This design comes from an exercise in tuning for small area, a short achievable clock period and few clock cycles on the open sky130 flow, not from production work.
In this exercise RTL edits were held to simulation tests only and were not proved equivalent to the original.
Some runs may be left out. An edit can pass the tests and still lose a function that they never use.

File: run.sh
#!/bin/bash
# synth_recipe.tcl (not shown) runs the flow's synth.tcl, then flattens the netlist and writes it again
# the make line also repeats each setting of config.mk as NAME=value (left out here)
make -C /OpenROAD-flow-scripts/flow DESIGN_CONFIG=/design/flow/config.mk WORK_HOME=/design/flow/orfs CLKGATE_MAP_FILE= SYNTH_SCRIPT=/design/flow/synth_recipe.tcl finish
File: config.mk
export PLATFORM = sky130hd
export DESIGN_NAME = cpu_v32_5
export DESIGN_NICKNAME = cpu_v32_5
export VERILOG_FILES = /design/flow/design.v
export SDC_FILE = /design/flow/constraint.sdc
export NUM_CORES = 4
export LEC_CHECK = 0
export CAP_MARGIN = 40
export CORE_MARGIN = 2
export CORE_UTILIZATION = 32
export PLACE_DENSITY = 0.5
export SLEW_MARGIN = 30
File: constraint.sdc
create_clock -name core_clock -period 70.0 [get_ports {wire_clock}]
set_input_delay 14.0000 -clock core_clock [delete_from_list [all_inputs] [get_ports {wire_clock}]]
set_output_delay 14.0000 -clock core_clock [all_outputs]
set_load 0.01 [all_outputs]
File: design.v
module alu_v32_5(wire_clock, wire_reset, enable_alu, m2, m3, m4, opCode, FR_out,
                 useCarry, flagToShifthAndRot, dec, fr_load, fr_value);
   input  wire         wire_clock;
   input  wire         wire_reset;
   input  wire         enable_alu;
   output reg  [31:0]  m2;
   input  wire [31:0]  m3;
   input  wire [31:0]  m4;
   input  wire [5:0]   opCode;
   output reg  [15:0]  FR_out;
   input  wire         useCarry;
   input  wire [2:0]   flagToShifthAndRot;
   input  wire         dec;
   input  wire         fr_load;
   input  wire [15:0]  fr_value;
   wire        cin = useCarry & FR_out[11];
   wire [63:0] add_t = {32'h0, m3} + {32'h0, m4} + {63'h0, cin};
   wire [31:0] addInv = -m4;
   wire [63:0] sub_t = {32'h0, m3} + {32'h0, addInv} + {63'h0, cin};
   wire [31:0] sub_ref = m3 + {31'h0, cin};
   wire        sub_neg = (m4 > sub_ref);
   wire [63:0] mul_t = {32'h0, m3} * {32'h0, m4};
   wire        dz = (m4 == 32'h0);
   wire [31:0] div_q = m3 / m4;
   wire [31:0] div_r = m3 % m4;
   wire [31:0] div_res = dz ? m2 : div_q;
   wire [31:0] mod_res = dz ? m2 : div_r;
   wire [31:0] n = m4;
   reg  [31:0] sh_res;
   always @(*) begin
      casez (flagToShifthAndRot)
        3'b10?:  sh_res = ((m3 << n) & 32'h0000ffff) | (m3 >> (32'h0000000f - n));
        3'b11?:  sh_res = ((m3 >> (32'h00000010 - n)) | (m3 << n)) & 32'h0000ffff;
        3'b00?:  sh_res = m3 << n;
        default: sh_res = m3 >> n;
      endcase
   end
   always @(posedge wire_clock) begin
      if (wire_reset) begin
         m2     <= 32'h0;
         FR_out <= 16'h0;
      end else if (fr_load) begin
         FR_out <= fr_value;
      end else if (enable_alu) begin
         case (opCode)
           6'b100000: begin  
              m2         <= {16'h0, add_t[15:0]};
              FR_out[11] <= (add_t > 64'h000000000000ffff);
              FR_out[12] <= (add_t[15:0] == 16'h0);
           end
           6'b100001: begin  
              m2         <= sub_neg ? 32'h0 : {16'h0, sub_t[15:0]};
              FR_out[6]  <= sub_neg;
              FR_out[12] <= (sub_t[15:0] == 16'h0);
           end
           6'b100010: begin  
              m2         <= {16'h0, mul_t[15:0]};
              FR_out[10] <= (mul_t > 64'h000000000000ffff);
              FR_out[12] <= (mul_t[15:0] == 16'h0);
           end
           6'b100011: begin  
              m2         <= div_res;
              FR_out[9]  <= dz;
              FR_out[12] <= (div_res == 32'h0);
           end
           6'b100101: begin  
              m2         <= mod_res;
              FR_out[9]  <= dz;
              FR_out[12] <= (mod_res == 32'h0);
           end
           6'b100100: begin  
              m2 <= dec ? (m3 - 32'h1) : (m3 + 32'h1);
           end
           6'b010110: begin  
              if (m3 == m4)     FR_out[15:13] <= 3'b001;
              else if (m3 < m4) FR_out[15:13] <= 3'b010;
              else              FR_out[15:13] <= 3'b100;
           end
           6'b010010: begin  
              m2         <= m3 & m4;
              FR_out[12] <= ((m3 & m4) == 32'h0);
           end
           6'b010011: begin  
              m2         <= m3 | m4;
              FR_out[12] <= ((m3 | m4) == 32'h0);
           end
           6'b010100: begin  
              m2         <= m3 ^ m4;
              FR_out[12] <= ((m3 ^ m4) == 32'h0);
           end
           6'b010101: begin  
              m2         <= ~m3;
              FR_out[12] <= (~m3 == 32'h0);
           end
           6'b010000: begin  
              m2 <= sh_res;
           end
           default: ;
         endcase
      end
   end
endmodule
module control_unit_v(wire_clock, wire_reset, bus_RAM_DATA_IN, bus_RAM_DATA_OUT,
                      bus_RAM_ADDRESS, wire_RW, bus_keyboard, videoflag, bus_vga_pos,
                      bus_vga_char, enable_alu, FR_in_at_control, opcode, useCarry,
                      flagToShifthAndRot, useDec, m2, m3, m4, fr_load, fr_value);
   input  wire         wire_clock;
   input  wire         wire_reset;
   input  wire [31:0]  bus_RAM_DATA_IN;
   output reg  [31:0]  bus_RAM_DATA_OUT;
   output reg  [31:0]  bus_RAM_ADDRESS;
   output reg          wire_RW;
   input  wire [7:0]   bus_keyboard;
   output reg          videoflag;
   output reg  [15:0]  bus_vga_pos;
   output reg  [15:0]  bus_vga_char;
   output reg          enable_alu;
   input  wire [15:0]  FR_in_at_control;
   output reg  [5:0]   opcode;
   output reg          useCarry;
   output reg  [2:0]   flagToShifthAndRot;
   output reg          useDec;
   input  wire [31:0]  m2;
   output reg  [31:0]  m3;
   output reg  [31:0]  m4;
   output wire         fr_load;
   output wire [15:0]  fr_value;
   reg [7:0]   stage;
   reg         processing_instruction;
   reg [15:0]  IR;
   reg [15:0]  PC;
   reg [31:0]  Rn [0:7];
   reg [15:0]  END;
   reg [15:0]  SP;
   wire [15:0] FR = FR_in_at_control;
   wire [2:0]  rd = IR[9:7];
   wire [2:0]  rs = IR[6:4];
   wire [2:0]  rt = IR[3:1];
   reg cond;
   always @(*) begin
      case (IR[9:6])
        4'b0000: cond = 1'b1;
        4'b0001: cond = FR[13];
        4'b0010: cond = ~FR[13];
        4'b0011: cond = FR[12];
        4'b0100: cond = ~FR[12];
        4'b0101: cond = FR[11];
        4'b0110: cond = ~FR[11];
        4'b0111: cond = FR[15];
        4'b1000: cond = FR[14];
        4'b1001: cond = FR[15] | FR[13];
        4'b1010: cond = FR[14] | FR[13];
        4'b1011: cond = FR[10];
        4'b1100: cond = ~FR[10];
        4'b1101: cond = FR[6];
        4'b1110: cond = FR[9];
        default: cond = 1'b0;
      endcase
   end
   assign fr_load  = processing_instruction && (IR[15:10] == 6'b000110) && IR[6] && (stage == 8'h03);
   assign fr_value = bus_RAM_DATA_IN[15:0];
   wire [15:0] jmp_target = bus_RAM_DATA_IN[15:0] - 16'h0001;
   always @(posedge wire_clock) begin
      if (!wire_reset && processing_instruction) begin
         casez (IR[15:10])
           6'b110000: if (stage == 8'h04) Rn[rd] <= bus_RAM_DATA_IN;             
           6'b111100: if (stage == 8'h02) Rn[rd] <= bus_RAM_DATA_IN;             
           6'b111000: if (stage == 8'h02) Rn[rd] <= bus_RAM_DATA_IN;             
           6'b110011: if (stage == 8'h01) begin                                   
                         if (IR[0] == 1'b0)      Rn[rd] <= Rn[rs];
                         else if (IR[1] == 1'b0) Rn[rd] <= {16'h0, SP};
                      end
           6'b110101: if (stage == 8'h01) Rn[rd] <= {24'h0, bus_keyboard};      
           6'b000110: if (stage == 8'h03 && !IR[6]) Rn[rd] <= bus_RAM_DATA_IN;   
           6'b100000, 6'b100001, 6'b100010, 6'b100011, 6'b100101, 6'b100100,
           6'b010010, 6'b010011, 6'b010100, 6'b010101, 6'b010000:
                      if (stage == 8'h06) Rn[rd] <= m2;                           
           default: ;
         endcase
      end
   end
   always @(posedge wire_clock) begin
      if (wire_reset) begin
         stage                  <= 8'h01;
         processing_instruction <= 1'b0;
         PC                     <= 16'h0000;
         SP                     <= 16'h7ffc;
         bus_RAM_ADDRESS        <= 32'h0;
         wire_RW                <= 1'b0;
         videoflag              <= 1'b0;
         enable_alu             <= 1'b0;
      end else begin
         stage      <= stage + 8'h01;
         enable_alu <= 1'b0;
         if (!processing_instruction) begin
            case (stage)
              8'h01: bus_RAM_ADDRESS <= {16'h0, PC};
              8'h02: begin
                 IR                     <= bus_RAM_DATA_IN[15:0];
                 PC                     <= PC + 16'h0001;
                 processing_instruction <= 1'b1;
                 stage                  <= 8'h01;
              end
              default: ;
            endcase
         end else begin
            casez (IR[15:10])
              6'b110000: begin  
                 case (stage)
                   8'h01: bus_RAM_ADDRESS <= {16'h0, PC};
                   8'h02: END <= bus_RAM_DATA_IN[15:0];
                   8'h03: bus_RAM_ADDRESS <= {16'h0, END};
                   8'h04: begin
                      PC <= PC + 16'h0001;
                      processing_instruction <= 1'b0;
                      stage <= 8'h01;
                   end
                   default: ;
                 endcase
              end
              6'b110001: begin  
                 case (stage)
                   8'h01: bus_RAM_ADDRESS <= {16'h0, PC};
                   8'h02: END <= bus_RAM_DATA_IN[15:0];
                   8'h03: bus_RAM_ADDRESS <= {16'h0, END};
                   8'h04: begin
                      wire_RW <= 1'b1;
                      bus_RAM_DATA_OUT <= Rn[rd];
                   end
                   8'h05: begin
                      PC <= PC + 16'h0001;
                      wire_RW <= 1'b0;
                      processing_instruction <= 1'b0;
                      stage <= 8'h01;
                   end
                   default: ;
                 endcase
              end
              6'b111101: begin  
                 case (stage)
                   8'h01: bus_RAM_ADDRESS <= Rn[rd];
                   8'h02: begin
                      wire_RW <= 1'b1;
                      bus_RAM_DATA_OUT <= Rn[rs];
                   end
                   8'h03: begin
                      wire_RW <= 1'b0;
                      processing_instruction <= 1'b0;
                      stage <= 8'h01;
                   end
                   default: ;
                 endcase
              end
              6'b111100: begin  
                 case (stage)
                   8'h01: bus_RAM_ADDRESS <= Rn[rs];
                   8'h02: begin
                      processing_instruction <= 1'b0;
                      stage <= 8'h01;
                   end
                   default: ;
                 endcase
              end
              6'b111000: begin  
                 case (stage)
                   8'h01: bus_RAM_ADDRESS <= {16'h0, PC};
                   8'h02: begin
                      PC <= PC + 16'h0001;
                      processing_instruction <= 1'b0;
                      stage <= 8'h01;
                   end
                   default: ;
                 endcase
              end
              6'b110011: begin  
                 case (stage)
                   8'h01: if (IR[1:0] == 2'b11) SP <= Rn[rd][15:0];
                   8'h02: begin
                      processing_instruction <= 1'b0;
                      stage <= 8'h01;
                   end
                   default: ;
                 endcase
              end
              6'b110010: begin  
                 case (stage)
                   8'h01: begin
                      bus_vga_pos  <= Rn[rs][15:0];
                      bus_vga_char <= Rn[rd][15:0];
                   end
                   8'h02: begin
                      if (bus_vga_char[11:8] == 4'h0)
                        bus_vga_char <= Rn[rd][15:0] + 16'h0f00;
                      else if (bus_vga_char[11:8] == 4'hf)
                        bus_vga_char <= Rn[rd][15:0] - 16'h0f00;
                   end
                   8'h03: videoflag <= 1'b1;
                   8'h04: videoflag <= 1'b0;
                   8'h90: begin
                      processing_instruction <= 1'b0;
                      stage <= 8'h01;
                   end
                   default: ;
                 endcase
              end
              6'b110101: begin  
                 if (stage == 8'h02) begin
                    processing_instruction <= 1'b0;
                    stage <= 8'h01;
                 end
              end
              6'b000101: begin  
                 case (stage)
                   8'h01: bus_RAM_ADDRESS <= {16'h0, SP};
                   8'h02: begin
                      wire_RW <= 1'b1;
                      bus_RAM_DATA_OUT <= IR[6] ? {16'h0, FR} : Rn[rd];
                   end
                   8'h03: begin
                      wire_RW <= 1'b0;
                      SP <= SP - 16'h0001;
                      processing_instruction <= 1'b0;
                      stage <= 8'h01;
                   end
                   default: ;
                 endcase
              end
              6'b000110: begin  
                 case (stage)
                   8'h01: SP <= SP + 16'h0001;
                   8'h02: bus_RAM_ADDRESS <= {16'h0, SP};
                   8'h06: begin
                      processing_instruction <= 1'b0;
                      stage <= 8'h01;
                   end
                   default: ;
                 endcase
              end
              6'b000100: begin  
                 case (stage)
                   8'h01: SP <= SP + 16'h0001;
                   8'h02: bus_RAM_ADDRESS <= {16'h0, SP};
                   8'h03: PC <= bus_RAM_DATA_IN[15:0];
                   8'h04: begin
                      PC <= PC + 16'h0001;
                      processing_instruction <= 1'b0;
                      stage <= 8'h01;
                   end
                   default: ;
                 endcase
              end
              6'b100000, 6'b100001, 6'b100010, 6'b100011, 6'b100101,
              6'b010010, 6'b010011, 6'b010100: begin  
                 case (stage)
                   8'h01: begin
                      m3         <= Rn[rs];
                      m4         <= Rn[rt];
                      useCarry   <= IR[0];
                      opcode     <= IR[15:10];
                      enable_alu <= 1'b1;
                   end
                   8'h06: begin
                      processing_instruction <= 1'b0;
                      stage <= 8'h01;
                   end
                   default: ;
                 endcase
              end
              6'b100100: begin  
                 case (stage)
                   8'h01: begin
                      m3         <= Rn[rd];
                      useDec     <= IR[6];
                      opcode     <= IR[15:10];
                      enable_alu <= 1'b1;
                   end
                   8'h06: begin
                      processing_instruction <= 1'b0;
                      stage <= 8'h01;
                   end
                   default: ;
                 endcase
              end
              6'b010110: begin  
                 case (stage)
                   8'h01: begin
                      m3         <= Rn[rd];
                      m4         <= Rn[rs];
                      opcode     <= IR[15:10];
                      enable_alu <= 1'b1;
                   end
                   8'h06: begin
                      processing_instruction <= 1'b0;
                      stage <= 8'h01;
                   end
                   default: ;
                 endcase
              end
              6'b010101: begin  
                 case (stage)
                   8'h01: begin
                      m3         <= Rn[rs];
                      opcode     <= IR[15:10];
                      enable_alu <= 1'b1;
                   end
                   8'h06: begin
                      processing_instruction <= 1'b0;
                      stage <= 8'h01;
                   end
                   default: ;
                 endcase
              end
              6'b010000: begin  
                 case (stage)
                   8'h01: begin
                      m3                 <= Rn[rd];
                      m4                 <= {28'h0, IR[3:0]};
                      opcode             <= IR[15:10];
                      flagToShifthAndRot <= IR[6:4];
                      enable_alu         <= 1'b1;
                   end
                   8'h06: begin
                      processing_instruction <= 1'b0;
                      stage <= 8'h01;
                   end
                   default: ;
                 endcase
              end
              6'b000010: begin  
                 case (stage)
                   8'h01: bus_RAM_ADDRESS <= {16'h0, PC};
                   8'h02: if (cond) PC <= jmp_target;
                   8'h03: PC <= PC + 16'h0001;
                   8'h04: begin
                      processing_instruction <= 1'b0;
                      stage <= 8'h01;
                   end
                   default: ;
                 endcase
              end
              6'b000011: begin  
                 case (stage)
                   8'h01: bus_RAM_ADDRESS <= {16'h0, SP};
                   8'h02: begin
                      wire_RW <= 1'b1;
                      bus_RAM_DATA_OUT <= {16'h0, PC};
                   end
                   8'h03: wire_RW <= 1'b0;
                   8'h04: bus_RAM_ADDRESS <= {16'h0, PC};
                   8'h05: if (cond) begin
                      PC <= jmp_target;
                      SP <= SP - 16'h0001;
                   end
                   8'h06: PC <= PC + 16'h0001;
                   8'h07: begin
                      processing_instruction <= 1'b0;
                      stage <= 8'h01;
                   end
                   default: ;
                 endcase
              end
              default: begin  
                 if (stage == 8'h03) begin
                    processing_instruction <= 1'b0;
                    stage <= 8'h01;
                 end
              end
            endcase
         end
      end
   end
endmodule
module  cpu_v32_5(wire_clock, wire_reset, bus_RAM_DATA_IN, bus_RAM_DATA_OUT, bus_RAM_ADDRESS,
                  wire_RW, bus_keyboard, videoflag, bus_vga_pos, bus_vga_char);
   input  wire         wire_clock;
   input  wire         wire_reset;
   input  wire [31:0]  bus_RAM_DATA_IN;
   output wire [31:0]  bus_RAM_DATA_OUT;
   output wire [31:0]  bus_RAM_ADDRESS;
   output wire         wire_RW;
   input  wire [7:0]   bus_keyboard;
   output wire         videoflag;
   output wire [15:0]  bus_vga_pos;
   output wire [15:0]  bus_vga_char;
   wire [31:0]         m2;
   wire [31:0]         m3;
   wire [31:0]         m4;
   wire                enable_alu;
   wire [5:0]          opCode;
   wire                useCarry;
   wire                useDec;
   wire [15:0]         FR_in_at_control;
   wire [2:0]          flagToShifthAndRot;
   wire                fr_load;
   wire [15:0]         fr_value;
   alu_v32_5 alu_v_dut(wire_clock, wire_reset, enable_alu, m2, m3, m4, opCode, FR_in_at_control,
                       useCarry, flagToShifthAndRot, useDec, fr_load, fr_value);
   control_unit_v control_v_dut(wire_clock, wire_reset, bus_RAM_DATA_IN, bus_RAM_DATA_OUT,
                                bus_RAM_ADDRESS, wire_RW, bus_keyboard, videoflag, bus_vga_pos,
                                bus_vga_char, enable_alu, FR_in_at_control, opCode, useCarry,
                                flagToShifthAndRot, useDec, m2, m3, m4, fr_load, fr_value);
endmodule
Fig. 1: run 1, wiring by layer
Bar = 200 um. Two of the layers only.
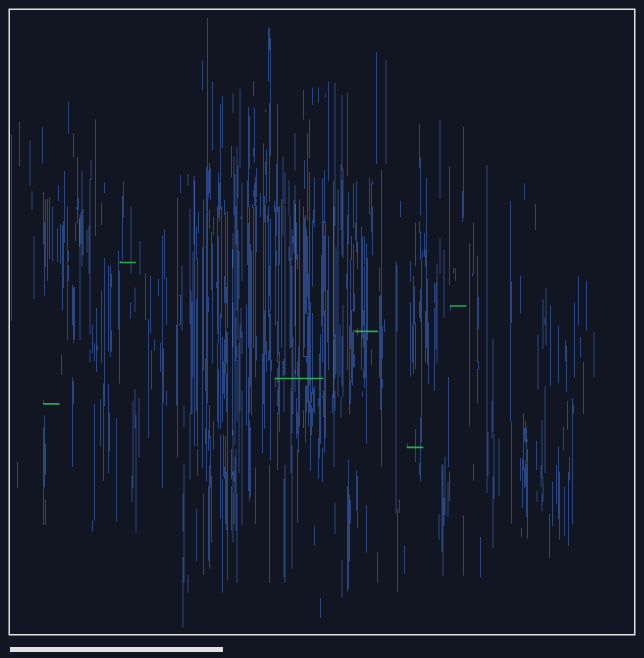
layer	color	wire length
M4	blue	32.6 mm
M5	green	120 um
WL/cell: 30.8 um
final wirelength: 572,000 um
Vias: 111,000
Tot GR Track Use: 0.325

Fig. 2: run 1, top view of the die
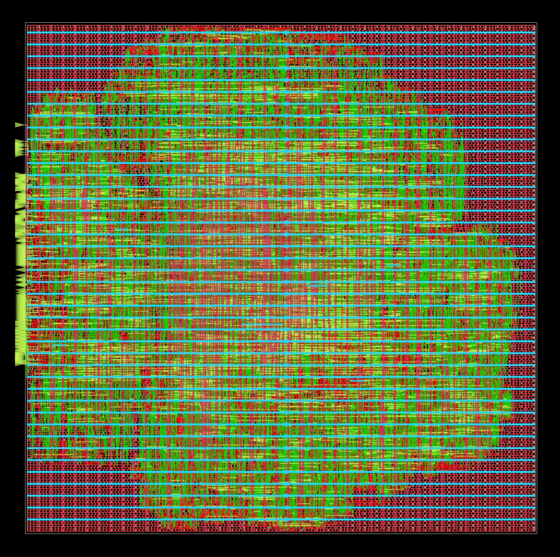
full die area: 343,000 um2
final cell count without fillers: 18,600
die height: 585 um
row count: 213
Die Wd: 585 um

Fig. 3: run 1, signal wires on met3
Bar = 200 um.
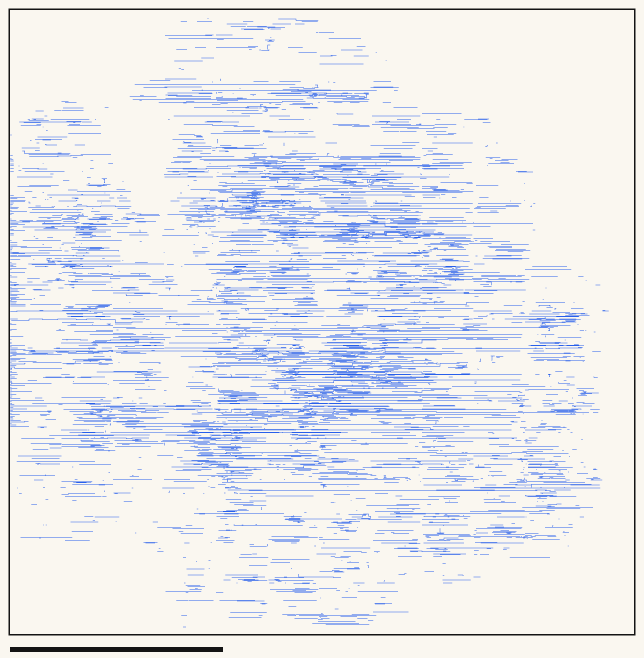
main direction	horizontal
nets with wire on the layer	1,717
share of all routed wire	9.9%
wire length on this layer	56.4 mm
met3 Use GR: 0.0622

Fig. 4: run 1, the clock tree on the layout
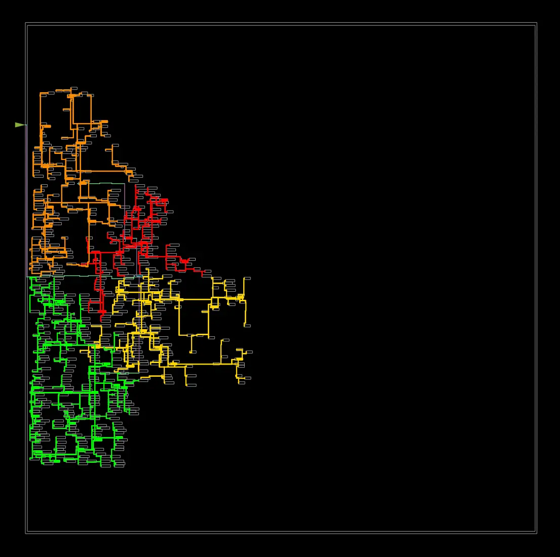
number of flip-flops and latches: 559
clk sink count: 559

==> flow_metrics.tcl, run 1 <==
set metrics [dict create \
    grt_use_met1 0.436 \
    fin_nets 16000 \
    cpPeakStageDelay_ns 0.72 \
    crit_path_top_delay_cell "a311oi_1" \
    largest_reg_flops 256 \
    synthMuxAreaShare 0.0698 \
    skew_ns 0.102 \
    grt_use_met2 0.503 \
    synth_commonest_cells "nand2_1 (1,692), nor2_1 (1,386), inv_1 (1,268)" \
    syn-num-nets 15300 \
    final.setup.tns_ns 0 \
    dr.pass1.iters 8 \
    clock_cell_area_share 0.0158 \
    reg2reg_slack_ns 2.39 \
    cts_buffers 57 \
    gp_congestion 1.04 \
    yosysSeqAreaShare 0.143 \
    hold_path_startpoint "control_v_dut.IR[5]" \
    nNonClkBuffers 1367 \
    synth.top_cell.area_share 0.168 \
    r2r_start "control_v_dut.m4[2]" \
    cts-root-buf "clkbuf_16" \
    cts_buffer_depth 3 \
    num-multi-input-gates 10700 \
    top_area_cell_class "multi-input gates" \
    synth_cells 13400 \
    dpl.hpwl_um 442000 \
    clk_pin_slew_ns 0.07 \
    startpoint "control_v_dut.m4[2]" \
    synth_xor_area_frac 0.0478 \
    synth_adder_area_share 0.284 \
    cap_violations 0 \
    antenna_found_initial 38 \
    worst-slew-pin-transition_ns 1.10 \
    netlist_area_um2 108000 \
    vias_per_cell 5.97 \
    cp_common_cell "ha_1" \
    core_area_um2 337000 \
    first_iter_violations 12900 \
    buf_share 0.0872 \
    taps 4515 \
    synth-simple-area-share 0.187 \
    cpLargestDelayFamily "compound AO/OA/AOI/OAI gates" \
    reg2reg_depth 307 \
    whs_path_depth 0 \
    multi_input_area_um2 87200 \
    floorplan.initialDensity 0.321 \
    utilization 0.375 \
    hold_viol 0 \
    dp.cells 18400 \
    synth_seq_cells 559 \
    endpoint_kind "register" \
    seq_share 0.123 \
    yosysWarnings 2 \
    h-tree-depth 2 \
    synth_most_common_cell "nand2_1" \
    cp-endpoint "alu_v_dut.FR_out[12]" \
    synthTopCellsByArea "fa_1 (17%), edfxtp_1 (12%), ha_1 (12%), nand2_1 (5.9%), nor2_1 (4.8%)" \
    timing.hold.ws_ns 0.453 \
    whs_endpoint "control_v_dut.flagToShifthAndRot[1]" \
    route.met3.wl_um 56400 \
    synth_compound_area_frac 0.197 \
    gr-total-overflow 0 \
    gr-max-usage-layer "met2" \
    drtAntennaViolNets 0 \
    hp-class "reg2reg" \
    wl_met1_um 235000 \
    final_area_um2 126000 \
    clkbuf_count 71 \
    path_depth 307 \
    clock_latency_ns 0.71 \
    status "no timing/DRC/antenna violations" \
    drc_errors 0 \
    io_pins 140 \
    r2r-end "alu_v_dut.FR_out[12]" \
    fin_crit_sh 0.966 \
    hold_buffers 0 \
    synthToLayoutAreaGrowth_pct 16.7 \
    n_all_inverters 1295 \
    dpl_worst_slack_ns -3.75 \
    cts_tree "yes" \
    fin_ws_ns 2.39 \
    start_kind "register" \
    finalCriticalPeriod_ns 67.61 \
    synth_cell_type_count 113 \
    slew_viol_final 0 \
    worstPathArrival_ns 68.24 \
    cp_max_fo 20 \
    grt_pass1_vias 107000 \
    portBuffers 139 \
    drive_above_1_share 0.151 \
    maxSlewHeadroom 0.260 \
    seq_area_um2 15500 \
    synth_top_family_by_area "adder cells" \
    async_flop_share 0 \
    max_freq_ghz 0.0148 \
    worst_ep_required_time_ns 70.62 \
    synth_flop_cell "edfxtp_1" \
    multi_input_area_share 0.691 \
    placed_cell_area_um2 121000 \
    n_fill_cell 35000 \
    setup_viol 0 \
    regMostFlops "control_v_dut.Rn" \
    post_cts_buffers 17 \
    synth.avg_cell_area_um2 8.10 \
    n_antenna_cell 19 \
]
Testbench counts for the RTL of run 1, summed over its fixed seeds: cycles 320,860.
-- run 1: placed cells by master (no fill, tap or decap), types with 51 or more instances in the layout --
master and instances:
a221oi_1 54, ha_1 982, clkbuf_16 59, mux4_2 219, and2_1 78, nor2_1 1364
o22ai_1 128, xnor2_1 391, a22oi_1 86, o221ai_1 52, or3_1 83, a21oi_1 824
edfxtp_1 426, nand2b_1 84, o21bai_1 76, nand2_1 1680, o31ai_1 51, clkdlybuf4s50_1 138
inv_1 1249, a211o_1 51, a31oi_1 112, o21a_1 155, dfxtp_1 124, nand3_1 269
mux2i_1 197, buf_4 1154, o21ai_1 51, nand4_1 122, nor4_1 81, xor2_1 194
or2_2 64, nor2b_1 77, and3_1 99, fa_1 910, nor3_1 285, a211oi_1 97
o211ai_1 118, a21o_1 217, o21ai_0 557
Fig. 5: run 1, nets reached from selected ports
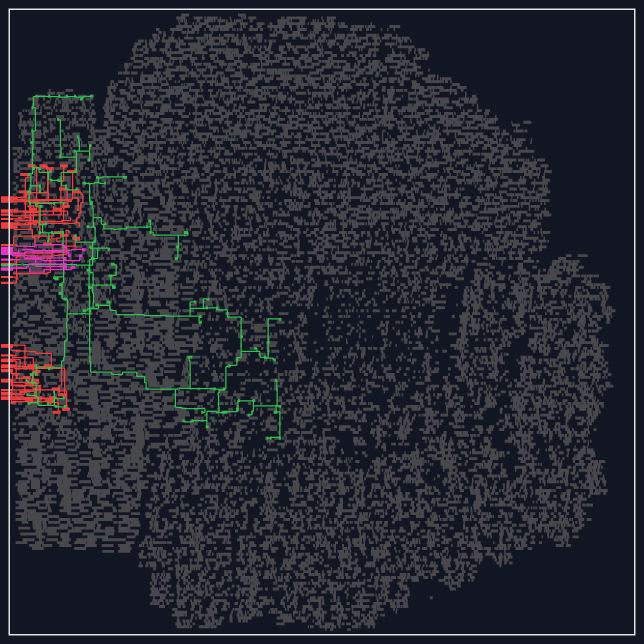

==> run 2: a larger rewrite; changed files in full <==
==> design.v <==
module alu_v32_5(op, ir_lo, X, Y, FR, m2, W, div_active, cnt, kb, SP,
                 res, fr_new, wr_rd, wr_m2, div_stall, w_next, m2_next, cnt_next);
   input  wire [5:0]   op;           
   input  wire [9:0]   ir_lo;        
   input  wire [31:0]  X;
   input  wire [31:0]  Y;
   input  wire [15:0]  FR;
   input  wire [31:0]  m2;           
   input  wire [31:0]  W;            
   input  wire         div_active;
   input  wire [4:0]   cnt;
   input  wire [7:0]   kb;
   input  wire [15:0]  SP;
   output reg  [31:0]  res;          
   output reg  [15:0]  fr_new;
   output reg          wr_rd;        
   output reg          wr_m2;        
   output wire         div_stall;    
   output wire [31:0]  w_next;
   output wire [31:0]  m2_next;
   output wire [4:0]   cnt_next;
   localparam OP_ADD = 6'b100000, OP_SUB = 6'b100001, OP_MUL = 6'b100010,
              OP_DIV = 6'b100011, OP_MOD = 6'b100101, OP_INC = 6'b100100,
              OP_CMP = 6'b010110, OP_AND = 6'b010010, OP_OR  = 6'b010011,
              OP_XOR = 6'b010100, OP_NOT = 6'b010101, OP_SHF = 6'b010000,
              OP_MOV = 6'b110011, OP_INCH = 6'b110101;
   wire is_add = (op == OP_ADD);
   wire is_sub = (op == OP_SUB);
   wire is_cmp = (op == OP_CMP);
   wire is_inc = (op == OP_INC);
   wire is_div = (op == OP_DIV) | (op == OP_MOD);
   wire dec    = ir_lo[6];
   wire k      = ir_lo[0] & FR[11] & (is_add | is_sub);
   wire        b_inv = is_sub | is_cmp;
   wire [31:0] b_op  = is_inc ? {32{dec}} : (b_inv ? ~Y : Y);
   wire        c_in  = b_inv | (is_inc & ~dec);
   wire [33:0] sum   = {2'b0, X} + {2'b0, b_op} + {33'b0, c_in} + {33'b0, k};
   wire        x_ones  = &X;
   wire        sub_neg = ~(sum[32] | sum[33]) | (x_ones & k & (|Y));
   wire        add_c   = |sum[33:16];
   wire [16:0] p17 = X[15:0] * Y[15:0];
   wire [15:0] y_suf;    
   genvar gi;
   generate
      for (gi = 0; gi < 16; gi = gi + 1) begin : g_suf
         assign y_suf[gi] = |Y[15:gi];
      end
   endgenerate
   reg hipp;
   integer ii;
   always @(*) begin
      hipp = 1'b0;
      for (ii = 1; ii < 16; ii = ii + 1)
         hipp = hipp | (X[ii] & y_suf[16-ii]);
   end
   wire x_nz = |X;
   wire y_nz = |Y;
   wire mul_o = ((|X[31:16]) & y_nz) | ((|Y[31:16]) & x_nz) | hipp | p17[16];
   wire [3:0]  n    = ir_lo[3:0];
   wire [2:0]  mode = ir_lo[6:4];
   wire [4:0]  r_amt = (mode[2:1] == 2'b01) ? {1'b0, n} :
                       (mode[2:1] == 2'b10) ? (5'd15 - {1'b0, n}) : (5'd16 - {1'b0, n});
   wire [31:0] rsh = X >> r_amt;
   function [5:0] blen(input [31:0] v);
      integer j;
      begin
         blen = 6'd0;
         for (j = 0; j < 32; j = j + 1)
            if (v[j]) blen = j + 1;
      end
   endfunction
   wire [5:0]  bl_x  = blen(X);
   wire [5:0]  bl_y  = blen(Y);
   wire        q_any = (bl_x >= bl_y);           
   wire [5:0]  i0    = bl_x - bl_y;
   wire [4:0]  di    = div_active ? cnt : i0[4:0];
   wire        use_d = is_div;
   wire [31:0] l_in  = use_d ? Y : X;
   wire [4:0]  l_amt = use_d ? di : {1'b0, n};
   wire [31:0] lsh   = l_in << l_amt;
   reg [31:0] sh_res;
   always @(*) begin
      case (mode[2:1])
        2'b00: sh_res = lsh;
        2'b01: sh_res = rsh;
        2'b10: sh_res = {16'h0, lsh[15:0]} | rsh;
        default: sh_res = {16'h0, lsh[15:0] | rsh[15:0]};
      endcase
   end
   wire        dz    = ~y_nz;
   wire [31:0] r_cur = div_active ? W : X;
   wire [31:0] q_cur = div_active ? m2 : 32'h0;
   wire [32:0] dsub  = {1'b0, r_cur} - {1'b0, lsh};
   wire        q_bit = ~dsub[32];
   wire [31:0] r_nx  = q_bit ? dsub[31:0] : r_cur;
   wire [31:0] q_nx  = {q_cur[30:0], q_bit};
   wire        d_run = div_active | (~dz & q_any);    
   wire        d_last = (di == 5'd0);
   assign div_stall = is_div & d_run & ~d_last;
   assign w_next    = r_nx;
   assign m2_next   = q_nx;
   assign cnt_next  = di - 5'd1;
   wire [31:0] div_q = dz ? m2 : (d_run ? q_nx : 32'h0);
   wire [31:0] div_r = dz ? m2 : (d_run ? r_nx : X);
   reg [31:0] pre;
   always @(*) begin
      pre    = 32'h0;
      wr_rd  = 1'b0;
      wr_m2  = 1'b0;
      fr_new = FR;
      case (op)
        OP_ADD: begin pre = {16'h0, sum[15:0]}; wr_rd = 1'b1; wr_m2 = 1'b1; fr_new[11] = add_c; end
        OP_SUB: begin pre = {16'h0, sum[15:0]}; wr_rd = 1'b1; wr_m2 = 1'b1; fr_new[6] = sub_neg; end
        OP_MUL: begin pre = {16'h0, p17[15:0]}; wr_rd = 1'b1; wr_m2 = 1'b1; fr_new[10] = mul_o; end
        OP_DIV: begin pre = div_q; wr_rd = 1'b1; wr_m2 = 1'b1; fr_new[9] = dz; end
        OP_MOD: begin pre = div_r; wr_rd = 1'b1; wr_m2 = 1'b1; fr_new[9] = dz; end
        OP_INC: begin pre = sum[31:0]; wr_rd = 1'b1; wr_m2 = 1'b1; end
        OP_AND: begin pre = X & Y; wr_rd = 1'b1; wr_m2 = 1'b1; end
        OP_OR:  begin pre = X | Y; wr_rd = 1'b1; wr_m2 = 1'b1; end
        OP_XOR: begin pre = X ^ Y; wr_rd = 1'b1; wr_m2 = 1'b1; end
        OP_NOT: begin pre = ~X; wr_rd = 1'b1; wr_m2 = 1'b1; end
        OP_SHF: begin pre = sh_res; wr_rd = 1'b1; wr_m2 = 1'b1; end
        OP_CMP: begin
           fr_new[15:13] = (sum[31:0] == 32'h0) ? 3'b001 : (sum[32] ? 3'b100 : 3'b010);
        end
        OP_MOV: begin
           pre   = ir_lo[0] ? {16'h0, SP} : X;
           wr_rd = ~(ir_lo[0] & ir_lo[1]);
        end
        OP_INCH: begin pre = {24'h0, kb}; wr_rd = 1'b1; end
        default: ;
      endcase
      case (op)
        OP_ADD, OP_SUB, OP_MUL, OP_DIV, OP_MOD, OP_AND, OP_OR, OP_XOR, OP_NOT:
          fr_new[12] = (pre == 32'h0);
        default: ;
      endcase
      res = (is_sub & sub_neg) ? 32'h0 : pre;
   end
endmodule
module control_unit_v(wire_clock, wire_reset, bus_RAM_DATA_IN, bus_RAM_DATA_OUT,
                      bus_RAM_ADDRESS, wire_RW, bus_keyboard, videoflag, bus_vga_pos,
                      bus_vga_char);
   input  wire         wire_clock;
   input  wire         wire_reset;
   input  wire [31:0]  bus_RAM_DATA_IN;
   output reg  [31:0]  bus_RAM_DATA_OUT;
   output reg  [31:0]  bus_RAM_ADDRESS;
   output wire         wire_RW;
   input  wire [7:0]   bus_keyboard;
   output wire         videoflag;
   output wire [15:0]  bus_vga_pos;
   output wire [15:0]  bus_vga_char;
   localparam PH_F = 2'd0, PH_I = 2'd1, PH_D = 2'd2, PH_W = 2'd3;
   localparam OP_LOAD = 6'b110000, OP_STORE = 6'b110001, OP_LOADN = 6'b111000,
              OP_LOADI = 6'b111100, OP_STOREI = 6'b111101, OP_MOV = 6'b110011,
              OP_OUTC = 6'b110010, OP_PUSH = 6'b000101, OP_POP = 6'b000110,
              OP_JMP = 6'b000010, OP_CALL = 6'b000011, OP_RTS = 6'b000100;
   reg [1:0]   phase;
   reg         ex_valid;      
   reg [15:0]  IR;
   reg [15:0]  PC;
   reg [15:0]  SP;
   reg [15:0]  FR;
   reg [31:0]  m2;            
   reg [31:0]  W;             
   reg         div_active;
   reg [4:0]   cnt;
   reg [31:0]  Rn [0:7];
   wire [5:0]  op = IR[15:10];
   wire [2:0]  rd = IR[9:7];
   wire [2:0]  rs = IR[6:4];
   wire [2:0]  rt = IR[3:1];
   wire x_rd = (op == 6'b010110) | (op == 6'b100100) | (op == 6'b010000) |
               (op == OP_STORE) | (op == OP_PUSH) | ((op == OP_MOV) & IR[1] & IR[0]);
   wire alu2 = (op == 6'b100000) | (op == 6'b100001) | (op == 6'b100010) |
               (op == 6'b100011) | (op == 6'b100101) | (op == 6'b010010) |
               (op == 6'b010011) | (op == 6'b010100);
   wire [2:0]  xi = x_rd ? rd : rs;
   wire [2:0]  yi = alu2 ? rt : ((op == 6'b010110) ? rs : rd);
   wire [31:0] X = Rn[xi];
   wire [31:0] Y = Rn[yi];
   wire [31:0] res;
   wire [15:0] fr_new;
   wire        wr_rd, wr_m2, div_stall;
   wire [31:0] w_next, m2_next;
   wire [4:0]  cnt_next;
   alu_v32_5 alu(.op(op), .ir_lo(IR[9:0]), .X(X), .Y(Y), .FR(FR), .m2(m2), .W(W),
                 .div_active(div_active), .cnt(cnt), .kb(bus_keyboard), .SP(SP),
                 .res(res), .fr_new(fr_new), .wr_rd(wr_rd), .wr_m2(wr_m2),
                 .div_stall(div_stall), .w_next(w_next), .m2_next(m2_next),
                 .cnt_next(cnt_next));
   wire ex     = (phase == PH_F) & ex_valid;
   wire stall  = ex & div_stall;
   wire [15:0] fr_cur = ex ? fr_new : FR;    
   wire [15:0] din16 = bus_RAM_DATA_IN[15:0];
   function cond_f(input [3:0] c, input [15:0] f);
      case (c)
        4'b0000: cond_f = 1'b1;
        4'b0001: cond_f = f[13];
        4'b0010: cond_f = ~f[13];
        4'b0011: cond_f = f[12];
        4'b0100: cond_f = ~f[12];
        4'b0101: cond_f = f[11];
        4'b0110: cond_f = ~f[11];
        4'b0111: cond_f = f[15];
        4'b1000: cond_f = f[14];
        4'b1001: cond_f = f[15] | f[13];
        4'b1010: cond_f = f[14] | f[13];
        4'b1011: cond_f = f[10];
        4'b1100: cond_f = ~f[10];
        4'b1101: cond_f = f[6];
        4'b1110: cond_f = f[9];
        default: cond_f = 1'b0;
      endcase
   endfunction
   wire f_cond = cond_f(din16[9:6], fr_cur);
   wire c_cond = cond_f(IR[9:6], FR);
   wire [15:0] sp_inc = SP + 16'h0001;
   always @(*) begin
      case (phase)
        PH_D: case (op)
                 OP_LOAD:  bus_RAM_ADDRESS = {16'h0, W[15:0]};
                 OP_LOADI: bus_RAM_ADDRESS = X;
                 default:  bus_RAM_ADDRESS = {16'h0, sp_inc};
              endcase
        PH_W: case (op)
                 OP_STORE:  bus_RAM_ADDRESS = {16'h0, W[15:0]};
                 OP_STOREI: bus_RAM_ADDRESS = Y;
                 default:   bus_RAM_ADDRESS = {16'h0, SP};
              endcase
        default: bus_RAM_ADDRESS = {16'h0, PC};
      endcase
      case (op)
        OP_CALL: bus_RAM_DATA_OUT = {16'h0, PC};
        OP_PUSH: bus_RAM_DATA_OUT = IR[6] ? {16'h0, FR} : X;
        default: bus_RAM_DATA_OUT = X;
      endcase
   end
   assign wire_RW      = (phase == PH_W);
   assign videoflag    = ex & (op == OP_OUTC);
   assign bus_vga_pos  = X[15:0];
   assign bus_vga_char = {Y[15:12], Y[11:8] ^ {4{(Y[11:8] == 4'h0) | (Y[11:8] == 4'hf)}}, Y[7:0]};
   wire load_wr = ((phase == PH_I) & (op == OP_LOADN)) |
                  ((phase == PH_D) & ((op == OP_LOAD) | (op == OP_LOADI) |
                                      ((op == OP_POP) & ~IR[6])));
   always @(posedge wire_clock) begin
      if (!wire_reset) begin
         if (load_wr)                   Rn[rd] <= bus_RAM_DATA_IN;
         else if (ex & wr_rd & ~stall)  Rn[rd] <= res;
      end
   end
   wire [5:0] fop = din16[15:10];
   wire f_multi = (fop == OP_LOAD) | (fop == OP_STORE) | (fop == OP_LOADN) |
                  (fop == OP_LOADI) | (fop == OP_STOREI) | (fop == OP_PUSH) |
                  (fop == OP_POP) | (fop == OP_JMP) | (fop == OP_CALL) | (fop == OP_RTS);
   reg [1:0] f_phase;
   always @(*) begin
      case (fop)
        OP_LOAD, OP_STORE, OP_LOADN: f_phase = PH_I;
        OP_JMP:                      f_phase = f_cond ? PH_I : PH_F;
        OP_LOADI, OP_POP, OP_RTS:    f_phase = PH_D;
        OP_STOREI, OP_PUSH, OP_CALL: f_phase = PH_W;
        default:                     f_phase = PH_F;
      endcase
   end
   wire f_skip = (fop == OP_JMP) & ~f_cond;
   always @(posedge wire_clock) begin
      if (phase == PH_I) W <= bus_RAM_DATA_IN;
      else if (stall)    W <= w_next;
      if (stall) cnt <= cnt_next;
   end
   always @(posedge wire_clock) begin
      if (wire_reset) begin
         phase      <= PH_F;
         ex_valid   <= 1'b0;
         PC         <= 16'h0000;
         SP         <= 16'h7ffc;
         FR         <= 16'h0000;
         m2         <= 32'h0;
         div_active <= 1'b0;
      end else begin
         if (ex) begin
            FR <= fr_new;
            if (stall)      m2 <= m2_next;
            else if (wr_m2) m2 <= res;
            if (op == OP_MOV && IR[1] && IR[0]) SP <= X[15:0];
         end
         div_active <= stall;
         case (phase)
           PH_F: if (!stall) begin
              IR       <= din16;
              ex_valid <= ~f_multi;
              phase    <= f_phase;
              PC       <= PC + (f_skip ? 16'h0002 : 16'h0001);
           end
           PH_I: begin
              phase <= (op == OP_LOAD) ? PH_D : (op == OP_STORE) ? PH_W : PH_F;
              if (op == OP_JMP || op == OP_CALL) PC <= din16;
              else                                PC <= PC + 16'h0001;
           end
           PH_D: begin
              phase <= PH_F;
              if (op == OP_POP || op == OP_RTS) SP <= sp_inc;
              if (op == OP_POP && IR[6])        FR <= din16;
              if (op == OP_RTS)                 PC <= din16 + 16'h0001;
           end
           PH_W: begin
              phase <= PH_F;
              if (op == OP_PUSH) SP <= SP - 16'h0001;
              if (op == OP_CALL) begin
                 if (c_cond) begin
                    phase <= PH_I;
                    SP    <= SP - 16'h0001;
                 end else begin
                    PC <= PC + 16'h0001;
                 end
              end
           end
         endcase
      end
   end
endmodule
module  cpu_v32_5(wire_clock, wire_reset, bus_RAM_DATA_IN, bus_RAM_DATA_OUT, bus_RAM_ADDRESS,
                  wire_RW, bus_keyboard, videoflag, bus_vga_pos, bus_vga_char);
   input  wire         wire_clock;
   input  wire         wire_reset;
   input  wire [31:0]  bus_RAM_DATA_IN;
   output wire [31:0]  bus_RAM_DATA_OUT;
   output wire [31:0]  bus_RAM_ADDRESS;
   output wire         wire_RW;
   input  wire [7:0]   bus_keyboard;
   output wire         videoflag;
   output wire [15:0]  bus_vga_pos;
   output wire [15:0]  bus_vga_char;
   control_unit_v control_v_dut(wire_clock, wire_reset, bus_RAM_DATA_IN, bus_RAM_DATA_OUT,
                                bus_RAM_ADDRESS, wire_RW, bus_keyboard, videoflag, bus_vga_pos,
                                bus_vga_char);
endmodule
Fig. 6: run 2, nets reached from selected ports
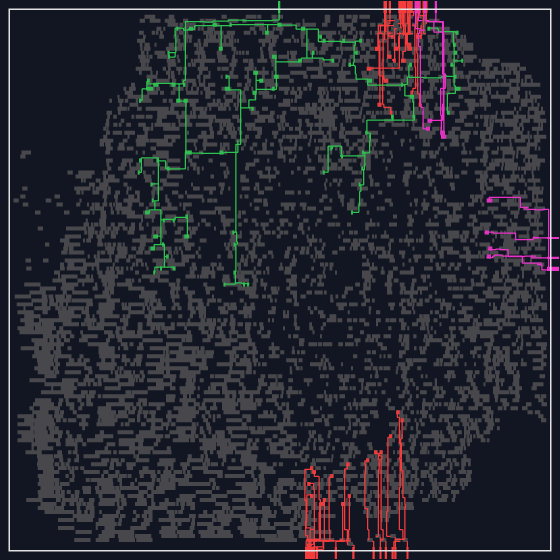
port	color	direction	edge	end cells	wire
wire_reset	green	input	top	87	1,410 um
bus_keyboard	magenta	input	4 right, 4 top	8	638 um
bus_RAM_ADDRESS	red	output	16 top, 16 bottom	32	1,740 um
number of port buffers: 139
total I/O pin count: 140

==> run 2 against run 1 <==
Against the previous run:
- cell count decreased by 62%
- clock-buffer cell count fell by 12
- core utilization is 0.80 points lower
- global-route usage increased by 4.1 points
- clock skew fell by 0.045 ns
- still clean
- design area is 62% lower
- worst setup slack better by 47 ns
- non-clock buffer count is 960 lower
==> flow_metrics.tcl, run 2 <==
set metrics [dict create \
    hold_path_startpoint "control_v_dut.FR[5]" \
    worstPathArrival_ns 7.00 \
    cts-root-buf "clkbuf_16" \
    largest_reg_flops 256 \
    final_cell_mix "nand2_1 (570), nor2_1 (457), o21ai_0 (388), edfxtp_1 (309), a21oi_1 (285)" \
    synth_commonest_cells "nand2_1 (571), nor2_1 (465), o21ai_0 (408)" \
    gp_congestion 1.07 \
    maxSlewHeadroom 0.309 \
    dp.cells 6919 \
    vias_per_cell 6.63 \
    post_cts_buffers 0 \
    path_depth 11 \
    synthToLayoutAreaGrowth_pct 14.0 \
    cp-endpoint "bus_RAM_ADDRESS[15]" \
    grt_pass1_vias 42800 \
    cap_violations 0 \
    synth.avg_cell_area_um2 8.11 \
    start_kind "register" \
    die-width_um 368 \
    drc_errors 0 \
    cts_buffer_depth 3 \
    synth_cell_type_count 116 \
    gr-max-usage-layer "met2" \
    clock_latency_ns 0.69 \
    worst-slew-pin-transition_ns 1.03 \
    wl_per_cell_um 36.6 \
    whs_path_depth 2 \
    worst_ep_required_time_ns 56.00 \
    cts_tree "yes" \
    synth.top_cell.area_share 0.219 \
    crit_path_top_delay_cell "nand3_4" \
    first_iter_violations 7603 \
    grt_use_total 0.366 \
    endpoint_kind "output pin" \
    placed_cell_area_um2 46400 \
    max_freq_ghz 0.0476 \
    wl_met1_um 105000 \
    hp-class "reg2reg" \
    antenna_found_initial 17 \
    core_area_um2 131000 \
    drtAntennaViolNets 0 \
    startpoint "control_v_dut.IR[10]" \
    gr-total-overflow 0 \
    regMostFlops "control_v_dut.Rn" \
    route.met3.wl_um 29800 \
    floorplan.initialDensity 0.322 \
    hold_buffers 0 \
    status "no timing/DRC/antenna violations" \
    synthTopCellsByArea "edfxtp_1 (22%), ha_1 (6.6%), nand2_1 (5.1%), o21ai_0 (4.8%), fa_1 (4.7%)" \
    final_area_um2 48300 \
    drive_above_1_share 0.108 \
    synth_seq_cells 393 \
    cpPeakStageDelay_ns 0.84 \
    dpl.hpwl_um 189000 \
    timing.hold.ws_ns 0.456 \
    hold_viol 0 \
    utilization 0.367 \
    final.setup.tns_ns 0 \
    rows 133 \
    synth_most_common_cell "nand2_1" \
    grt_use_met1 0.494 \
    die_y_um 368 \
]
Testbench counts for the RTL of run 2, summed over its fixed seeds: cycles 68,759.
Fig. 7: run 2, signal wires on met3
Bar = 100 um.
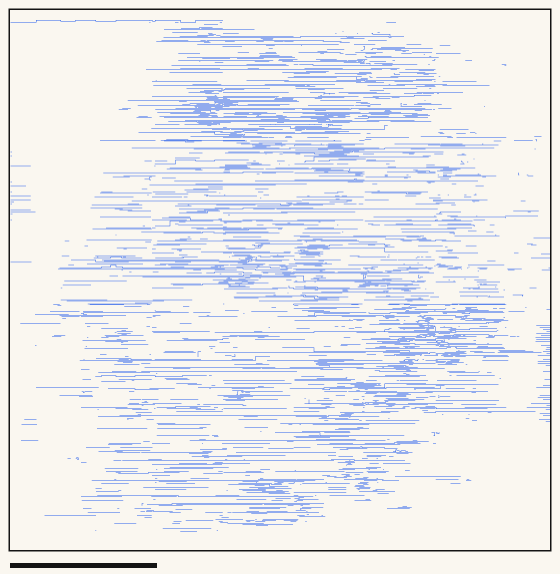
nets with wire on the layer	852
share of all routed wire	12%
Vias: 46,600
final wirelength: 258,000 um
met3 Use GR: 0.0965

-- run 2: cell count changes after synthesis, sizes merged, moves of 218 or more --
cell    change
nor2      -921
a21oi     -585
xnor2     -277
clkbuf    -218
inv      -1025
ha        -774
nand2    -1120
fa        -811
nor3      -233
-- run 2: final cells by class --
class / instances / share of cell area
flip-flops and latches: 393 / 0.227
repair buffers: 407 / 0.0714
diodes: 5 / 0.000259
multi-input cells: 4119 / 0.600
clock buffers: 59 / 0.0266
well taps: 1755 / 0.0455
clock inverters: 34 / 0.00902
inverters: 258 / 0.0201
-- run 2: cells by family (layout without fill, tap and decap cells) --
group	after synthesis	after routing	synth area share
AND/OR/NAND/NOR	1764	1764	0.205
AO/OA/AOI/OAI	1684	1684	0.271
buffers and inverters	709	758	0.0685
flip-flops	393	393	0.259
adder cells (fa/ha/maj)	323	323	0.113
multiplexers	177	177	0.0480
XOR/XNOR	171	171	0.0363
other	0	5	0
Fig. 8: run 2, the clock tree on the layout
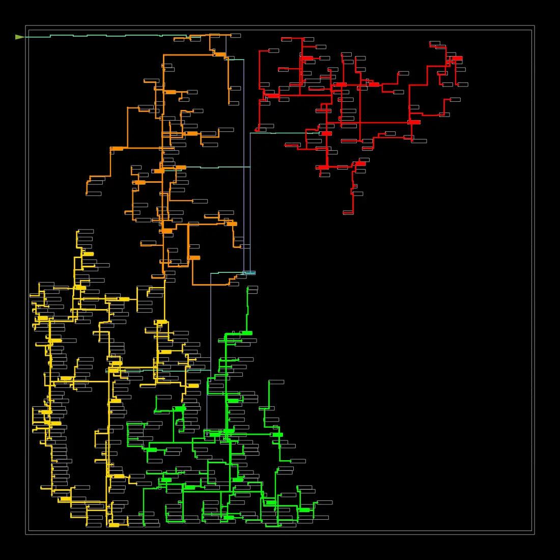

==> inputs of run 3 (changes only) <==
--- a/design.v
+++ b/design.v
@@ -71,10 +71,14 @@
    endfunction
-   wire [5:0]  bl_x  = blen(X);
-   wire [5:0]  bl_y  = blen(Y);
-   wire        q_any = (bl_x >= bl_y);           
-   wire [5:0]  i0    = bl_x - bl_y;
-   wire [4:0]  di    = div_active ? cnt : i0[4:0];
+   reg [31:0] y_pre;    
+   integer jj;
+   always @(*) begin
+      y_pre[31] = Y[31];
+      for (jj = 30; jj >= 0; jj = jj - 1)
+         y_pre[jj] = y_pre[jj+1] | Y[jj];
+   end
+   wire        x_longer = |(X & ~y_pre);           
+   wire [5:0]  i0    = blen(X) - blen(Y);
    wire        use_d = is_div;
    wire [31:0] l_in  = use_d ? Y : X;
-   wire [4:0]  l_amt = use_d ? di : {1'b0, n};
+   wire [4:0]  l_amt = use_d ? cnt : {1'b0, n};
    wire [31:0] lsh   = l_in << l_amt;
@@ -92,3 +96,4 @@
    wire [31:0] q_cur = div_active ? m2 : 32'h0;
-   wire [32:0] dsub  = {1'b0, r_cur} - {1'b0, lsh};
+   wire [31:0] d_cur = div_active ? lsh : Y;
+   wire [32:0] dsub  = {1'b0, r_cur} - {1'b0, d_cur};
    wire        q_bit = ~dsub[32];
@@ -96,10 +101,8 @@
    wire [31:0] q_nx  = {q_cur[30:0], q_bit};
-   wire        d_run = div_active | (~dz & q_any);    
-   wire        d_last = (di == 5'd0);
-   assign div_stall = is_div & d_run & ~d_last;
-   assign w_next    = r_nx;
-   assign m2_next   = q_nx;
-   assign cnt_next  = di - 5'd1;
-   wire [31:0] div_q = dz ? m2 : (d_run ? q_nx : 32'h0);
-   wire [31:0] div_r = dz ? m2 : (d_run ? r_nx : X);
+   assign div_stall = is_div & (div_active ? (cnt != 5'd0) : (~dz & x_longer));
+   assign w_next    = div_active ? r_nx : X;
+   assign m2_next   = div_active ? q_nx : 32'h0;
+   assign cnt_next  = div_active ? (cnt - 5'd1) : i0[4:0];
+   wire [31:0] div_q = dz ? m2 : q_nx;
+   wire [31:0] div_r = dz ? m2 : r_nx;
    reg [31:0] pre;
@@ -173,9 +176,17 @@
    wire [2:0]  rt = IR[3:1];
-   wire x_rd = (op == 6'b010110) | (op == 6'b100100) | (op == 6'b010000) |
-               (op == OP_STORE) | (op == OP_PUSH) | ((op == OP_MOV) & IR[1] & IR[0]);
-   wire alu2 = (op == 6'b100000) | (op == 6'b100001) | (op == 6'b100010) |
-               (op == 6'b100011) | (op == 6'b100101) | (op == 6'b010010) |
-               (op == 6'b010011) | (op == 6'b010100);
-   wire [2:0]  xi = x_rd ? rd : rs;
-   wire [2:0]  yi = alu2 ? rt : ((op == 6'b010110) ? rs : rd);
+   function [5:0] port_sel(input [15:0] w);
+      reg [5:0] o;
+      reg x_rd, alu2;
+      begin
+         o = w[15:10];
+         x_rd = (o == 6'b010110) | (o == 6'b100100) | (o == 6'b010000) |
+                (o == OP_STORE) | (o == OP_PUSH) | ((o == OP_MOV) & w[1] & w[0]);
+         alu2 = (o == 6'b100000) | (o == 6'b100001) | (o == 6'b100010) |
+                (o == 6'b100011) | (o == 6'b100101) | (o == 6'b010010) |
+                (o == 6'b010011) | (o == 6'b010100);
+         port_sel[2:0] = x_rd ? w[9:7] : w[6:4];
+         port_sel[5:3] = alu2 ? w[3:1] : ((o == 6'b010110) ? w[6:4] : w[9:7]);
+      end
+   endfunction
+   reg  [2:0]  xi, yi;
    wire [31:0] X = Rn[xi];
@@ -194,3 +205,4 @@
    wire stall  = ex & div_stall;
-   wire [15:0] fr_cur = ex ? fr_new : FR;    
+   wire flags_late = ex & ((op == 6'b100010) | (op == 6'b100011) | (op == 6'b100101));
+   wire [15:0] fr_cur = ex ? fr_new : FR;
    wire [15:0] din16 = bus_RAM_DATA_IN[15:0];
@@ -260,3 +272,3 @@
         OP_LOAD, OP_STORE, OP_LOADN: f_phase = PH_I;
-        OP_JMP:                      f_phase = f_cond ? PH_I : PH_F;
+        OP_JMP:                      f_phase = (f_cond | flags_late) ? PH_I : PH_F;
         OP_LOADI, OP_POP, OP_RTS:    f_phase = PH_D;
@@ -266,3 +278,3 @@
    end
-   wire f_skip = (fop == OP_JMP) & ~f_cond;
+   wire f_skip = (fop == OP_JMP) & ~f_cond & ~flags_late;
    always @(posedge wire_clock) begin
@@ -292,2 +304,3 @@
               IR       <= din16;
+              {yi, xi} <= port_sel(din16);
               ex_valid <= ~f_multi;
@@ -298,3 +311,3 @@
               phase <= (op == OP_LOAD) ? PH_D : (op == OP_STORE) ? PH_W : PH_F;
-              if (op == OP_JMP || op == OP_CALL) PC <= din16;
+              if (op == OP_CALL || (op == OP_JMP && c_cond)) PC <= din16;
               else                                PC <= PC + 16'h0001;
--- a/config.mk
+++ b/config.mk
@@ -7,6 +7,7 @@
 export LEC_CHECK = 0
-export CAP_MARGIN = 40
+export ABC_CLOCK_PERIOD_IN_PS = 14000
+export CAP_MARGIN = 20
 export CORE_MARGIN = 2
-export CORE_UTILIZATION = 32
-export PLACE_DENSITY = 0.5
-export SLEW_MARGIN = 30
+export CORE_UTILIZATION = 50
+export PLACE_DENSITY = 0.6
+export SLEW_MARGIN = 20
Fig. 9: run 3, the clock tree on the layout
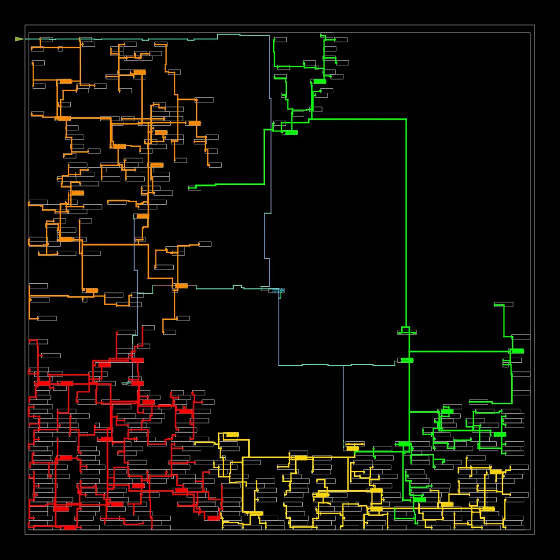
TritonCTS Buffers: 46
number of flip-flops and latches: 404
clk sink count: 404
H-Tree Depth: 2
CTS root buffer: clkbuf_16

==> run 3 against run 2 <==
Against the previous run:
- now fails the layout checks on capacitance limit, slew limit
- register-to-register slack better by 5.6 ns
- synthesized area up 2.2%
- die area down 34%
- clock skew down 0.0071 ns
- critical path depth up 13
- largest cell class unchanged
- core utilization up 20 points
==> flow_metrics.tcl, run 3 <==
set metrics [dict create \
    top_area_cell_class "multi-input gates" \
    dr.pass1.iters 12 \
    n_fill_cell 7846 \
    skew_ns 0.0492 \
    core_area_um2 85400 \
    first_iter_violations 8881 \
    slew_viol_final 3 \
    drive_above_1_share 0.109 \
    n_all_inverters 263 \
    finalCriticalPeriod_ns 20.30 \
    dpl.hpwl_um 175000 \
    synth_seq_cells 404 \
    worst-slew-pin-transition_ns 1.51 \
    clk_pin_slew_ns 0.06 \
    grt_use_met2 0.693 \
    cpPeakStageDelay_ns 1.17 \
    crit_path_top_delay_cell "a2111oi_0" \
    final.setup.tns_ns 0 \
    clock_cell_area_share 0.0327 \
    wl_met1_um 86100 \
    antenna_found_initial 23 \
    die_y_um 298 \
    drtAntennaViolNets 0 \
    multi_input_area_share 0.620 \
    wl_per_cell_um 37.1 \
    grt_use_total 0.518 \
    violatedChecks "capacitance limit, slew limit" \
    seq_area_um2 11300 \
    fin_ws_ns 49.70 \
    endpoint_kind "register" \
    cap_violations 1 \
    io_pins 140 \
    status "failed layout checks" \
    synth.avg_cell_area_um2 8.25 \
    synthTopCellsByArea "edfxtp_1 (22%), ha_1 (6.4%), nand2_1 (5.2%), mux2i_1 (4.9%), fa_1 (4.6%)" \
    max_freq_ghz 0.0493 \
    placed_cell_area_um2 46400 \
    rows 107 \
    gp_congestion 1.14 \
    hp-class "reg2reg" \
    final_cell_mix "nand2_1 (601), nor2_1 (479), a21oi_1 (379), o21ai_0 (336), edfxtp_1 (314)" \
    setup_viol 0 \
    buf_share 0.0621 \
    fin_crit_sh 0.290 \
    grt_use_met1 0.659 \
    regMostFlops "control_v_dut.Rn" \
    die-width_um 298 \
]
Testbench counts for the RTL of run 3, summed over its fixed seeds: cycles 69,166.
Fig. 10: run 3, a small window of the routed layout
Bar = 10 um. Region (60, 60) to (90, 90) um. Cells in gray, sequential cells in the stronger gray; small squares are vias.
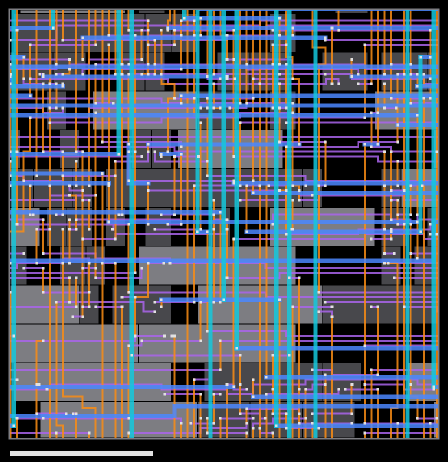
layer	color
M1	purple
M3	blue
M4	cyan
M2	orange
netlist names of flops here include	control_v_dut.Rn (5), control_v_dut.m2 (4)
cells with their middle in the window	55
most frequent	nand2_1 (8), o21ai_0 (7)
sequential cells in the window	10

==> run 3: cell types whose count changed in the layout (fill, tap and decap cells not counted), sizes merged, moves of 75 or more <==
cell and delta:
a21oi +96, a211oi -96, o21ai -75, mux2i +114, and4 -103, a2111oi -77
==> run 3: kinds of logic (layout without fill, tap and decap cells) <==
group | after synthesis | in the layout | synth area share
and+or+nand+nor | 1697 | 1697 | 0.177
AOI/OAI and AO/OA | 1588 | 1588 | 0.242
other | 0 | 22 | 0
adders and majority gates | 324 | 324 | 0.111
xor gates and xnor gates | 178 | 178 | 0.0363
buffers and inverters | 689 | 700 | 0.0616
DFF | 404 | 404 | 0.259
muxes | 366 | 366 | 0.113
==> run 3: final timing paths <==
path | slack, ns | cells past startpoint | end | startpoint
worst min-delay path | 0.45 | 2 | control_v_dut.FR[0] | control_v_dut.FR[0]
worst min register to register | 0.45 | 2 | control_v_dut.FR[0] | control_v_dut.FR[0]
worst max register to register | 55.81 | 38 | control_v_dut.PC[12] | register
worst max-delay path | 49.70 | 24 | control_v_dut.PC[12] | bus_keyboard[6]
Fig. 11: run 3, wiring by layer
Bar = 100 um. Two of the layers only.
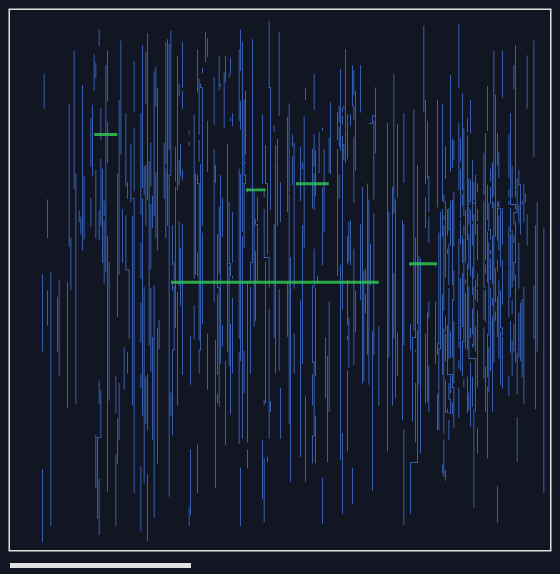

==> run 4: a larger rewrite; changed files in full <==
==> design.v <==
module alu_v32_5(op, ir_lo, X, Y, FR, m2, W, div_active, cnt, kb, SP,
                 res, fr_new, wr_rd, wr_m2, div_stall, w_next, m2_next, cnt_next);
   input  wire [5:0]   op;           
   input  wire [9:0]   ir_lo;        
   input  wire [31:0]  X;
   input  wire [31:0]  Y;
   input  wire [15:0]  FR;
   input  wire [31:0]  m2;           
   input  wire [31:0]  W;            
   input  wire         div_active;
   input  wire [4:0]   cnt;
   input  wire [7:0]   kb;
   input  wire [15:0]  SP;
   output reg  [31:0]  res;          
   output reg  [15:0]  fr_new;
   output reg          wr_rd;        
   output reg          wr_m2;        
   output wire         div_stall;    
   output wire [31:0]  w_next;
   output wire [31:0]  m2_next;
   output wire [4:0]   cnt_next;
   localparam OP_ADD = 6'b100000, OP_SUB = 6'b100001, OP_MUL = 6'b100010,
              OP_DIV = 6'b100011, OP_MOD = 6'b100101, OP_INC = 6'b100100,
              OP_CMP = 6'b010110, OP_AND = 6'b010010, OP_OR  = 6'b010011,
              OP_XOR = 6'b010100, OP_NOT = 6'b010101, OP_SHF = 6'b010000,
              OP_MOV = 6'b110011, OP_INCH = 6'b110101;
   wire is_add = (op == OP_ADD);
   wire is_sub = (op == OP_SUB);
   wire is_cmp = (op == OP_CMP);
   wire is_inc = (op == OP_INC);
   wire is_div = (op == OP_DIV) | (op == OP_MOD);
   wire dec    = ir_lo[6];
   wire k      = ir_lo[0] & FR[11] & (is_add | is_sub);
   wire        b_inv = is_sub | is_cmp;
   wire [31:0] b_op  = is_inc ? {32{dec}} : (b_inv ? ~Y : Y);
   wire        c_in  = b_inv | (is_inc & ~dec);
   wire [33:0] sum   = {2'b0, X} + {2'b0, b_op} + {33'b0, c_in} + {33'b0, k};
   wire        x_ones  = &X;
   wire        sub_neg = ~(sum[32] | sum[33]) | (x_ones & k & (|Y));
   wire        add_c   = |sum[33:16];
   wire [16:0] p17 = X[15:0] * Y[15:0];
   wire [15:0] y_suf;    
   genvar gi;
   generate
      for (gi = 0; gi < 16; gi = gi + 1) begin : g_suf
         assign y_suf[gi] = |Y[15:gi];
      end
   endgenerate
   reg hipp;
   integer ii;
   always @(*) begin
      hipp = 1'b0;
      for (ii = 1; ii < 16; ii = ii + 1)
         hipp = hipp | (X[ii] & y_suf[16-ii]);
   end
   wire x_nz = |X;
   wire y_nz = |Y;
   wire mul_o = ((|X[31:16]) & y_nz) | ((|Y[31:16]) & x_nz) | hipp | p17[16];
   wire [3:0]  n    = ir_lo[3:0];
   wire [2:0]  mode = ir_lo[6:4];
   wire [4:0]  r_amt = (mode[2:1] == 2'b01) ? {1'b0, n} :
                       (mode[2:1] == 2'b10) ? (5'd15 - {1'b0, n}) : (5'd16 - {1'b0, n});
   wire [31:0] rsh = X >> r_amt;
   function [5:0] blen(input [31:0] v);
      integer j;
      begin
         blen = 6'd0;
         for (j = 0; j < 32; j = j + 1)
            if (v[j]) blen = j + 1;
      end
   endfunction
   reg [31:0] y_pre;    
   integer jj;
   always @(*) begin
      y_pre[31] = Y[31];
      for (jj = 30; jj >= 0; jj = jj - 1)
         y_pre[jj] = y_pre[jj+1] | Y[jj];
   end
   wire        x_longer = |(X & ~y_pre);           
   wire [5:0]  i0    = blen(X) - blen(Y);
   wire        use_d = is_div;
   wire [31:0] l_in  = use_d ? Y : X;
   wire [4:0]  l_amt = use_d ? cnt : {1'b0, n};
   wire [31:0] lsh   = l_in << l_amt;
   reg [31:0] sh_res;
   always @(*) begin
      case (mode[2:1])
        2'b00: sh_res = lsh;
        2'b01: sh_res = rsh;
        2'b10: sh_res = {16'h0, lsh[15:0]} | rsh;
        default: sh_res = {16'h0, lsh[15:0] | rsh[15:0]};
      endcase
   end
   wire        dz    = ~y_nz;
   wire [31:0] r_cur = div_active ? W : X;
   wire [31:0] q_cur = div_active ? m2 : 32'h0;
   wire [31:0] d_cur = div_active ? lsh : Y;
   wire [32:0] dsub  = {1'b0, r_cur} - {1'b0, d_cur};
   wire        q_bit = ~dsub[32];
   wire [31:0] r_nx  = q_bit ? dsub[31:0] : r_cur;
   wire [31:0] q_nx  = {q_cur[30:0], q_bit};
   assign div_stall = is_div & (div_active ? (cnt != 5'd0) : (~dz & x_longer));
   assign w_next    = div_active ? r_nx : X;
   assign m2_next   = div_active ? q_nx : 32'h0;
   assign cnt_next  = div_active ? (cnt - 5'd1) : i0[4:0];
   wire [31:0] div_q = dz ? m2 : q_nx;
   wire [31:0] div_r = dz ? m2 : r_nx;
   reg [31:0] pre;
   reg        zf;
   always @(*) begin
      pre    = 32'h0;
      zf     = 1'b0;
      wr_rd  = 1'b0;
      wr_m2  = 1'b0;
      fr_new = FR;
      case (op)
        OP_ADD: begin pre = {16'h0, sum[15:0]}; wr_rd = 1'b1; wr_m2 = 1'b1; fr_new[11] = add_c; zf = 1'b1; end
        OP_SUB: begin pre = {16'h0, sum[15:0]}; wr_rd = 1'b1; wr_m2 = 1'b1; fr_new[6] = sub_neg; zf = 1'b1; end
        OP_MUL: begin pre = {16'h0, p17[15:0]}; wr_rd = 1'b1; wr_m2 = 1'b1; fr_new[10] = mul_o; zf = 1'b1; end
        OP_DIV: begin pre = div_q; wr_rd = 1'b1; wr_m2 = 1'b1; fr_new[9] = dz; zf = 1'b1; end
        OP_MOD: begin pre = div_r; wr_rd = 1'b1; wr_m2 = 1'b1; fr_new[9] = dz; zf = 1'b1; end
        OP_INC: begin pre = sum[31:0]; wr_rd = 1'b1; wr_m2 = 1'b1; end
        OP_AND: begin pre = X & Y; wr_rd = 1'b1; wr_m2 = 1'b1; zf = 1'b1; end
        OP_OR:  begin pre = X | Y; wr_rd = 1'b1; wr_m2 = 1'b1; zf = 1'b1; end
        OP_XOR: begin pre = X ^ Y; wr_rd = 1'b1; wr_m2 = 1'b1; zf = 1'b1; end
        OP_NOT: begin pre = ~X; wr_rd = 1'b1; wr_m2 = 1'b1; zf = 1'b1; end
        OP_SHF: begin pre = sh_res; wr_rd = 1'b1; wr_m2 = 1'b1; end
        OP_CMP: begin
           fr_new[15:13] = (sum[31:0] == 32'h0) ? 3'b001 : (sum[32] ? 3'b100 : 3'b010);
        end
        OP_MOV: wr_rd = ~(ir_lo[0] & ir_lo[1]);
        OP_INCH: wr_rd = 1'b1;
        default: ;
      endcase
      if (zf) fr_new[12] = (pre == 32'h0);
      if (op == OP_MOV)       res = ir_lo[0] ? {16'h0, SP} : X;
      else if (op == OP_INCH) res = {24'h0, kb};
      else                    res = (is_sub & sub_neg) ? 32'h0 : pre;
   end
endmodule
module control_unit_v(wire_clock, wire_reset, bus_RAM_DATA_IN, bus_RAM_DATA_OUT,
                      bus_RAM_ADDRESS, wire_RW, bus_keyboard, videoflag, bus_vga_pos,
                      bus_vga_char);
   input  wire         wire_clock;
   input  wire         wire_reset;
   input  wire [31:0]  bus_RAM_DATA_IN;
   output wire [31:0]  bus_RAM_DATA_OUT;
   output wire [31:0]  bus_RAM_ADDRESS;
   output wire         wire_RW;
   input  wire [7:0]   bus_keyboard;
   output wire         videoflag;
   output wire [15:0]  bus_vga_pos;
   output wire [15:0]  bus_vga_char;
   localparam PH_F = 3'd0, PH_I = 3'd1, PH_D = 3'd2, PH_W = 3'd3, PH_A = 3'd4;
   localparam OP_LOAD = 6'b110000, OP_STORE = 6'b110001, OP_LOADN = 6'b111000,
              OP_LOADI = 6'b111100, OP_STOREI = 6'b111101, OP_MOV = 6'b110011,
              OP_OUTC = 6'b110010, OP_PUSH = 6'b000101, OP_POP = 6'b000110,
              OP_JMP = 6'b000010, OP_CALL = 6'b000011, OP_RTS = 6'b000100;
   reg [2:0]   phase;
   reg         ex_valid;      
   reg [15:0]  IR;
   reg [15:0]  PC;            
   reg [15:0]  SP;
   reg [15:0]  FR;
   reg [31:0]  m2;            
   reg [31:0]  ADDR;
   reg [31:0]  DOUT;          
   reg         RW;
   reg         VF;
   reg         div_active;
   reg [4:0]   cnt;
   reg [31:0]  Rn [0:7];
   assign bus_RAM_ADDRESS  = ADDR;
   assign bus_RAM_DATA_OUT = DOUT;
   assign wire_RW          = RW;
   assign videoflag        = VF;
   assign bus_vga_pos      = DOUT[15:0];
   assign bus_vga_char     = DOUT[31:16];
   wire [5:0]  op = IR[15:10];
   wire [2:0]  rd = IR[9:7];
   function [5:0] port_sel(input [15:0] w);
      reg [5:0] o;
      reg x_rd, alu2;
      begin
         o = w[15:10];
         x_rd = (o == 6'b010110) | (o == 6'b100100) | (o == 6'b010000) |
                (o == OP_STORE) | (o == OP_PUSH) | ((o == OP_MOV) & w[1] & w[0]);
         alu2 = (o == 6'b100000) | (o == 6'b100001) | (o == 6'b100010) |
                (o == 6'b100011) | (o == 6'b100101) | (o == 6'b010010) |
                (o == 6'b010011) | (o == 6'b010100);
         port_sel[2:0] = x_rd ? w[9:7] : w[6:4];
         port_sel[5:3] = alu2 ? w[3:1] : ((o == 6'b010110) ? w[6:4] : w[9:7]);
      end
   endfunction
   reg  [2:0]  xi, yi;
   wire [31:0] X = Rn[xi];
   wire [31:0] Y = Rn[yi];
   wire [31:0] res;
   wire [15:0] fr_new;
   wire        wr_rd, wr_m2, div_stall;
   wire [31:0] w_next, m2_next;
   wire [4:0]  cnt_next;
   alu_v32_5 alu(.op(op), .ir_lo(IR[9:0]), .X(X), .Y(Y), .FR(FR), .m2(m2), .W(DOUT),
                 .div_active(div_active), .cnt(cnt), .kb(bus_keyboard), .SP(SP),
                 .res(res), .fr_new(fr_new), .wr_rd(wr_rd), .wr_m2(wr_m2),
                 .div_stall(div_stall), .w_next(w_next), .m2_next(m2_next),
                 .cnt_next(cnt_next));
   wire ex     = (phase == PH_F) & ex_valid;
   wire stall  = ex & div_stall;
   wire ex_outc  = ex & (op == OP_OUTC);
   wire ex_movsp = ex & (op == OP_MOV) & IR[1] & IR[0];
   wire flags_late = ex & ((op == 6'b100010) | (op == 6'b100011) | (op == 6'b100101));
   wire [15:0] fr_cur = ex ? fr_new : FR;
   function cond_f(input [3:0] c, input [15:0] f);
      case (c)
        4'b0000: cond_f = 1'b1;
        4'b0001: cond_f = f[13];
        4'b0010: cond_f = ~f[13];
        4'b0011: cond_f = f[12];
        4'b0100: cond_f = ~f[12];
        4'b0101: cond_f = f[11];
        4'b0110: cond_f = ~f[11];
        4'b0111: cond_f = f[15];
        4'b1000: cond_f = f[14];
        4'b1001: cond_f = f[15] | f[13];
        4'b1010: cond_f = f[14] | f[13];
        4'b1011: cond_f = f[10];
        4'b1100: cond_f = ~f[10];
        4'b1101: cond_f = f[6];
        4'b1110: cond_f = f[9];
        default: cond_f = 1'b0;
      endcase
   endfunction
   wire [15:0] din16 = bus_RAM_DATA_IN[15:0];
   wire [5:0]  fop   = din16[15:10];
   wire f_cond = cond_f(din16[9:6], fr_cur);
   wire c_cond = cond_f(IR[9:6], FR);
   wire [15:0] pc_inc  = PC + 16'h0001;
   wire [15:0] pc_inc2 = PC + 16'h0002;
   wire [15:0] sp_inc  = SP + 16'h0001;
   wire [15:0] sp_dec  = SP - 16'h0001;
   wire [15:0] sp_now     = ex_movsp ? X[15:0] : SP;
   wire [15:0] sp_now_inc = ex_movsp ? (X[15:0] + 16'h0001) : sp_inc;
   wire load_wr = ((phase == PH_I) & (op == OP_LOADN)) |
                  ((phase == PH_D) & ((op == OP_LOAD) | (op == OP_LOADI) |
                                      ((op == OP_POP) & ~IR[6])));
   always @(posedge wire_clock) begin
      if (load_wr)                   Rn[rd] <= bus_RAM_DATA_IN;
      else if (ex & wr_rd & ~stall)  Rn[rd] <= res;
   end
   wire [15:0] ch = Y[15:0];
   wire [15:0] ch_adj = {ch[15:12], ch[11:8] ^ {4{(ch[11:8] == 4'h0) | (ch[11:8] == 4'hf)}}, ch[7:0]};
   always @(posedge wire_clock) begin
      if (stall) cnt <= cnt_next;
      if (ex_outc)
         DOUT <= {ch_adj, X[15:0]};
      else if (stall)
         DOUT <= w_next;
      else if (phase == PH_F)
         DOUT <= {16'h0, pc_inc};                         
      else if (phase == PH_A)
         DOUT <= (op == OP_CALL) ? {16'h0, PC} :
                 (op == OP_PUSH && IR[6]) ? {16'h0, FR} : X;
      else if (phase == PH_I)
         DOUT <= X;                                        
   end
   always @(posedge wire_clock) begin
      if (wire_reset) begin
         phase      <= PH_F;
         ex_valid   <= 1'b0;
         PC         <= 16'h0000;
         SP         <= 16'h7ffc;
         FR         <= 16'h0000;
         m2         <= 32'h0;
         div_active <= 1'b0;
         ADDR       <= 32'h0;
         RW         <= 1'b0;
         VF         <= 1'b0;
      end else begin
         if (ex) begin
            FR <= fr_new;
            if (stall)      m2 <= m2_next;
            else if (wr_m2) m2 <= res;
            if (ex_movsp)   SP <= X[15:0];
         end
         div_active <= stall;
         VF <= ex_outc;
         RW <= 1'b0;
         case (phase)
           PH_F: if (!stall) begin
              IR       <= din16;
              {yi, xi} <= port_sel(din16);
              ex_valid <= 1'b0;
              PC       <= pc_inc;
              ADDR     <= {16'h0, pc_inc};
              case (fop)
                OP_LOAD, OP_STORE, OP_LOADN: phase <= PH_I;
                OP_JMP:
                   if (f_cond | flags_late) phase <= PH_I;
                   else begin
                      PC   <= pc_inc2;
                      ADDR <= {16'h0, pc_inc2};
                   end
                OP_LOADI, OP_STOREI, OP_PUSH: phase <= PH_A;
                OP_POP, OP_RTS: begin
                   phase <= PH_D;
                   ADDR  <= {16'h0, sp_now_inc};
                end
                OP_CALL:
                   if (ex_outc) phase <= PH_A;      
                   else begin
                      phase <= PH_W;
                      ADDR  <= {16'h0, sp_now};
                      RW    <= 1'b1;
                   end
                default: ex_valid <= 1'b1;
              endcase
           end
           PH_I: begin
              phase <= PH_F;
              PC    <= pc_inc;
              ADDR  <= {16'h0, pc_inc};
              case (op)
                OP_LOAD: begin
                   phase <= PH_D;
                   ADDR  <= {16'h0, din16};
                end
                OP_STORE: begin
                   phase <= PH_W;
                   ADDR  <= {16'h0, din16};
                   RW    <= 1'b1;
                end
                OP_JMP, OP_CALL:
                   if (op == OP_CALL || c_cond) begin
                      PC   <= din16;
                      ADDR <= {16'h0, din16};
                   end
                default: ;
              endcase
           end
           PH_D: begin
              phase <= PH_F;
              ADDR  <= {16'h0, PC};
              if (op == OP_POP || op == OP_RTS) SP <= sp_inc;
              if (op == OP_POP && IR[6])        FR <= din16;
              if (op == OP_RTS) begin
                 PC   <= din16 + 16'h0001;
                 ADDR <= {16'h0, din16 + 16'h0001};
              end
           end
           PH_W: begin
              phase <= PH_F;
              ADDR  <= {16'h0, PC};
              if (op == OP_PUSH) SP <= sp_dec;
              if (op == OP_CALL) begin
                 if (c_cond) begin
                    phase <= PH_I;
                    SP    <= sp_dec;
                 end else begin
                    PC   <= pc_inc;
                    ADDR <= {16'h0, pc_inc};
                 end
              end
           end
           default: begin  
              case (op)
                OP_LOADI: begin
                   phase <= PH_D;
                   ADDR  <= X;
                end
                OP_STOREI: begin
                   phase <= PH_W;
                   ADDR  <= Y;
                   RW    <= 1'b1;
                end
                default: begin  
                   phase <= PH_W;
                   ADDR  <= {16'h0, SP};
                   RW    <= 1'b1;
                end
              endcase
           end
         endcase
      end
   end
endmodule
module  cpu_v32_5(wire_clock, wire_reset, bus_RAM_DATA_IN, bus_RAM_DATA_OUT, bus_RAM_ADDRESS,
                  wire_RW, bus_keyboard, videoflag, bus_vga_pos, bus_vga_char);
   input  wire         wire_clock;
   input  wire         wire_reset;
   input  wire [31:0]  bus_RAM_DATA_IN;
   output wire [31:0]  bus_RAM_DATA_OUT;
   output wire [31:0]  bus_RAM_ADDRESS;
   output wire         wire_RW;
   input  wire [7:0]   bus_keyboard;
   output wire         videoflag;
   output wire [15:0]  bus_vga_pos;
   output wire [15:0]  bus_vga_char;
   control_unit_v control_v_dut(wire_clock, wire_reset, bus_RAM_DATA_IN, bus_RAM_DATA_OUT,
                                bus_RAM_ADDRESS, wire_RW, bus_keyboard, videoflag, bus_vga_pos,
                                bus_vga_char);
endmodule
Fig. 12: run 4, wiring by layer
Bar = 100 um. Two of the layers only.
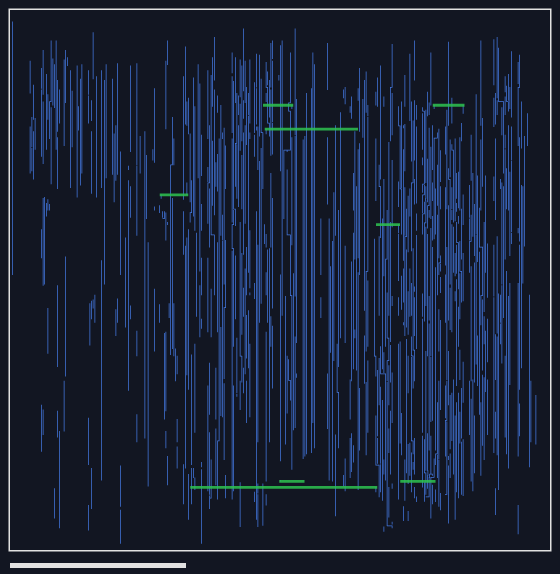
layer	color	wire length
M5	green	247 um
M4	blue	24.5 mm
Vias: 51,700
final wirelength: 264,000 um
WL/cell: 39.1 um
Tot GR Track Use: 0.542

Fig. 13: run 4, a small window of the routed layout
Bar = 10 um. Region (62, 62) to (92, 92) um. Cells in gray, sequential cells in the stronger gray; small squares are vias.
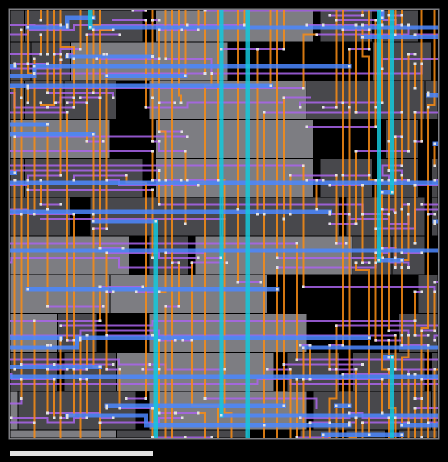
layer	color
M4	cyan
M2	orange
M3	blue
M1	purple
netlist names of flops here include	control_v_dut.Rn (13)
cells with their middle in the window	42
most frequent	edfxtp_1 (13), mux4_2 (6), mux2i_1 (6)
sequential cells in the window	13

==> run 4 against run 3 <==
Against the previous run:
- now clean on timing, DRC and antenna
- core utilization is 1.1 points lower
- flip-flop and latch count grew 35
- first-iteration DRC count grew 17%
- via count up 7.4%
- register-to-register slack improved by 0.30 ns
- critical path depth down 10
- clock skew down 0.028 ns
- largest cell class unchanged
==> flow_metrics.tcl, run 4 <==
set metrics [dict create \
    status "no timing/DRC/antenna violations" \
    post_cts_buffers 0 \
    utilization 0.552 \
    placed_cell_area_um2 48800 \
    hold_path_startpoint "control_v_dut.xi[2]" \
    vias_per_cell 7.67 \
    grt_use_met2 0.739 \
    dpl_worst_slack_ns 51.39 \
    synth.avg_cell_area_um2 8.22 \
    slew_viol_final 0 \
    whs_path_depth 2 \
    drc_errors 0 \
    grt_use_met1 0.680 \
    worst_ep_required_time_ns 70.58 \
    cts.sink_count 439 \
    synth_commonest_cells "nand2_1 (646), nor2_1 (485), a21oi_1 (474)" \
    die-width_um 308 \
    cpPeakStageDelay_ns 0.94 \
    final_area_um2 50500 \
    path_cells "clkdlybuf4s50_1 -> or3_1 -> a21oi_1 -> nor3_1 -> nand2_1 -> a31oi_1 -> o311ai_1 -> a211o_1 -> a211oi_1 -> nand2_2 -> nor2_4 -> mux2_1 -> a32o_1 -> a221oi_1" \
    worst-slew-pin-transition_ns 1.38 \
    synthTopCellsByArea "edfxtp_1 (20%), ha_1 (6.1%), dfxtp_1 (5.4%), nand2_1 (5.3%), a21oi_1 (5.1%)" \
    finalCriticalPeriod_ns 18.00 \
    netlist_area_um2 46100 \
    synth_compound_area_frac 0.251 \
    dp.cells 6634 \
    rows 111 \
    clock_latency_ns 0.68 \
    dpl.hpwl_um 187000 \
    fin_crit_sh 0.257 \
    die-area_um2 94600 \
    instances_no_fill 6744 \
    synthMuxAreaShare 0.111 \
    cpLargestDelayFamily "compound AO/OA/AOI/OAI gates" \
    gr-total-overflow 0 \
    async_flop_share 0 \
    r2r-end "control_v_dut.PC[6]" \
    largest_reg_flops 256 \
    wl_met1_um 92700 \
    regMostFlops "control_v_dut.Rn" \
    grt_pass1_vias 47400 \
    final_cell_mix "nand2_1 (646), nor2_1 (472), a21oi_1 (471), o21ai_0 (390), edfxtp_1 (314)" \
    grt.met3_usage 0.239 \
    synth_cells 5602 \
    synth_most_common_cell "nand2_1" \
    synth_seq_cells 439 \
    h-tree-depth 2 \
    cts-root-buf "clkbuf_16" \
    synth_xor_area_frac 0.0409 \
    cp-endpoint "control_v_dut.PC[6]" \
    reg2reg_slack_ns 56.11 \
    synth-simple-area-share 0.168 \
    synthToLayoutAreaGrowth_pct 9.73 \
    yosysSeqAreaShare 0.259 \
    gp_congestion 1.13 \
    dr.pass1.iters 13 \
    endpoint_kind "register" \
    fin_nets 5863 \
    worstPathArrival_ns 18.57 \
    floorplan.initialDensity 0.503 \
    synth_top_family_by_area "compound AO/OA/AOI/OAI gates" \
    cts_buffer_depth 3 \
    timing.hold.ws_ns 0.447 \
    antenna_found_initial 21 \
    reg2reg_depth 36 \
    syn-num-nets 5965 \
    cts_tree "yes" \
    first_iter_violations 10400 \
    crit_path_top_delay_cell "clkdlybuf4s50_1" \
    cap_violations 0 \
    yosysWarnings 2 \
    maxSlewHeadroom 0.0756 \
    drtAntennaViolNets 0 \
    portBuffers 139 \
    route.met3.wl_um 44000 \
    drive_above_1_share 0.108 \
    hold_buffers 0 \
    synth_cell_type_count 106 \
    startpoint "bus_RAM_DATA_IN[7]" \
    hp-class "reg2reg" \
    cts_resized 0 \
    cts_buffers 50 \
    synth_adder_area_share 0.103 \
    synth_flop_cell "edfxtp_1" \
    setup_viol 0 \
    skew_ns 0.0213 \
    core_area_um2 91500 \
    clk_pin_slew_ns 0.06 \
    gr-max-usage-layer "met2" \
]
Testbench counts for the RTL of run 4, summed over its fixed seeds: cycles 72,207.
[run 4: cell types whose count changed after synthesis, sizes merged, moves of 21 or more]
cell	previous run	this run
a21oi	384	474
a311oi	32	11
buf	88	115
clkbuf	338	390
dfxtp	90	125
nand2	602	648
nand3	170	119
o21ai	347	410
o22ai	70	110
xnor2	130	162
[run 4: cell type report]
cell class / instances / area, um2
diodes: 17 / 42.5
flip-flops and latches: 439 / 11900
fillers: 8361 / 41000
multi-input cells: 4407 / 31500
clock inverters: 32 / 407
clock buffers: 61 / 1290
repair buffers: 351 / 2980
well taps: 1186 / 1480
inverters: 251 / 942
[run 4: cell families (layout without fill, tap and decap cells)]
kind of cell,Yosys count,after routing
compound gates,1792,1792
simple gates,1708,1708
buf+inv,756,695
flops,439,439
mux,370,370
fa+ha+maj,322,322
xor+xnor,215,215
other cells,0,17
Fig. 14: run 4, top view of the die
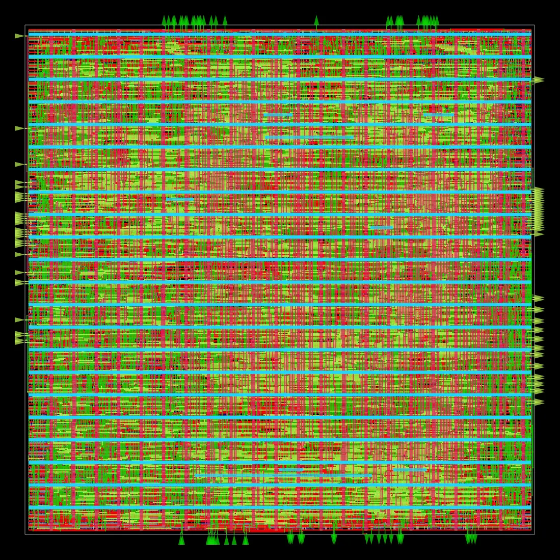

==> run 5: a larger rewrite; changed files in full <==
removed: run.sh
==> design.v <==
module alu_v32_5(op, ir_lo, X, Y, FR, m2, W, div_active, cnt, kb, SP,
                 res, fr_new, wr_rd, wr_m2, div_stall, w_next, m2_next, cnt_next);
   input  wire [5:0]   op;           
   input  wire [9:0]   ir_lo;        
   input  wire [31:0]  X;
   input  wire [31:0]  Y;
   input  wire [15:0]  FR;
   input  wire [31:0]  m2;           
   input  wire [31:0]  W;            
   input  wire         div_active;
   input  wire [4:0]   cnt;
   input  wire [7:0]   kb;
   input  wire [15:0]  SP;
   output reg  [31:0]  res;          
   output reg  [15:0]  fr_new;
   output reg          wr_rd;        
   output reg          wr_m2;        
   output wire         div_stall;    
   output wire [31:0]  w_next;
   output wire [31:0]  m2_next;
   output wire [4:0]   cnt_next;
   localparam OP_ADD = 6'b100000, OP_SUB = 6'b100001, OP_MUL = 6'b100010,
              OP_DIV = 6'b100011, OP_MOD = 6'b100101, OP_INC = 6'b100100,
              OP_CMP = 6'b010110, OP_AND = 6'b010010, OP_OR  = 6'b010011,
              OP_XOR = 6'b010100, OP_NOT = 6'b010101, OP_SHF = 6'b010000,
              OP_MOV = 6'b110011, OP_INCH = 6'b110101;
   wire is_add = (op == OP_ADD);
   wire is_sub = (op == OP_SUB);
   wire is_cmp = (op == OP_CMP);
   wire is_inc = (op == OP_INC);
   wire is_div = (op == OP_DIV) | (op == OP_MOD);
   wire dec    = ir_lo[6];
   wire k      = ir_lo[0] & FR[11] & (is_add | is_sub);
   wire        d_it  = is_div & div_active;           
   wire [31:0] lsh;
   wire        b_inv = is_sub | is_cmp | is_div;
   wire [31:0] a_op  = d_it ? W : X;
   wire [31:0] b_op  = is_inc ? {32{dec}} : (b_inv ? ~(d_it ? lsh : Y) : Y);
   wire        c_in  = b_inv | (is_inc & ~dec);
   wire [33:0] sum   = {2'b0, a_op} + {2'b0, b_op} + {33'b0, c_in} + {33'b0, k};
   wire        x_ones  = &X;
   wire        sub_neg = ~(sum[32] | sum[33]) | (x_ones & k & (|Y));
   wire        add_c   = |sum[33:16];
   wire [16:0] p17 = X[15:0] * Y[15:0];
   wire [15:0] y_suf;    
   genvar gi;
   generate
      for (gi = 0; gi < 16; gi = gi + 1) begin : g_suf
         assign y_suf[gi] = |Y[15:gi];
      end
   endgenerate
   reg hipp;
   integer ii;
   always @(*) begin
      hipp = 1'b0;
      for (ii = 1; ii < 16; ii = ii + 1)
         hipp = hipp | (X[ii] & y_suf[16-ii]);
   end
   wire x_nz = |X;
   wire y_nz = |Y;
   wire mul_o = ((|X[31:16]) & y_nz) | ((|Y[31:16]) & x_nz) | hipp | p17[16];
   wire [3:0]  n    = ir_lo[3:0];
   wire [2:0]  mode = ir_lo[6:4];
   wire [4:0]  r_amt = (mode[2:1] == 2'b01) ? {1'b0, n} :
                       (mode[2:1] == 2'b10) ? (5'd15 - {1'b0, n}) : (5'd16 - {1'b0, n});
   wire [31:0] rsh = X >> r_amt;
   function [5:0] blen(input [31:0] v);
      integer j;
      begin
         blen = 6'd0;
         for (j = 0; j < 32; j = j + 1)
            if (v[j]) blen = j + 1;
      end
   endfunction
   reg [31:0] y_pre;    
   integer jj;
   always @(*) begin
      y_pre[31] = Y[31];
      for (jj = 30; jj >= 0; jj = jj - 1)
         y_pre[jj] = y_pre[jj+1] | Y[jj];
   end
   wire        x_longer = |(X & ~y_pre);           
   wire [5:0]  i0    = blen(X) - blen(Y);
   wire        use_d = is_div;
   wire [31:0] l_in  = use_d ? Y : X;
   wire [4:0]  l_amt = use_d ? cnt : {1'b0, n};
   assign      lsh   = l_in << l_amt;
   reg [31:0] sh_res;
   always @(*) begin
      case (mode[2:1])
        2'b00: sh_res = lsh;
        2'b01: sh_res = rsh;
        2'b10: sh_res = {16'h0, lsh[15:0]} | rsh;
        default: sh_res = {16'h0, lsh[15:0] | rsh[15:0]};
      endcase
   end
   wire        dz    = ~y_nz;
   wire [31:0] q_cur = div_active ? m2 : 32'h0;
   wire        q_bit = sum[32];                          
   wire [31:0] r_nx  = q_bit ? sum[31:0] : a_op;
   wire [31:0] q_nx  = {q_cur[30:0], q_bit};
   assign div_stall = is_div & (div_active ? (cnt != 5'd0) : (~dz & x_longer));
   assign w_next    = div_active ? r_nx : X;
   assign m2_next   = div_active ? q_nx : 32'h0;
   assign cnt_next  = div_active ? (cnt - 5'd1) : i0[4:0];
   wire [31:0] div_q = dz ? m2 : q_nx;
   wire [31:0] div_r = dz ? m2 : r_nx;
   reg [31:0] pre;
   reg        zf;
   always @(*) begin
      pre    = 32'h0;
      zf     = 1'b0;
      wr_rd  = 1'b0;
      wr_m2  = 1'b0;
      fr_new = FR;
      case (op)
        OP_ADD: begin pre = {16'h0, sum[15:0]}; wr_rd = 1'b1; wr_m2 = 1'b1; fr_new[11] = add_c; zf = 1'b1; end
        OP_SUB: begin pre = {16'h0, sum[15:0]}; wr_rd = 1'b1; wr_m2 = 1'b1; fr_new[6] = sub_neg; zf = 1'b1; end
        OP_MUL: begin pre = {16'h0, p17[15:0]}; wr_rd = 1'b1; wr_m2 = 1'b1; fr_new[10] = mul_o; zf = 1'b1; end
        OP_DIV: begin pre = div_q; wr_rd = 1'b1; wr_m2 = 1'b1; fr_new[9] = dz; zf = 1'b1; end
        OP_MOD: begin pre = div_r; wr_rd = 1'b1; wr_m2 = 1'b1; fr_new[9] = dz; zf = 1'b1; end
        OP_INC: begin pre = sum[31:0]; wr_rd = 1'b1; wr_m2 = 1'b1; end
        OP_AND: begin pre = X & Y; wr_rd = 1'b1; wr_m2 = 1'b1; zf = 1'b1; end
        OP_OR:  begin pre = X | Y; wr_rd = 1'b1; wr_m2 = 1'b1; zf = 1'b1; end
        OP_XOR: begin pre = X ^ Y; wr_rd = 1'b1; wr_m2 = 1'b1; zf = 1'b1; end
        OP_NOT: begin pre = ~X; wr_rd = 1'b1; wr_m2 = 1'b1; zf = 1'b1; end
        OP_SHF: begin pre = sh_res; wr_rd = 1'b1; wr_m2 = 1'b1; end
        OP_CMP: begin
           fr_new[15:13] = (sum[31:0] == 32'h0) ? 3'b001 : (sum[32] ? 3'b100 : 3'b010);
        end
        OP_MOV: wr_rd = ~(ir_lo[0] & ir_lo[1]);
        OP_INCH: wr_rd = 1'b1;
        default: ;
      endcase
      if (zf) fr_new[12] = (pre == 32'h0);
      if (op == OP_MOV)       res = ir_lo[0] ? {16'h0, SP} : X;
      else if (op == OP_INCH) res = {24'h0, kb};
      else                    res = (is_sub & sub_neg) ? 32'h0 : pre;
   end
endmodule
module control_unit_v(wire_clock, wire_reset, bus_RAM_DATA_IN, bus_RAM_DATA_OUT,
                      bus_RAM_ADDRESS, wire_RW, bus_keyboard, videoflag, bus_vga_pos,
                      bus_vga_char);
   input  wire         wire_clock;
   input  wire         wire_reset;
   input  wire [31:0]  bus_RAM_DATA_IN;
   output wire [31:0]  bus_RAM_DATA_OUT;
   output wire [31:0]  bus_RAM_ADDRESS;
   output wire         wire_RW;
   input  wire [7:0]   bus_keyboard;
   output wire         videoflag;
   output wire [15:0]  bus_vga_pos;
   output wire [15:0]  bus_vga_char;
   localparam PH_F = 3'd0, PH_I = 3'd1, PH_D = 3'd2, PH_W = 3'd3, PH_A = 3'd4,
              PH_FA = 3'd5, PH_DA = 3'd6, PH_WA = 3'd7;
   localparam OP_LOAD = 6'b110000, OP_STORE = 6'b110001, OP_LOADN = 6'b111000,
              OP_LOADI = 6'b111100, OP_STOREI = 6'b111101, OP_MOV = 6'b110011,
              OP_OUTC = 6'b110010, OP_PUSH = 6'b000101, OP_POP = 6'b000110,
              OP_JMP = 6'b000010, OP_CALL = 6'b000011, OP_RTS = 6'b000100;
   reg [2:0]   phase;
   reg         ex_valid;      
   reg [15:0]  IR;
   reg [15:0]  PC;            
   reg [15:0]  SP;
   reg [15:0]  FR;
   reg [31:0]  m2;            
   reg [31:0]  ADDR;
   reg [31:0]  DOUT;          
   reg         RW;
   reg         VF;
   reg         div_active;
   reg [2:0]   pend;          
   reg [2:0]   ld_rd;         
   reg [4:0]   cnt;
   reg [31:0]  Rn [0:7];
   assign bus_RAM_ADDRESS  = ADDR;
   assign bus_RAM_DATA_OUT = DOUT;
   assign wire_RW          = RW;
   assign videoflag        = VF;
   assign bus_vga_pos      = DOUT[15:0];
   assign bus_vga_char     = DOUT[31:16];
   wire [5:0]  op = IR[15:10];
   wire [2:0]  rd = IR[9:7];
   function [5:0] port_sel(input [15:0] w);
      reg [5:0] o;
      reg x_rd, alu2;
      begin
         o = w[15:10];
         x_rd = (o == 6'b010110) | (o == 6'b100100) | (o == 6'b010000) |
                (o == OP_STORE) | (o == OP_PUSH) | ((o == OP_MOV) & w[1] & w[0]);
         alu2 = (o == 6'b100000) | (o == 6'b100001) | (o == 6'b100010) |
                (o == 6'b100011) | (o == 6'b100101) | (o == 6'b010010) |
                (o == 6'b010011) | (o == 6'b010100);
         port_sel[2:0] = x_rd ? w[9:7] : w[6:4];
         port_sel[5:3] = alu2 ? w[3:1] : ((o == 6'b010110) ? w[6:4] : w[9:7]);
      end
   endfunction
   reg  [7:0]  xs, ys;        
   reg  [31:0] X, Y;
   integer ri;
   always @(*) begin
      X = 32'h0;
      Y = 32'h0;
      for (ri = 0; ri < 8; ri = ri + 1) begin
         X = X | (Rn[ri] & {32{xs[ri]}});
         Y = Y | (Rn[ri] & {32{ys[ri]}});
      end
   end
   wire [31:0] res;
   wire [15:0] fr_new;
   wire        wr_rd, wr_m2, div_stall;
   wire [31:0] w_next, m2_next;
   wire [4:0]  cnt_next;
   alu_v32_5 alu(.op(op), .ir_lo(IR[9:0]), .X(X), .Y(Y), .FR(FR), .m2(m2), .W(DOUT),
                 .div_active(div_active), .cnt(cnt), .kb(bus_keyboard), .SP(SP),
                 .res(res), .fr_new(fr_new), .wr_rd(wr_rd), .wr_m2(wr_m2),
                 .div_stall(div_stall), .w_next(w_next), .m2_next(m2_next),
                 .cnt_next(cnt_next));
   wire ex     = (phase == PH_F) & ex_valid;
   wire stall  = ex & div_stall;
   wire ex_outc  = ex & (op == OP_OUTC);
   wire ex_movsp = ex & (op == OP_MOV) & IR[1] & IR[0];
   wire flags_late = ex & ((op == 6'b100010) | (op == 6'b100011) | (op == 6'b100101));
   wire [15:0] fr_cur = ex ? fr_new : FR;
   function cond_f(input [3:0] c, input [15:0] f);
      case (c)
        4'b0000: cond_f = 1'b1;
        4'b0001: cond_f = f[13];
        4'b0010: cond_f = ~f[13];
        4'b0011: cond_f = f[12];
        4'b0100: cond_f = ~f[12];
        4'b0101: cond_f = f[11];
        4'b0110: cond_f = ~f[11];
        4'b0111: cond_f = f[15];
        4'b1000: cond_f = f[14];
        4'b1001: cond_f = f[15] | f[13];
        4'b1010: cond_f = f[14] | f[13];
        4'b1011: cond_f = f[10];
        4'b1100: cond_f = ~f[10];
        4'b1101: cond_f = f[6];
        4'b1110: cond_f = f[9];
        default: cond_f = 1'b0;
      endcase
   endfunction
   wire [15:0] din16 = bus_RAM_DATA_IN[15:0];
   wire [5:0]  fop   = din16[15:10];
   wire [5:0]  psel  = port_sel(din16);
   reg [15:0] cv;
   integer ci;
   always @(*)
      for (ci = 0; ci < 16; ci = ci + 1)
         cv[ci] = cond_f(ci[3:0], fr_cur) | flags_late;
   wire f_cond = cv[din16[9:6]];
   wire c_cond = cond_f(IR[9:6], FR);
   wire [15:0] pc_inc  = PC + 16'h0001;
   wire [15:0] pc_inc2 = PC + 16'h0002;
   wire [15:0] sp_inc  = SP + 16'h0001;
   wire [15:0] sp_dec  = SP - 16'h0001;
   wire [15:0] sp_now     = ex_movsp ? X[15:0] : SP;
   wire [15:0] sp_now_inc = ex_movsp ? (X[15:0] + 16'h0001) : sp_inc;
   wire ph_f  = (phase == PH_F);
   wire ph_fa = (phase == PH_FA);
   wire ph_da = (phase == PH_DA);
   wire ph_wa = (phase == PH_WA);
   wire ph_ax = ph_da | ph_wa;
   wire fa_hazard = ((op == OP_PUSH) & (SP == PC)) |
                    ((op == OP_STOREI) & (Y == {16'h0, PC}));
   wire f_go  = ph_f & ~stall;                  
   wire fa_go = ph_fa & ~fa_hazard;             
   wire fetch = f_go | fa_go;
   wire load_wr = ((phase == PH_I) & (op == OP_LOADN)) |
                  ((phase == PH_D) & ((op == OP_LOAD) | ((op == OP_POP) & ~IR[6]))) |
                  ph_da;
   wire [2:0] wr_idx = ph_da ? ld_rd : rd;
   always @(posedge wire_clock) begin
      if (load_wr)                   Rn[wr_idx] <= bus_RAM_DATA_IN;
      else if (ex & wr_rd & ~stall)  Rn[rd] <= res;
   end
   wire [15:0] ch = Y[15:0];
   wire [15:0] ch_adj = {ch[15:12], ch[11:8] ^ {4{(ch[11:8] == 4'h0) | (ch[11:8] == 4'hf)}}, ch[7:0]};
   wire d_jmp     = (fop == OP_JMP);
   wire d_poprts  = (fop == OP_POP) | (fop == OP_RTS);
   wire d_call    = (fop == OP_CALL);
   wire d_ahead   = (fop == OP_LOADI) | (fop == OP_STOREI) | (fop == OP_PUSH);
   wire d_callw   = d_call & ~ex_outc;                 
   wire f_skip    = d_jmp & ~f_cond;
   reg  [2:0] f_phase;                                  
   always @(*) begin
      case (fop)
        OP_LOAD, OP_STORE, OP_LOADN: f_phase = PH_I;
        OP_JMP:                      f_phase = f_skip ? PH_F : PH_I;
        OP_LOADI, OP_STOREI, OP_PUSH: f_phase = PH_FA;
        OP_POP, OP_RTS:              f_phase = PH_D;
        OP_CALL:                     f_phase = ex_outc ? PH_A : PH_W;
        default:                     f_phase = PH_F;
      endcase
   end
   wire f_multi = (fop == OP_LOAD) | (fop == OP_STORE) | (fop == OP_LOADN) | d_jmp |
                  d_ahead | d_poprts | d_call;
   always @(posedge wire_clock) begin
      if (stall) cnt <= cnt_next;
      if (fetch) begin
         IR       <= din16;
         {ys, xs} <= {8'h1 << psel[5:3], 8'h1 << psel[2:0]};
      end
      if (ph_fa) ld_rd <= rd;
      if (ex_outc)
         DOUT <= {ch_adj, X[15:0]};
      else if (stall)
         DOUT <= w_next;
      else if (ph_f)
         DOUT <= {16'h0, pc_inc};                         
      else if (ph_fa)
         DOUT <= (op == OP_PUSH && IR[6]) ? {16'h0, FR} : X;
      else if (phase == PH_A || ph_ax)
         DOUT <= {16'h0, PC};                             
      else if (phase == PH_I)
         DOUT <= X;                                        
   end
   wire i_din     = (op == OP_LOAD) | (op == OP_STORE) | (op == OP_CALL) | ((op == OP_JMP) & c_cond);
   wire [15:0] din_inc = din16 + 16'h0001;
   reg  [31:0] addr_slow;
   reg  [15:0] pc_slow;
   always @(*) begin
      addr_slow = {16'h0, PC};
      pc_slow   = PC;
      case (phase)
        PH_I: begin
           addr_slow = {16'h0, i_din ? din16 : pc_inc};
           pc_slow   = ((op == OP_CALL) | ((op == OP_JMP) & c_cond)) ? din16 : pc_inc;
        end
        PH_D:
           if (op == OP_RTS) begin
              addr_slow = {16'h0, din_inc};
              pc_slow   = din_inc;
           end
        PH_W:
           if (op == OP_CALL && !c_cond) begin
              addr_slow = {16'h0, pc_inc};
              pc_slow   = pc_inc;
           end
        PH_A:
           addr_slow = {16'h0, SP};
        PH_FA:
           addr_slow = (op == OP_LOADI) ? X : (op == OP_STOREI) ? Y : {16'h0, SP};
        PH_DA, PH_WA:
           addr_slow = {16'h0, (pend == PH_D) ? sp_inc : (pend == PH_W) ? SP : PC};
        default: ;
      endcase
   end
   wire [15:0] a_base = d_poprts ? sp_now_inc : (d_callw ? sp_now : pc_inc);
   wire [15:0] a_jmp  = f_cond ? pc_inc : pc_inc2;
   wire [15:0] a_f    = d_jmp ? a_jmp : a_base;
   wire [31:0] addr_next = f_go ? {16'h0, a_f} : addr_slow;
   wire [15:0] pc_f      = d_jmp ? a_jmp : pc_inc;
   wire [15:0] pc_next   = fetch ? pc_f : pc_slow;
   always @(posedge wire_clock) begin
      if (wire_reset) begin
         ADDR <= 32'h0;
         PC   <= 16'h0000;
      end else begin
         ADDR <= addr_next;
         PC   <= pc_next;
      end
   end
   always @(posedge wire_clock) begin
      if (wire_reset) begin
         phase      <= PH_F;
         ex_valid   <= 1'b0;
         SP         <= 16'h7ffc;
         FR         <= 16'h0000;
         m2         <= 32'h0;
         div_active <= 1'b0;
         RW         <= 1'b0;
         VF         <= 1'b0;
      end else begin
         if (ex) begin
            FR <= fr_new;
            if (stall)      m2 <= m2_next;
            else if (wr_m2) m2 <= res;
            if (ex_movsp)   SP <= X[15:0];
         end
         div_active <= stall;
         VF <= ex_outc;
         RW <= 1'b0;
         if (fetch) ex_valid <= ~f_multi;
         case (phase)
           PH_F: if (!stall) begin
              phase <= f_phase;
              RW    <= d_callw;
           end
           PH_I: begin
              phase <= PH_F;
              if (op == OP_LOAD) phase <= PH_D;
              if (op == OP_STORE) begin
                 phase <= PH_W;
                 RW    <= 1'b1;
              end
           end
           PH_D: begin
              phase <= PH_F;
              if (op == OP_POP || op == OP_RTS) SP <= sp_inc;
              if (op == OP_POP && IR[6])        FR <= din16;
           end
           PH_W: begin
              phase <= PH_F;
              if (op == OP_PUSH) SP <= sp_dec;
              if (op == OP_CALL && c_cond) begin
                 phase <= PH_I;
                 SP    <= sp_dec;
              end
           end
           PH_A: begin  
              phase <= PH_W;
              RW    <= 1'b1;
           end
           PH_FA: begin
              phase <= (op == OP_LOADI) ? PH_DA : PH_WA;
              RW    <= (op != OP_LOADI);
              pend  <= fa_hazard ? PH_F : ((f_phase == PH_A) ? PH_W : f_phase);
              if (fa_hazard) ex_valid <= 1'b0;
              if (op == OP_PUSH) SP <= sp_dec;
           end
           default: begin  
              phase <= pend;
              RW    <= (pend == PH_W);
           end
         endcase
      end
   end
endmodule
module  cpu_v32_5(wire_clock, wire_reset, bus_RAM_DATA_IN, bus_RAM_DATA_OUT, bus_RAM_ADDRESS,
                  wire_RW, bus_keyboard, videoflag, bus_vga_pos, bus_vga_char);
   input  wire         wire_clock;
   input  wire         wire_reset;
   input  wire [31:0]  bus_RAM_DATA_IN;
   output wire [31:0]  bus_RAM_DATA_OUT;
   output wire [31:0]  bus_RAM_ADDRESS;
   output wire         wire_RW;
   input  wire [7:0]   bus_keyboard;
   output wire         videoflag;
   output wire [15:0]  bus_vga_pos;
   output wire [15:0]  bus_vga_char;
   control_unit_v control_v_dut(wire_clock, wire_reset, bus_RAM_DATA_IN, bus_RAM_DATA_OUT,
                                bus_RAM_ADDRESS, wire_RW, bus_keyboard, videoflag, bus_vga_pos,
                                bus_vga_char);
endmodule
==> flow/run.sh <==
#!/bin/bash
# Layout: the standard flow (standard.sh, unchanged synthesis), with
# repair_timing asked to keep a setup margin so that it also shortens the
# paths that already meet the 70 ns clock; the I/O ports keep their buffers.
set -euo pipefail
cd "$(dirname "$0")/.."
bash standard.sh SETUP_SLACK_MARGIN=54.5 finish > orfs_make.log 2>&1
==> standard.sh <==
#!/bin/bash
# synth_recipe.tcl (not shown) runs the flow's synth.tcl, then flattens the netlist and writes it again
# the make line also repeats each setting of config.mk as NAME=value (left out here)
make -C /OpenROAD-flow-scripts/flow DESIGN_CONFIG=/design/flow/config.mk WORK_HOME=/design/flow/orfs CLKGATE_MAP_FILE= SYNTH_SCRIPT=/design/flow/synth_recipe.tcl "${@:-finish}"
==> config.mk <==
export PLATFORM = sky130hd
export DESIGN_NAME = cpu_v32_5
export DESIGN_NICKNAME = cpu_v32_5
export VERILOG_FILES = /design/flow/design.v
export SDC_FILE = /design/flow/constraint.sdc
export NUM_CORES = 4
export LEC_CHECK = 0
export CAP_MARGIN = 40
export CORE_MARGIN = 2
export CORE_UTILIZATION = 35
export PLACE_DENSITY = 0.5
export SLEW_MARGIN = 30
Fig. 15: run 5, top view of the die
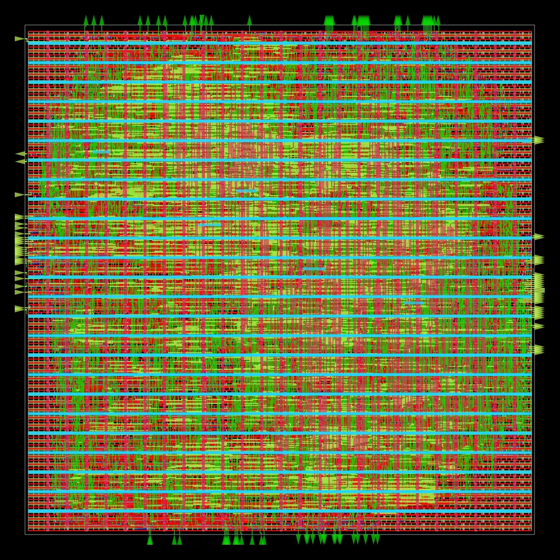
row count: 128
final cell utilization of the core: 0.411
final cell count without fillers: 7,036

==> run 5 against run 4 <==
Against the previous run:
- still clean on timing, DRC and antenna
- clock skew increased by 0.034 ns
- synthesized cell count decreased by 5.6%
- global-route usage decreased by 14 points
- via count decreased by 5.5%
- critical path depth decreased by 1
- register-to-register slack improved by 2.2 ns
- highest routed layer unchanged
==> flow_metrics.tcl, run 5 <==
set metrics [dict create \
    n_fill_cell 12400 \
    clock_latency_ns 0.70 \
    floorplan.initialDensity 0.354 \
    synthMuxAreaShare 0.0315 \
    synthToLayoutAreaGrowth_pct 16.3 \
    worst-slew-pin-transition_ns 1.14 \
    cts_buffer_depth 3 \
    placed_cell_area_um2 47000 \
    hold_buffers 0 \
    startpoint "bus_RAM_DATA_IN[8]" \
    regMostFlops "control_v_dut.Rn" \
    path_depth 13 \
    worstPathArrival_ns 16.26 \
    slew_viol_final 0 \
    drive_above_1_share 0.147 \
    syn-num-nets 5619 \
    skew_ns 0.0555 \
    yosysSeqAreaShare 0.284 \
    hold_viol 0 \
    finalCriticalPeriod_ns 15.68 \
    synth_compound_area_frac 0.294 \
    whs_path_depth 2 \
    start_kind "input pin" \
    synth_adder_area_share 0.101 \
    async_flop_share 0 \
    vias_per_cell 6.95 \
    io_pins 140 \
    synth.top_cell.area_share 0.229 \
    cap_violations 0 \
    die-width_um 355 \
    synth_most_common_cell "nor2_1" \
    endpoint_kind "register" \
    gr-total-overflow 0 \
    portBuffers 139 \
    synth_top_family_by_area "compound AO/OA/AOI/OAI gates" \
    status "no timing/DRC/antenna violations" \
    whs_endpoint "control_v_dut.FR[3]" \
    r2r_start "control_v_dut.IR[14]" \
    synth_cells 5287 \
    netlist_area_um2 43200 \
    synth_xor_area_frac 0.0355 \
    die-area_um2 126000 \
    cts.sink_count 449 \
    final_cell_mix "nor2_1 (556), nand2_1 (429), o21ai_0 (350), a21oi_1 (336), buf_4 (331)" \
    crit_path_top_delay_cell "a211oi_2" \
    post_cts_buffers 52 \
    hp-class "reg2reg" \
    yosysWarnings 2 \
    hold_path_startpoint "control_v_dut.FR[3]" \
    grt_use_total 0.405 \
    drtAntennaViolNets 0 \
    wl_per_cell_um 37.8 \
]
Testbench counts for the RTL of run 5, summed over its fixed seeds: cycles 69,172.
Fig. 16: run 5, signal wires on met3
Bar = 100 um.
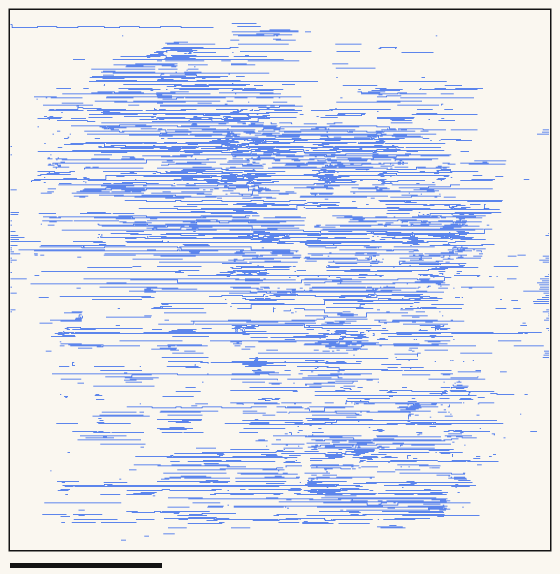
nets with wire on the layer	1,011
wire length on this layer	35.9 mm
main direction	horizontal
final wirelength: 266,000 um
Vias: 48,900
met3 Use GR: 0.141

[run 5: cell count changes in the layout (fill, tap and decap cells not counted), moves of 84 or more]
cell             previous run  this run
a22oi_1                   135       323
mux2i_1                   190        35
nand2_1                   646       429
a21oi_1                   471       336
nor2_1                    472       556
clkdlybuf4s50_1           138        24
buf_4                     212       331
[run 5: cell type report]
type,count,area (um2),share of cell area
Antenna cell,9,22.5,0.000448
Clock buffer,68,1530,0.0304
Clock inverter,31,370,0.00737
Inverter,258,973,0.0194
Multi-Input combinational cell,4080,28700,0.572
Sequential cell,449,12300,0.245
Tap cell,1625,2030,0.0405
Timing Repair Buffer,516,4290,0.0854
[run 5: tightest hold or removal path, cell delays in order (launching register included)]
cell	delay (ns)
dfxtp_1	0.33
nand2_1	0.06
a21oi_1	0.05
[run 5: layer usage]
metal / track usage / up-vias
met5: 0.000377 / -
met4: 0.226 / 10
met3: 0.141 / 947
met2: 0.577 / 3895
met1: 0.532 / 24000
li1: - / 20100
[run 5: stage by stage]
step	setup WS (ns)	instances
finish	54.32	7036
global route	54.26	7028
CTS	54.29	6976
detailed placement	52.49	6824
global placement	52.58	6797
floorplan	53.97	5287
Fig. 17: run 5, wiring by layer
Bar = 100 um. Two of the layers only.
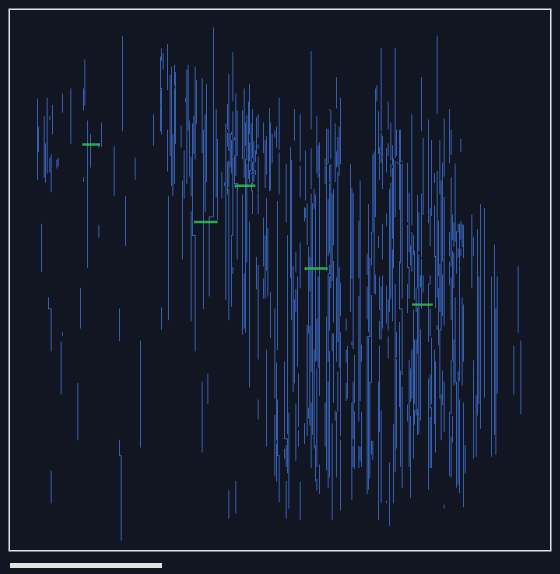

==> inputs of run 6 (changes only) <==
==> flow/run.sh (replaced) <==
#!/bin/bash
# Layout: the standard flow (standard.sh, unchanged synthesis), with
# repair_timing asked to keep a setup margin so that it also shortens the
# paths that already meet the 70 ns clock. The I/O ports keep their
# buffers (a plain buffer cell instead of the default delay cell).
set -euo pipefail
cd "$(dirname "$0")/.."
bash standard.sh SETUP_SLACK_MARGIN=55 "BUFFER_PORTS_ARGS=-buffer_cell sky130_fd_sc_hd__buf_2" finish > orfs_make.log 2>&1
--- a/config.mk
+++ b/config.mk
@@ -10,2 +10,3 @@
 export CORE_UTILIZATION = 35
+export CTS_BUF_LIST = sky130_fd_sc_hd__clkbuf_4 sky130_fd_sc_hd__clkbuf_8
 export PLACE_DENSITY = 0.5
Fig. 18: run 6, wiring by layer
Bar = 100 um. Two of the layers only.
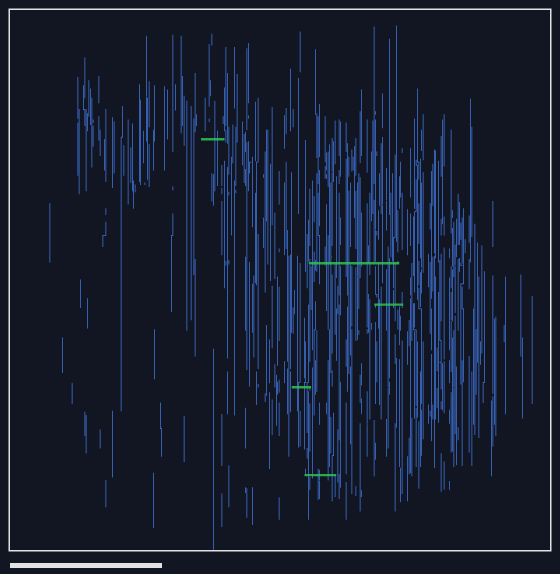
layer	color	wire length
M5	green	120 um
M4	blue	19,200 um
Tot GR Track Use: 0.393
Vias: 49,200
WL/cell: 36.7 um
final wirelength: 258,000 um

Fig. 19: run 6, top view of the die
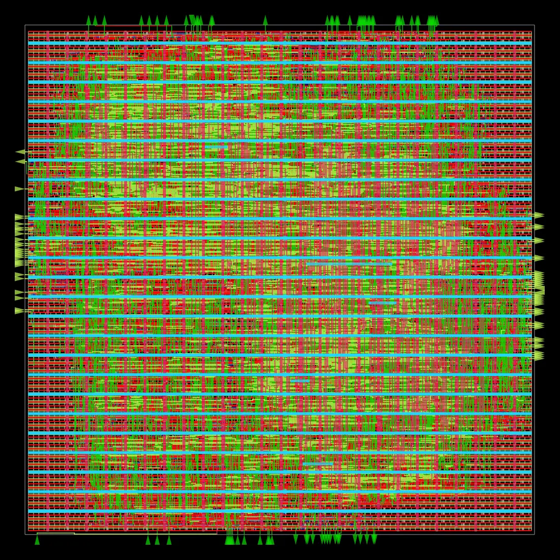
fin area: 49,500 um2
final cell count without fillers: 7,035
final cell utilization of the core: 0.405
full die area: 126,000 um2

==> run 6 against run 5 <==
Against the previous run:
- worst hold slack improved by 0.011 ns
- register-to-register slack worse by 0.03 ns
- sequential share of layout area increased by 0.43 points
- global-route usage fell by 1.2 points
- clock-buffer cell count up 51
- die area unchanged
==> flow_metrics.tcl, run 6 <==
set metrics [dict create \
    synth_flop_cell "edfxtp_1" \
    maxSlewHeadroom 0.257 \
    io_pins 140 \
    regMostFlops "control_v_dut.Rn" \
    cap_violations 0 \
    synthTopCellsByArea "edfxtp_1 (23%), a22oi_1 (5.6%), ha_1 (5.6%), dfxtp_1 (5.5%), nor2_1 (5.0%)" \
    timing.hold.ws_ns 0.496 \
    path_cells "buf_2" \
    floorplan.initialDensity 0.354 \
    whs_path_depth 2 \
    max_freq_ghz 0.0642 \
    crit_path_top_delay_cell "edfxtp_1" \
    netlist_area_um2 43200 \
    reg2reg_slack_ns 58.31 \
    worst_ep_required_time_ns 56.00 \
    drtAntennaViolNets 0 \
    path_depth 1 \
    gp_congestion 1.11 \
    r2r_start "control_v_dut.IR[14]" \
    startpoint "control_v_dut.DOUT[31]" \
    synth_commonest_cells "nor2_1 (576), nand2_1 (433), o21ai_0 (364)" \
    portBuffers 139 \
    synthMuxAreaShare 0.0315 \
    synth.avg_cell_area_um2 8.17 \
    yosysWarnings 2 \
    drc_errors 0 \
    grt_pass1_vias 45300 \
    vias_per_cell 6.99 \
    die-width_um 355 \
    largest_reg_flops 256 \
    skew_ns 0.0880 \
    slew_viol_final 0 \
    synth_cell_type_count 118 \
    finalCriticalPeriod_ns 15.58 \
    dp.cells 6802 \
    worst-slew-pin-transition_ns 1.12 \
    cts_buffers 86 \
    clk_pin_slew_ns 0.08 \
    synth_top_family_by_area "compound AO/OA/AOI/OAI gates" \
    r2r-end "control_v_dut.PC[13]" \
    first_iter_violations 8257 \
    rows 128 \
    status "no timing/DRC/antenna violations" \
    antenna_found_initial 13 \
    cts-root-buf "clkbuf_8" \
    synth_seq_cells 449 \
    die_y_um 355 \
    final.setup.tns_ns 0 \
    synth.top_cell.area_share 0.229 \
    cpPeakStageDelay_ns 0.52 \
    cpLargestDelayFamily "flip-flops" \
    fin_ws_ns 54.42 \
    placed_cell_area_um2 46200 \
    drive_above_1_share 0.177 \
    synth_compound_area_frac 0.294 \
    synth_most_common_cell "nor2_1" \
    cts_buffer_depth 3 \
    gr-total-overflow 0 \
    clock_latency_ns 0.86 \
    cp_max_fo 3 \
    synthToLayoutAreaGrowth_pct 14.6 \
    whs_endpoint "control_v_dut.FR[2]" \
    setup_viol 0 \
    syn-num-nets 5619 \
    yosysSeqAreaShare 0.284 \
    async_flop_share 0 \
    cp-endpoint "bus_RAM_DATA_OUT[31]" \
    fin_crit_sh 0.223 \
]
==> run 6: per-layer routing <==
metal	track usage	wire (um)	vias up
met1	0.517	99900	24000
met5	0	119	-
met2	0.550	103000	4095
li1	-	-	20000
met3	0.134	36100	1044
met4	0.245	19200	10
==> run 6: repair_timing <==
item                                    CTS  global route
gates cloned                              1             0
endpoints found under the setup margin  140           149
setup buffers                            43            15
pin swaps                                46            43
resized for setup                       118            84
hold buffers                              0             0
==> run 6: area by class of cell <==
cell class,instances,area [um2]
inverter,258,985
antenna,6,15.0
sequential,449,12300
clock buffer,119,1470
tap,1625,2030
timing repair buffer,462,3550
clock inverter,36,400
fill,12500,72600
multi-input combinational,4080,28800
==> run 6: tightest hold or removal path, cell delays in order, from the launching register on <==
cell and delay [ns]:
dfxtp_1 0.33, nand2_1 0.06, a21oi_1 0.05
==> run 6: logic make-up (layout without fill, tap and decap cells) <==
group,count (synthesis),count (layout)
buffers and inverters,758,875
AND/OR/NAND/NOR,1641,1641
AO/OA/AOI/OAI,1863,1863
other,0,6
multiplexers,110,110
XOR/XNOR,175,175
flip-flops,449,449
adder cells (fa/ha/maj),291,291
Fig. 20: run 6, the clock tree on the layout
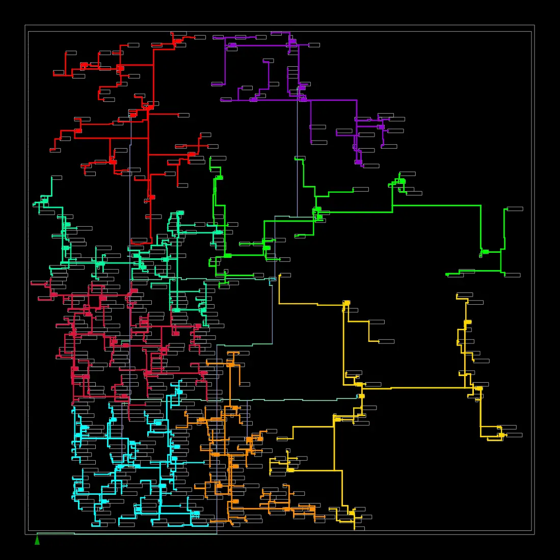

==> inputs of run 7 (changes only) <==
--- a/flow/run.sh
+++ b/flow/run.sh
@@ -7,2 +7,2 @@
 cd "$(dirname "$0")/.."
-bash standard.sh SETUP_SLACK_MARGIN=55 "BUFFER_PORTS_ARGS=-buffer_cell sky130_fd_sc_hd__buf_2" finish > orfs_make.log 2>&1
+bash standard.sh SETUP_SLACK_MARGIN=54.5 "BUFFER_PORTS_ARGS=-buffer_cell sky130_fd_sc_hd__buf_2" finish > orfs_make.log 2>&1
Fig. 21: run 7, the clock tree on the layout
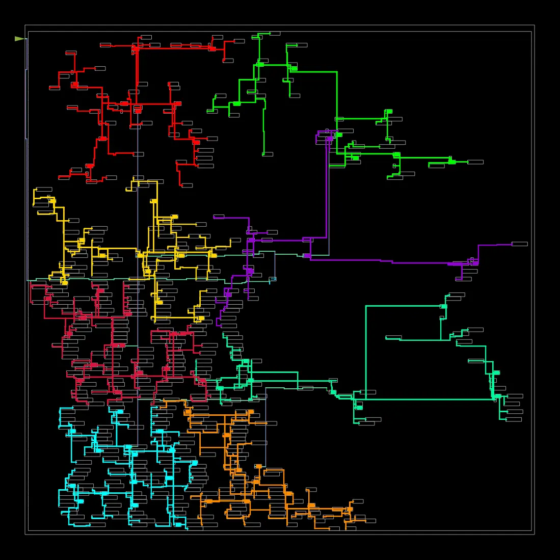
TritonCTS Buffers: 85
CTS root buffer: clkbuf_8
number of flip-flops and latches: 449
H-Tree Depth: 3

==> run 7 against run 6 <==
Against the previous run:
- flip-flop and latch count did not move
- register-to-register slack lost 0.25 ns
- non-clock buffer count is 28 lower
- routed wire length is 1.3% higher
- first-iteration DRC count up 3.3%
- sequential share of layout area grew 0.50 points
- highest routed layer unchanged
==> flow_metrics.tcl, run 7 <==
set metrics [dict create \
    clkbuf_count 111 \
    synth_flop_cell "edfxtp_1" \
    skew_ns 0.0712 \
    num-multi-input-gates 4080 \
    dr.max_layer_used "met5" \
    netlist_area_um2 43200 \
    reg2reg_depth 35 \
    multi_input_area_um2 28400 \
    status "no timing/DRC/antenna violations" \
    die_y_um 355 \
    worstPathArrival_ns 16.29 \
    reg2reg_slack_ns 58.06 \
    rows 128 \
    timing.hold.ws_ns 0.498 \
    placed_cell_area_um2 46100 \
    maxSlewHeadroom 0.164 \
    worst_ep_required_time_ns 70.69 \
    async_flop_share 0 \
    grt_pass1_vias 44900 \
    max_freq_ghz 0.0641 \
    seq_share 0.254 \
    drive_above_1_share 0.157 \
    endpoint_kind "register" \
    fin_ws_ns 54.40 \
    fin_crit_sh 0.223 \
    slew_viol_final 0 \
    cts.sink_count 449 \
    cp_max_fo 10 \
    largest_reg_flops 256 \
    grt_use_met2 0.567 \
    nNonClkBuffers 434 \
    gr-total-overflow 0 \
    whs_path_depth 2 \
    clock_latency_ns 0.85 \
    die-width_um 355 \
    dpl.hpwl_um 184000 \
    clk_pin_slew_ns 0.07 \
    dp.cells 6803 \
    final_cell_mix "nor2_1 (555), nand2_1 (429), o21ai_0 (354), a21oi_1 (339), edfxtp_1 (330)" \
    seq_area_um2 12300 \
    grt.met3_usage 0.139 \
    n_all_inverters 258 \
    gr-max-usage-layer "met2" \
    core_area_um2 122000 \
    clock_cell_area_share 0.0339 \
    portBuffers 139 \
    finalCriticalPeriod_ns 15.60 \
    drtAntennaViolNets 0 \
    synthToLayoutAreaGrowth_pct 12.1 \
    hold_buffers 0 \
    io_pins 140 \
    dr.pass1.iters 9 \
    cts_tree "yes" \
    yosysWarnings 2 \
    gp_congestion 1.10 \
    synth.top_cell.area_share 0.229 \
    top_area_cell_class "multi-input gates" \
    cap_violations 0 \
    post_cts_buffers 19 \
    final.setup.tns_ns 0 \
    yosysSeqAreaShare 0.284 \
    met2_length_um 106000 \
    floorplan.initialDensity 0.354 \
    taps 1625 \
    n_antenna_cell 11 \
    drc_errors 0 \
    synth.avg_cell_area_um2 8.17 \
    antenna_found_initial 16 \
    cts_buffer_depth 3 \
    dpl_worst_slack_ns 53.15 \
    final_common_cell "nor2_1" \
    wl_met1_um 100000 \
    synth_cells 5287 \
    hp-class "reg2reg" \
    route.met3.wl_um 36400 \
    n_fill_cell 12600 \
]
Fig. 22: run 7, wiring by layer
Bar = 100 um. Two of the layers only.
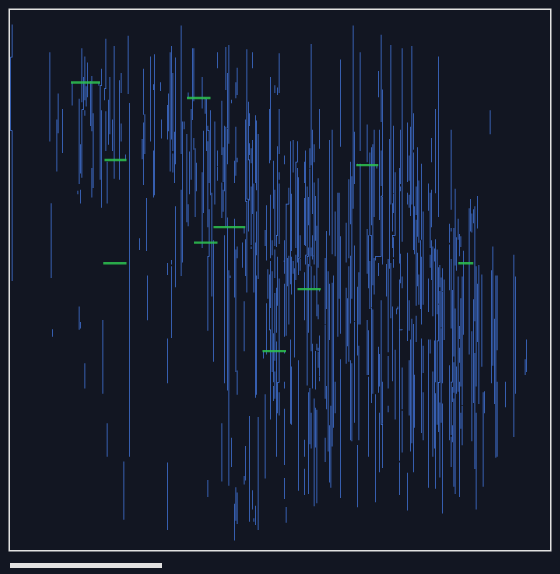
layer	color	wire length
M5	green	140 um
M4	blue	19,400 um
Vias: 49,200
Tot GR Track Use: 0.399
WL/cell: 37.3 um

-- run 7: cell families (layout without fill, tap and decap cells) --
family          count (synthesis)  count (layout)  share of synthesized area
compound gates               1863            1863                      0.294
simple gates                 1641            1641                      0.180
buf+inv                       758             843                     0.0729
flops                         449             449                      0.284
fa+ha+maj                     291             291                      0.101
xor+xnor                      175             175                     0.0355
mux                           110             110                     0.0315
other cells                     0              11                          0
-- run 7: worst max-delay path: stages --
cell      delay, ns
buf_8          0.13
ha_4           0.17
and3_4         0.17
and3_4         0.18
buf_4          0.14
xnor2_2        0.15
a32oi_2        0.29
o221ai_2       0.15
a221oi_2       0.33
a21oi_2        0.13
nand3b_1       0.20
nor4_2         0.15
nor3_1         0.08
-- run 7: worst paths after layout --
check                            from                     end
setup / recovery   bus_RAM_DATA_IN[0]  control_v_dut.ADDR[10]
hold / removal    control_v_dut.FR[8]     control_v_dut.FR[8]
setup reg to reg  control_v_dut.xs[5]    control_v_dut.PC[13]
hold reg to reg   control_v_dut.FR[8]     control_v_dut.FR[8]

re-timing with driven ports:
In the flow no input, the clock included, has a driving cell. The finished layouts below were timed again as built, in two steps.
Step 1 assumes that a clkbuf_16 drives the clock port and a buf_2 every other input.
Step 2 adds t to the input delays and takes it off the output delays; t is the mean of the earliest and latest rising clock arrival at the registers after step 1. Input paths then give back, and output paths get back, about the clock's delay inside the block.
Three values: ideal ports, drivers, drivers and shift; two values: the first two.
| run | t, ns | slack for setup (ns) | worst hold slack (ns) | worst data-port slew with drivers (ns) |
|---|---|---|---|---|
| run 1 | 0.722 | 2.387 / 2.387 / 2.387 | 0.453 / 0.453 / 0.453 | 0.09 |
| run 2 | 0.736 | 48.997 / 48.919 / 49.291 | 0.456 / 0.456 / 0.456 | 0.07 |
| run 3 | 0.722 | 49.696 / 49.750 / 49.027 | 0.453 / 0.453 / 0.453 | 0.04 |
| run 4 | 0.745 | 52.005 / 52.054 / 51.309 | 0.447 / 0.447 / 0.447 | 0.06 |
| run 5 | 0.761 | 54.319 / 54.357 / 53.596 | 0.485 / 0.485 / 0.485 | 0.08 |
| run 6 | 0.887 | 54.420 / 54.351 / 53.521 | 0.496 / 0.496 / 0.496 | 0.16 |
| run 7 | 0.889 | 54.399 / 54.339 / 53.539 | 0.498 / 0.498 / 0.498 | 0.07 |
The setup slack of run 6, which loses most, moves by -0.069 ns with the drivers and by -0.899 ns with both steps.
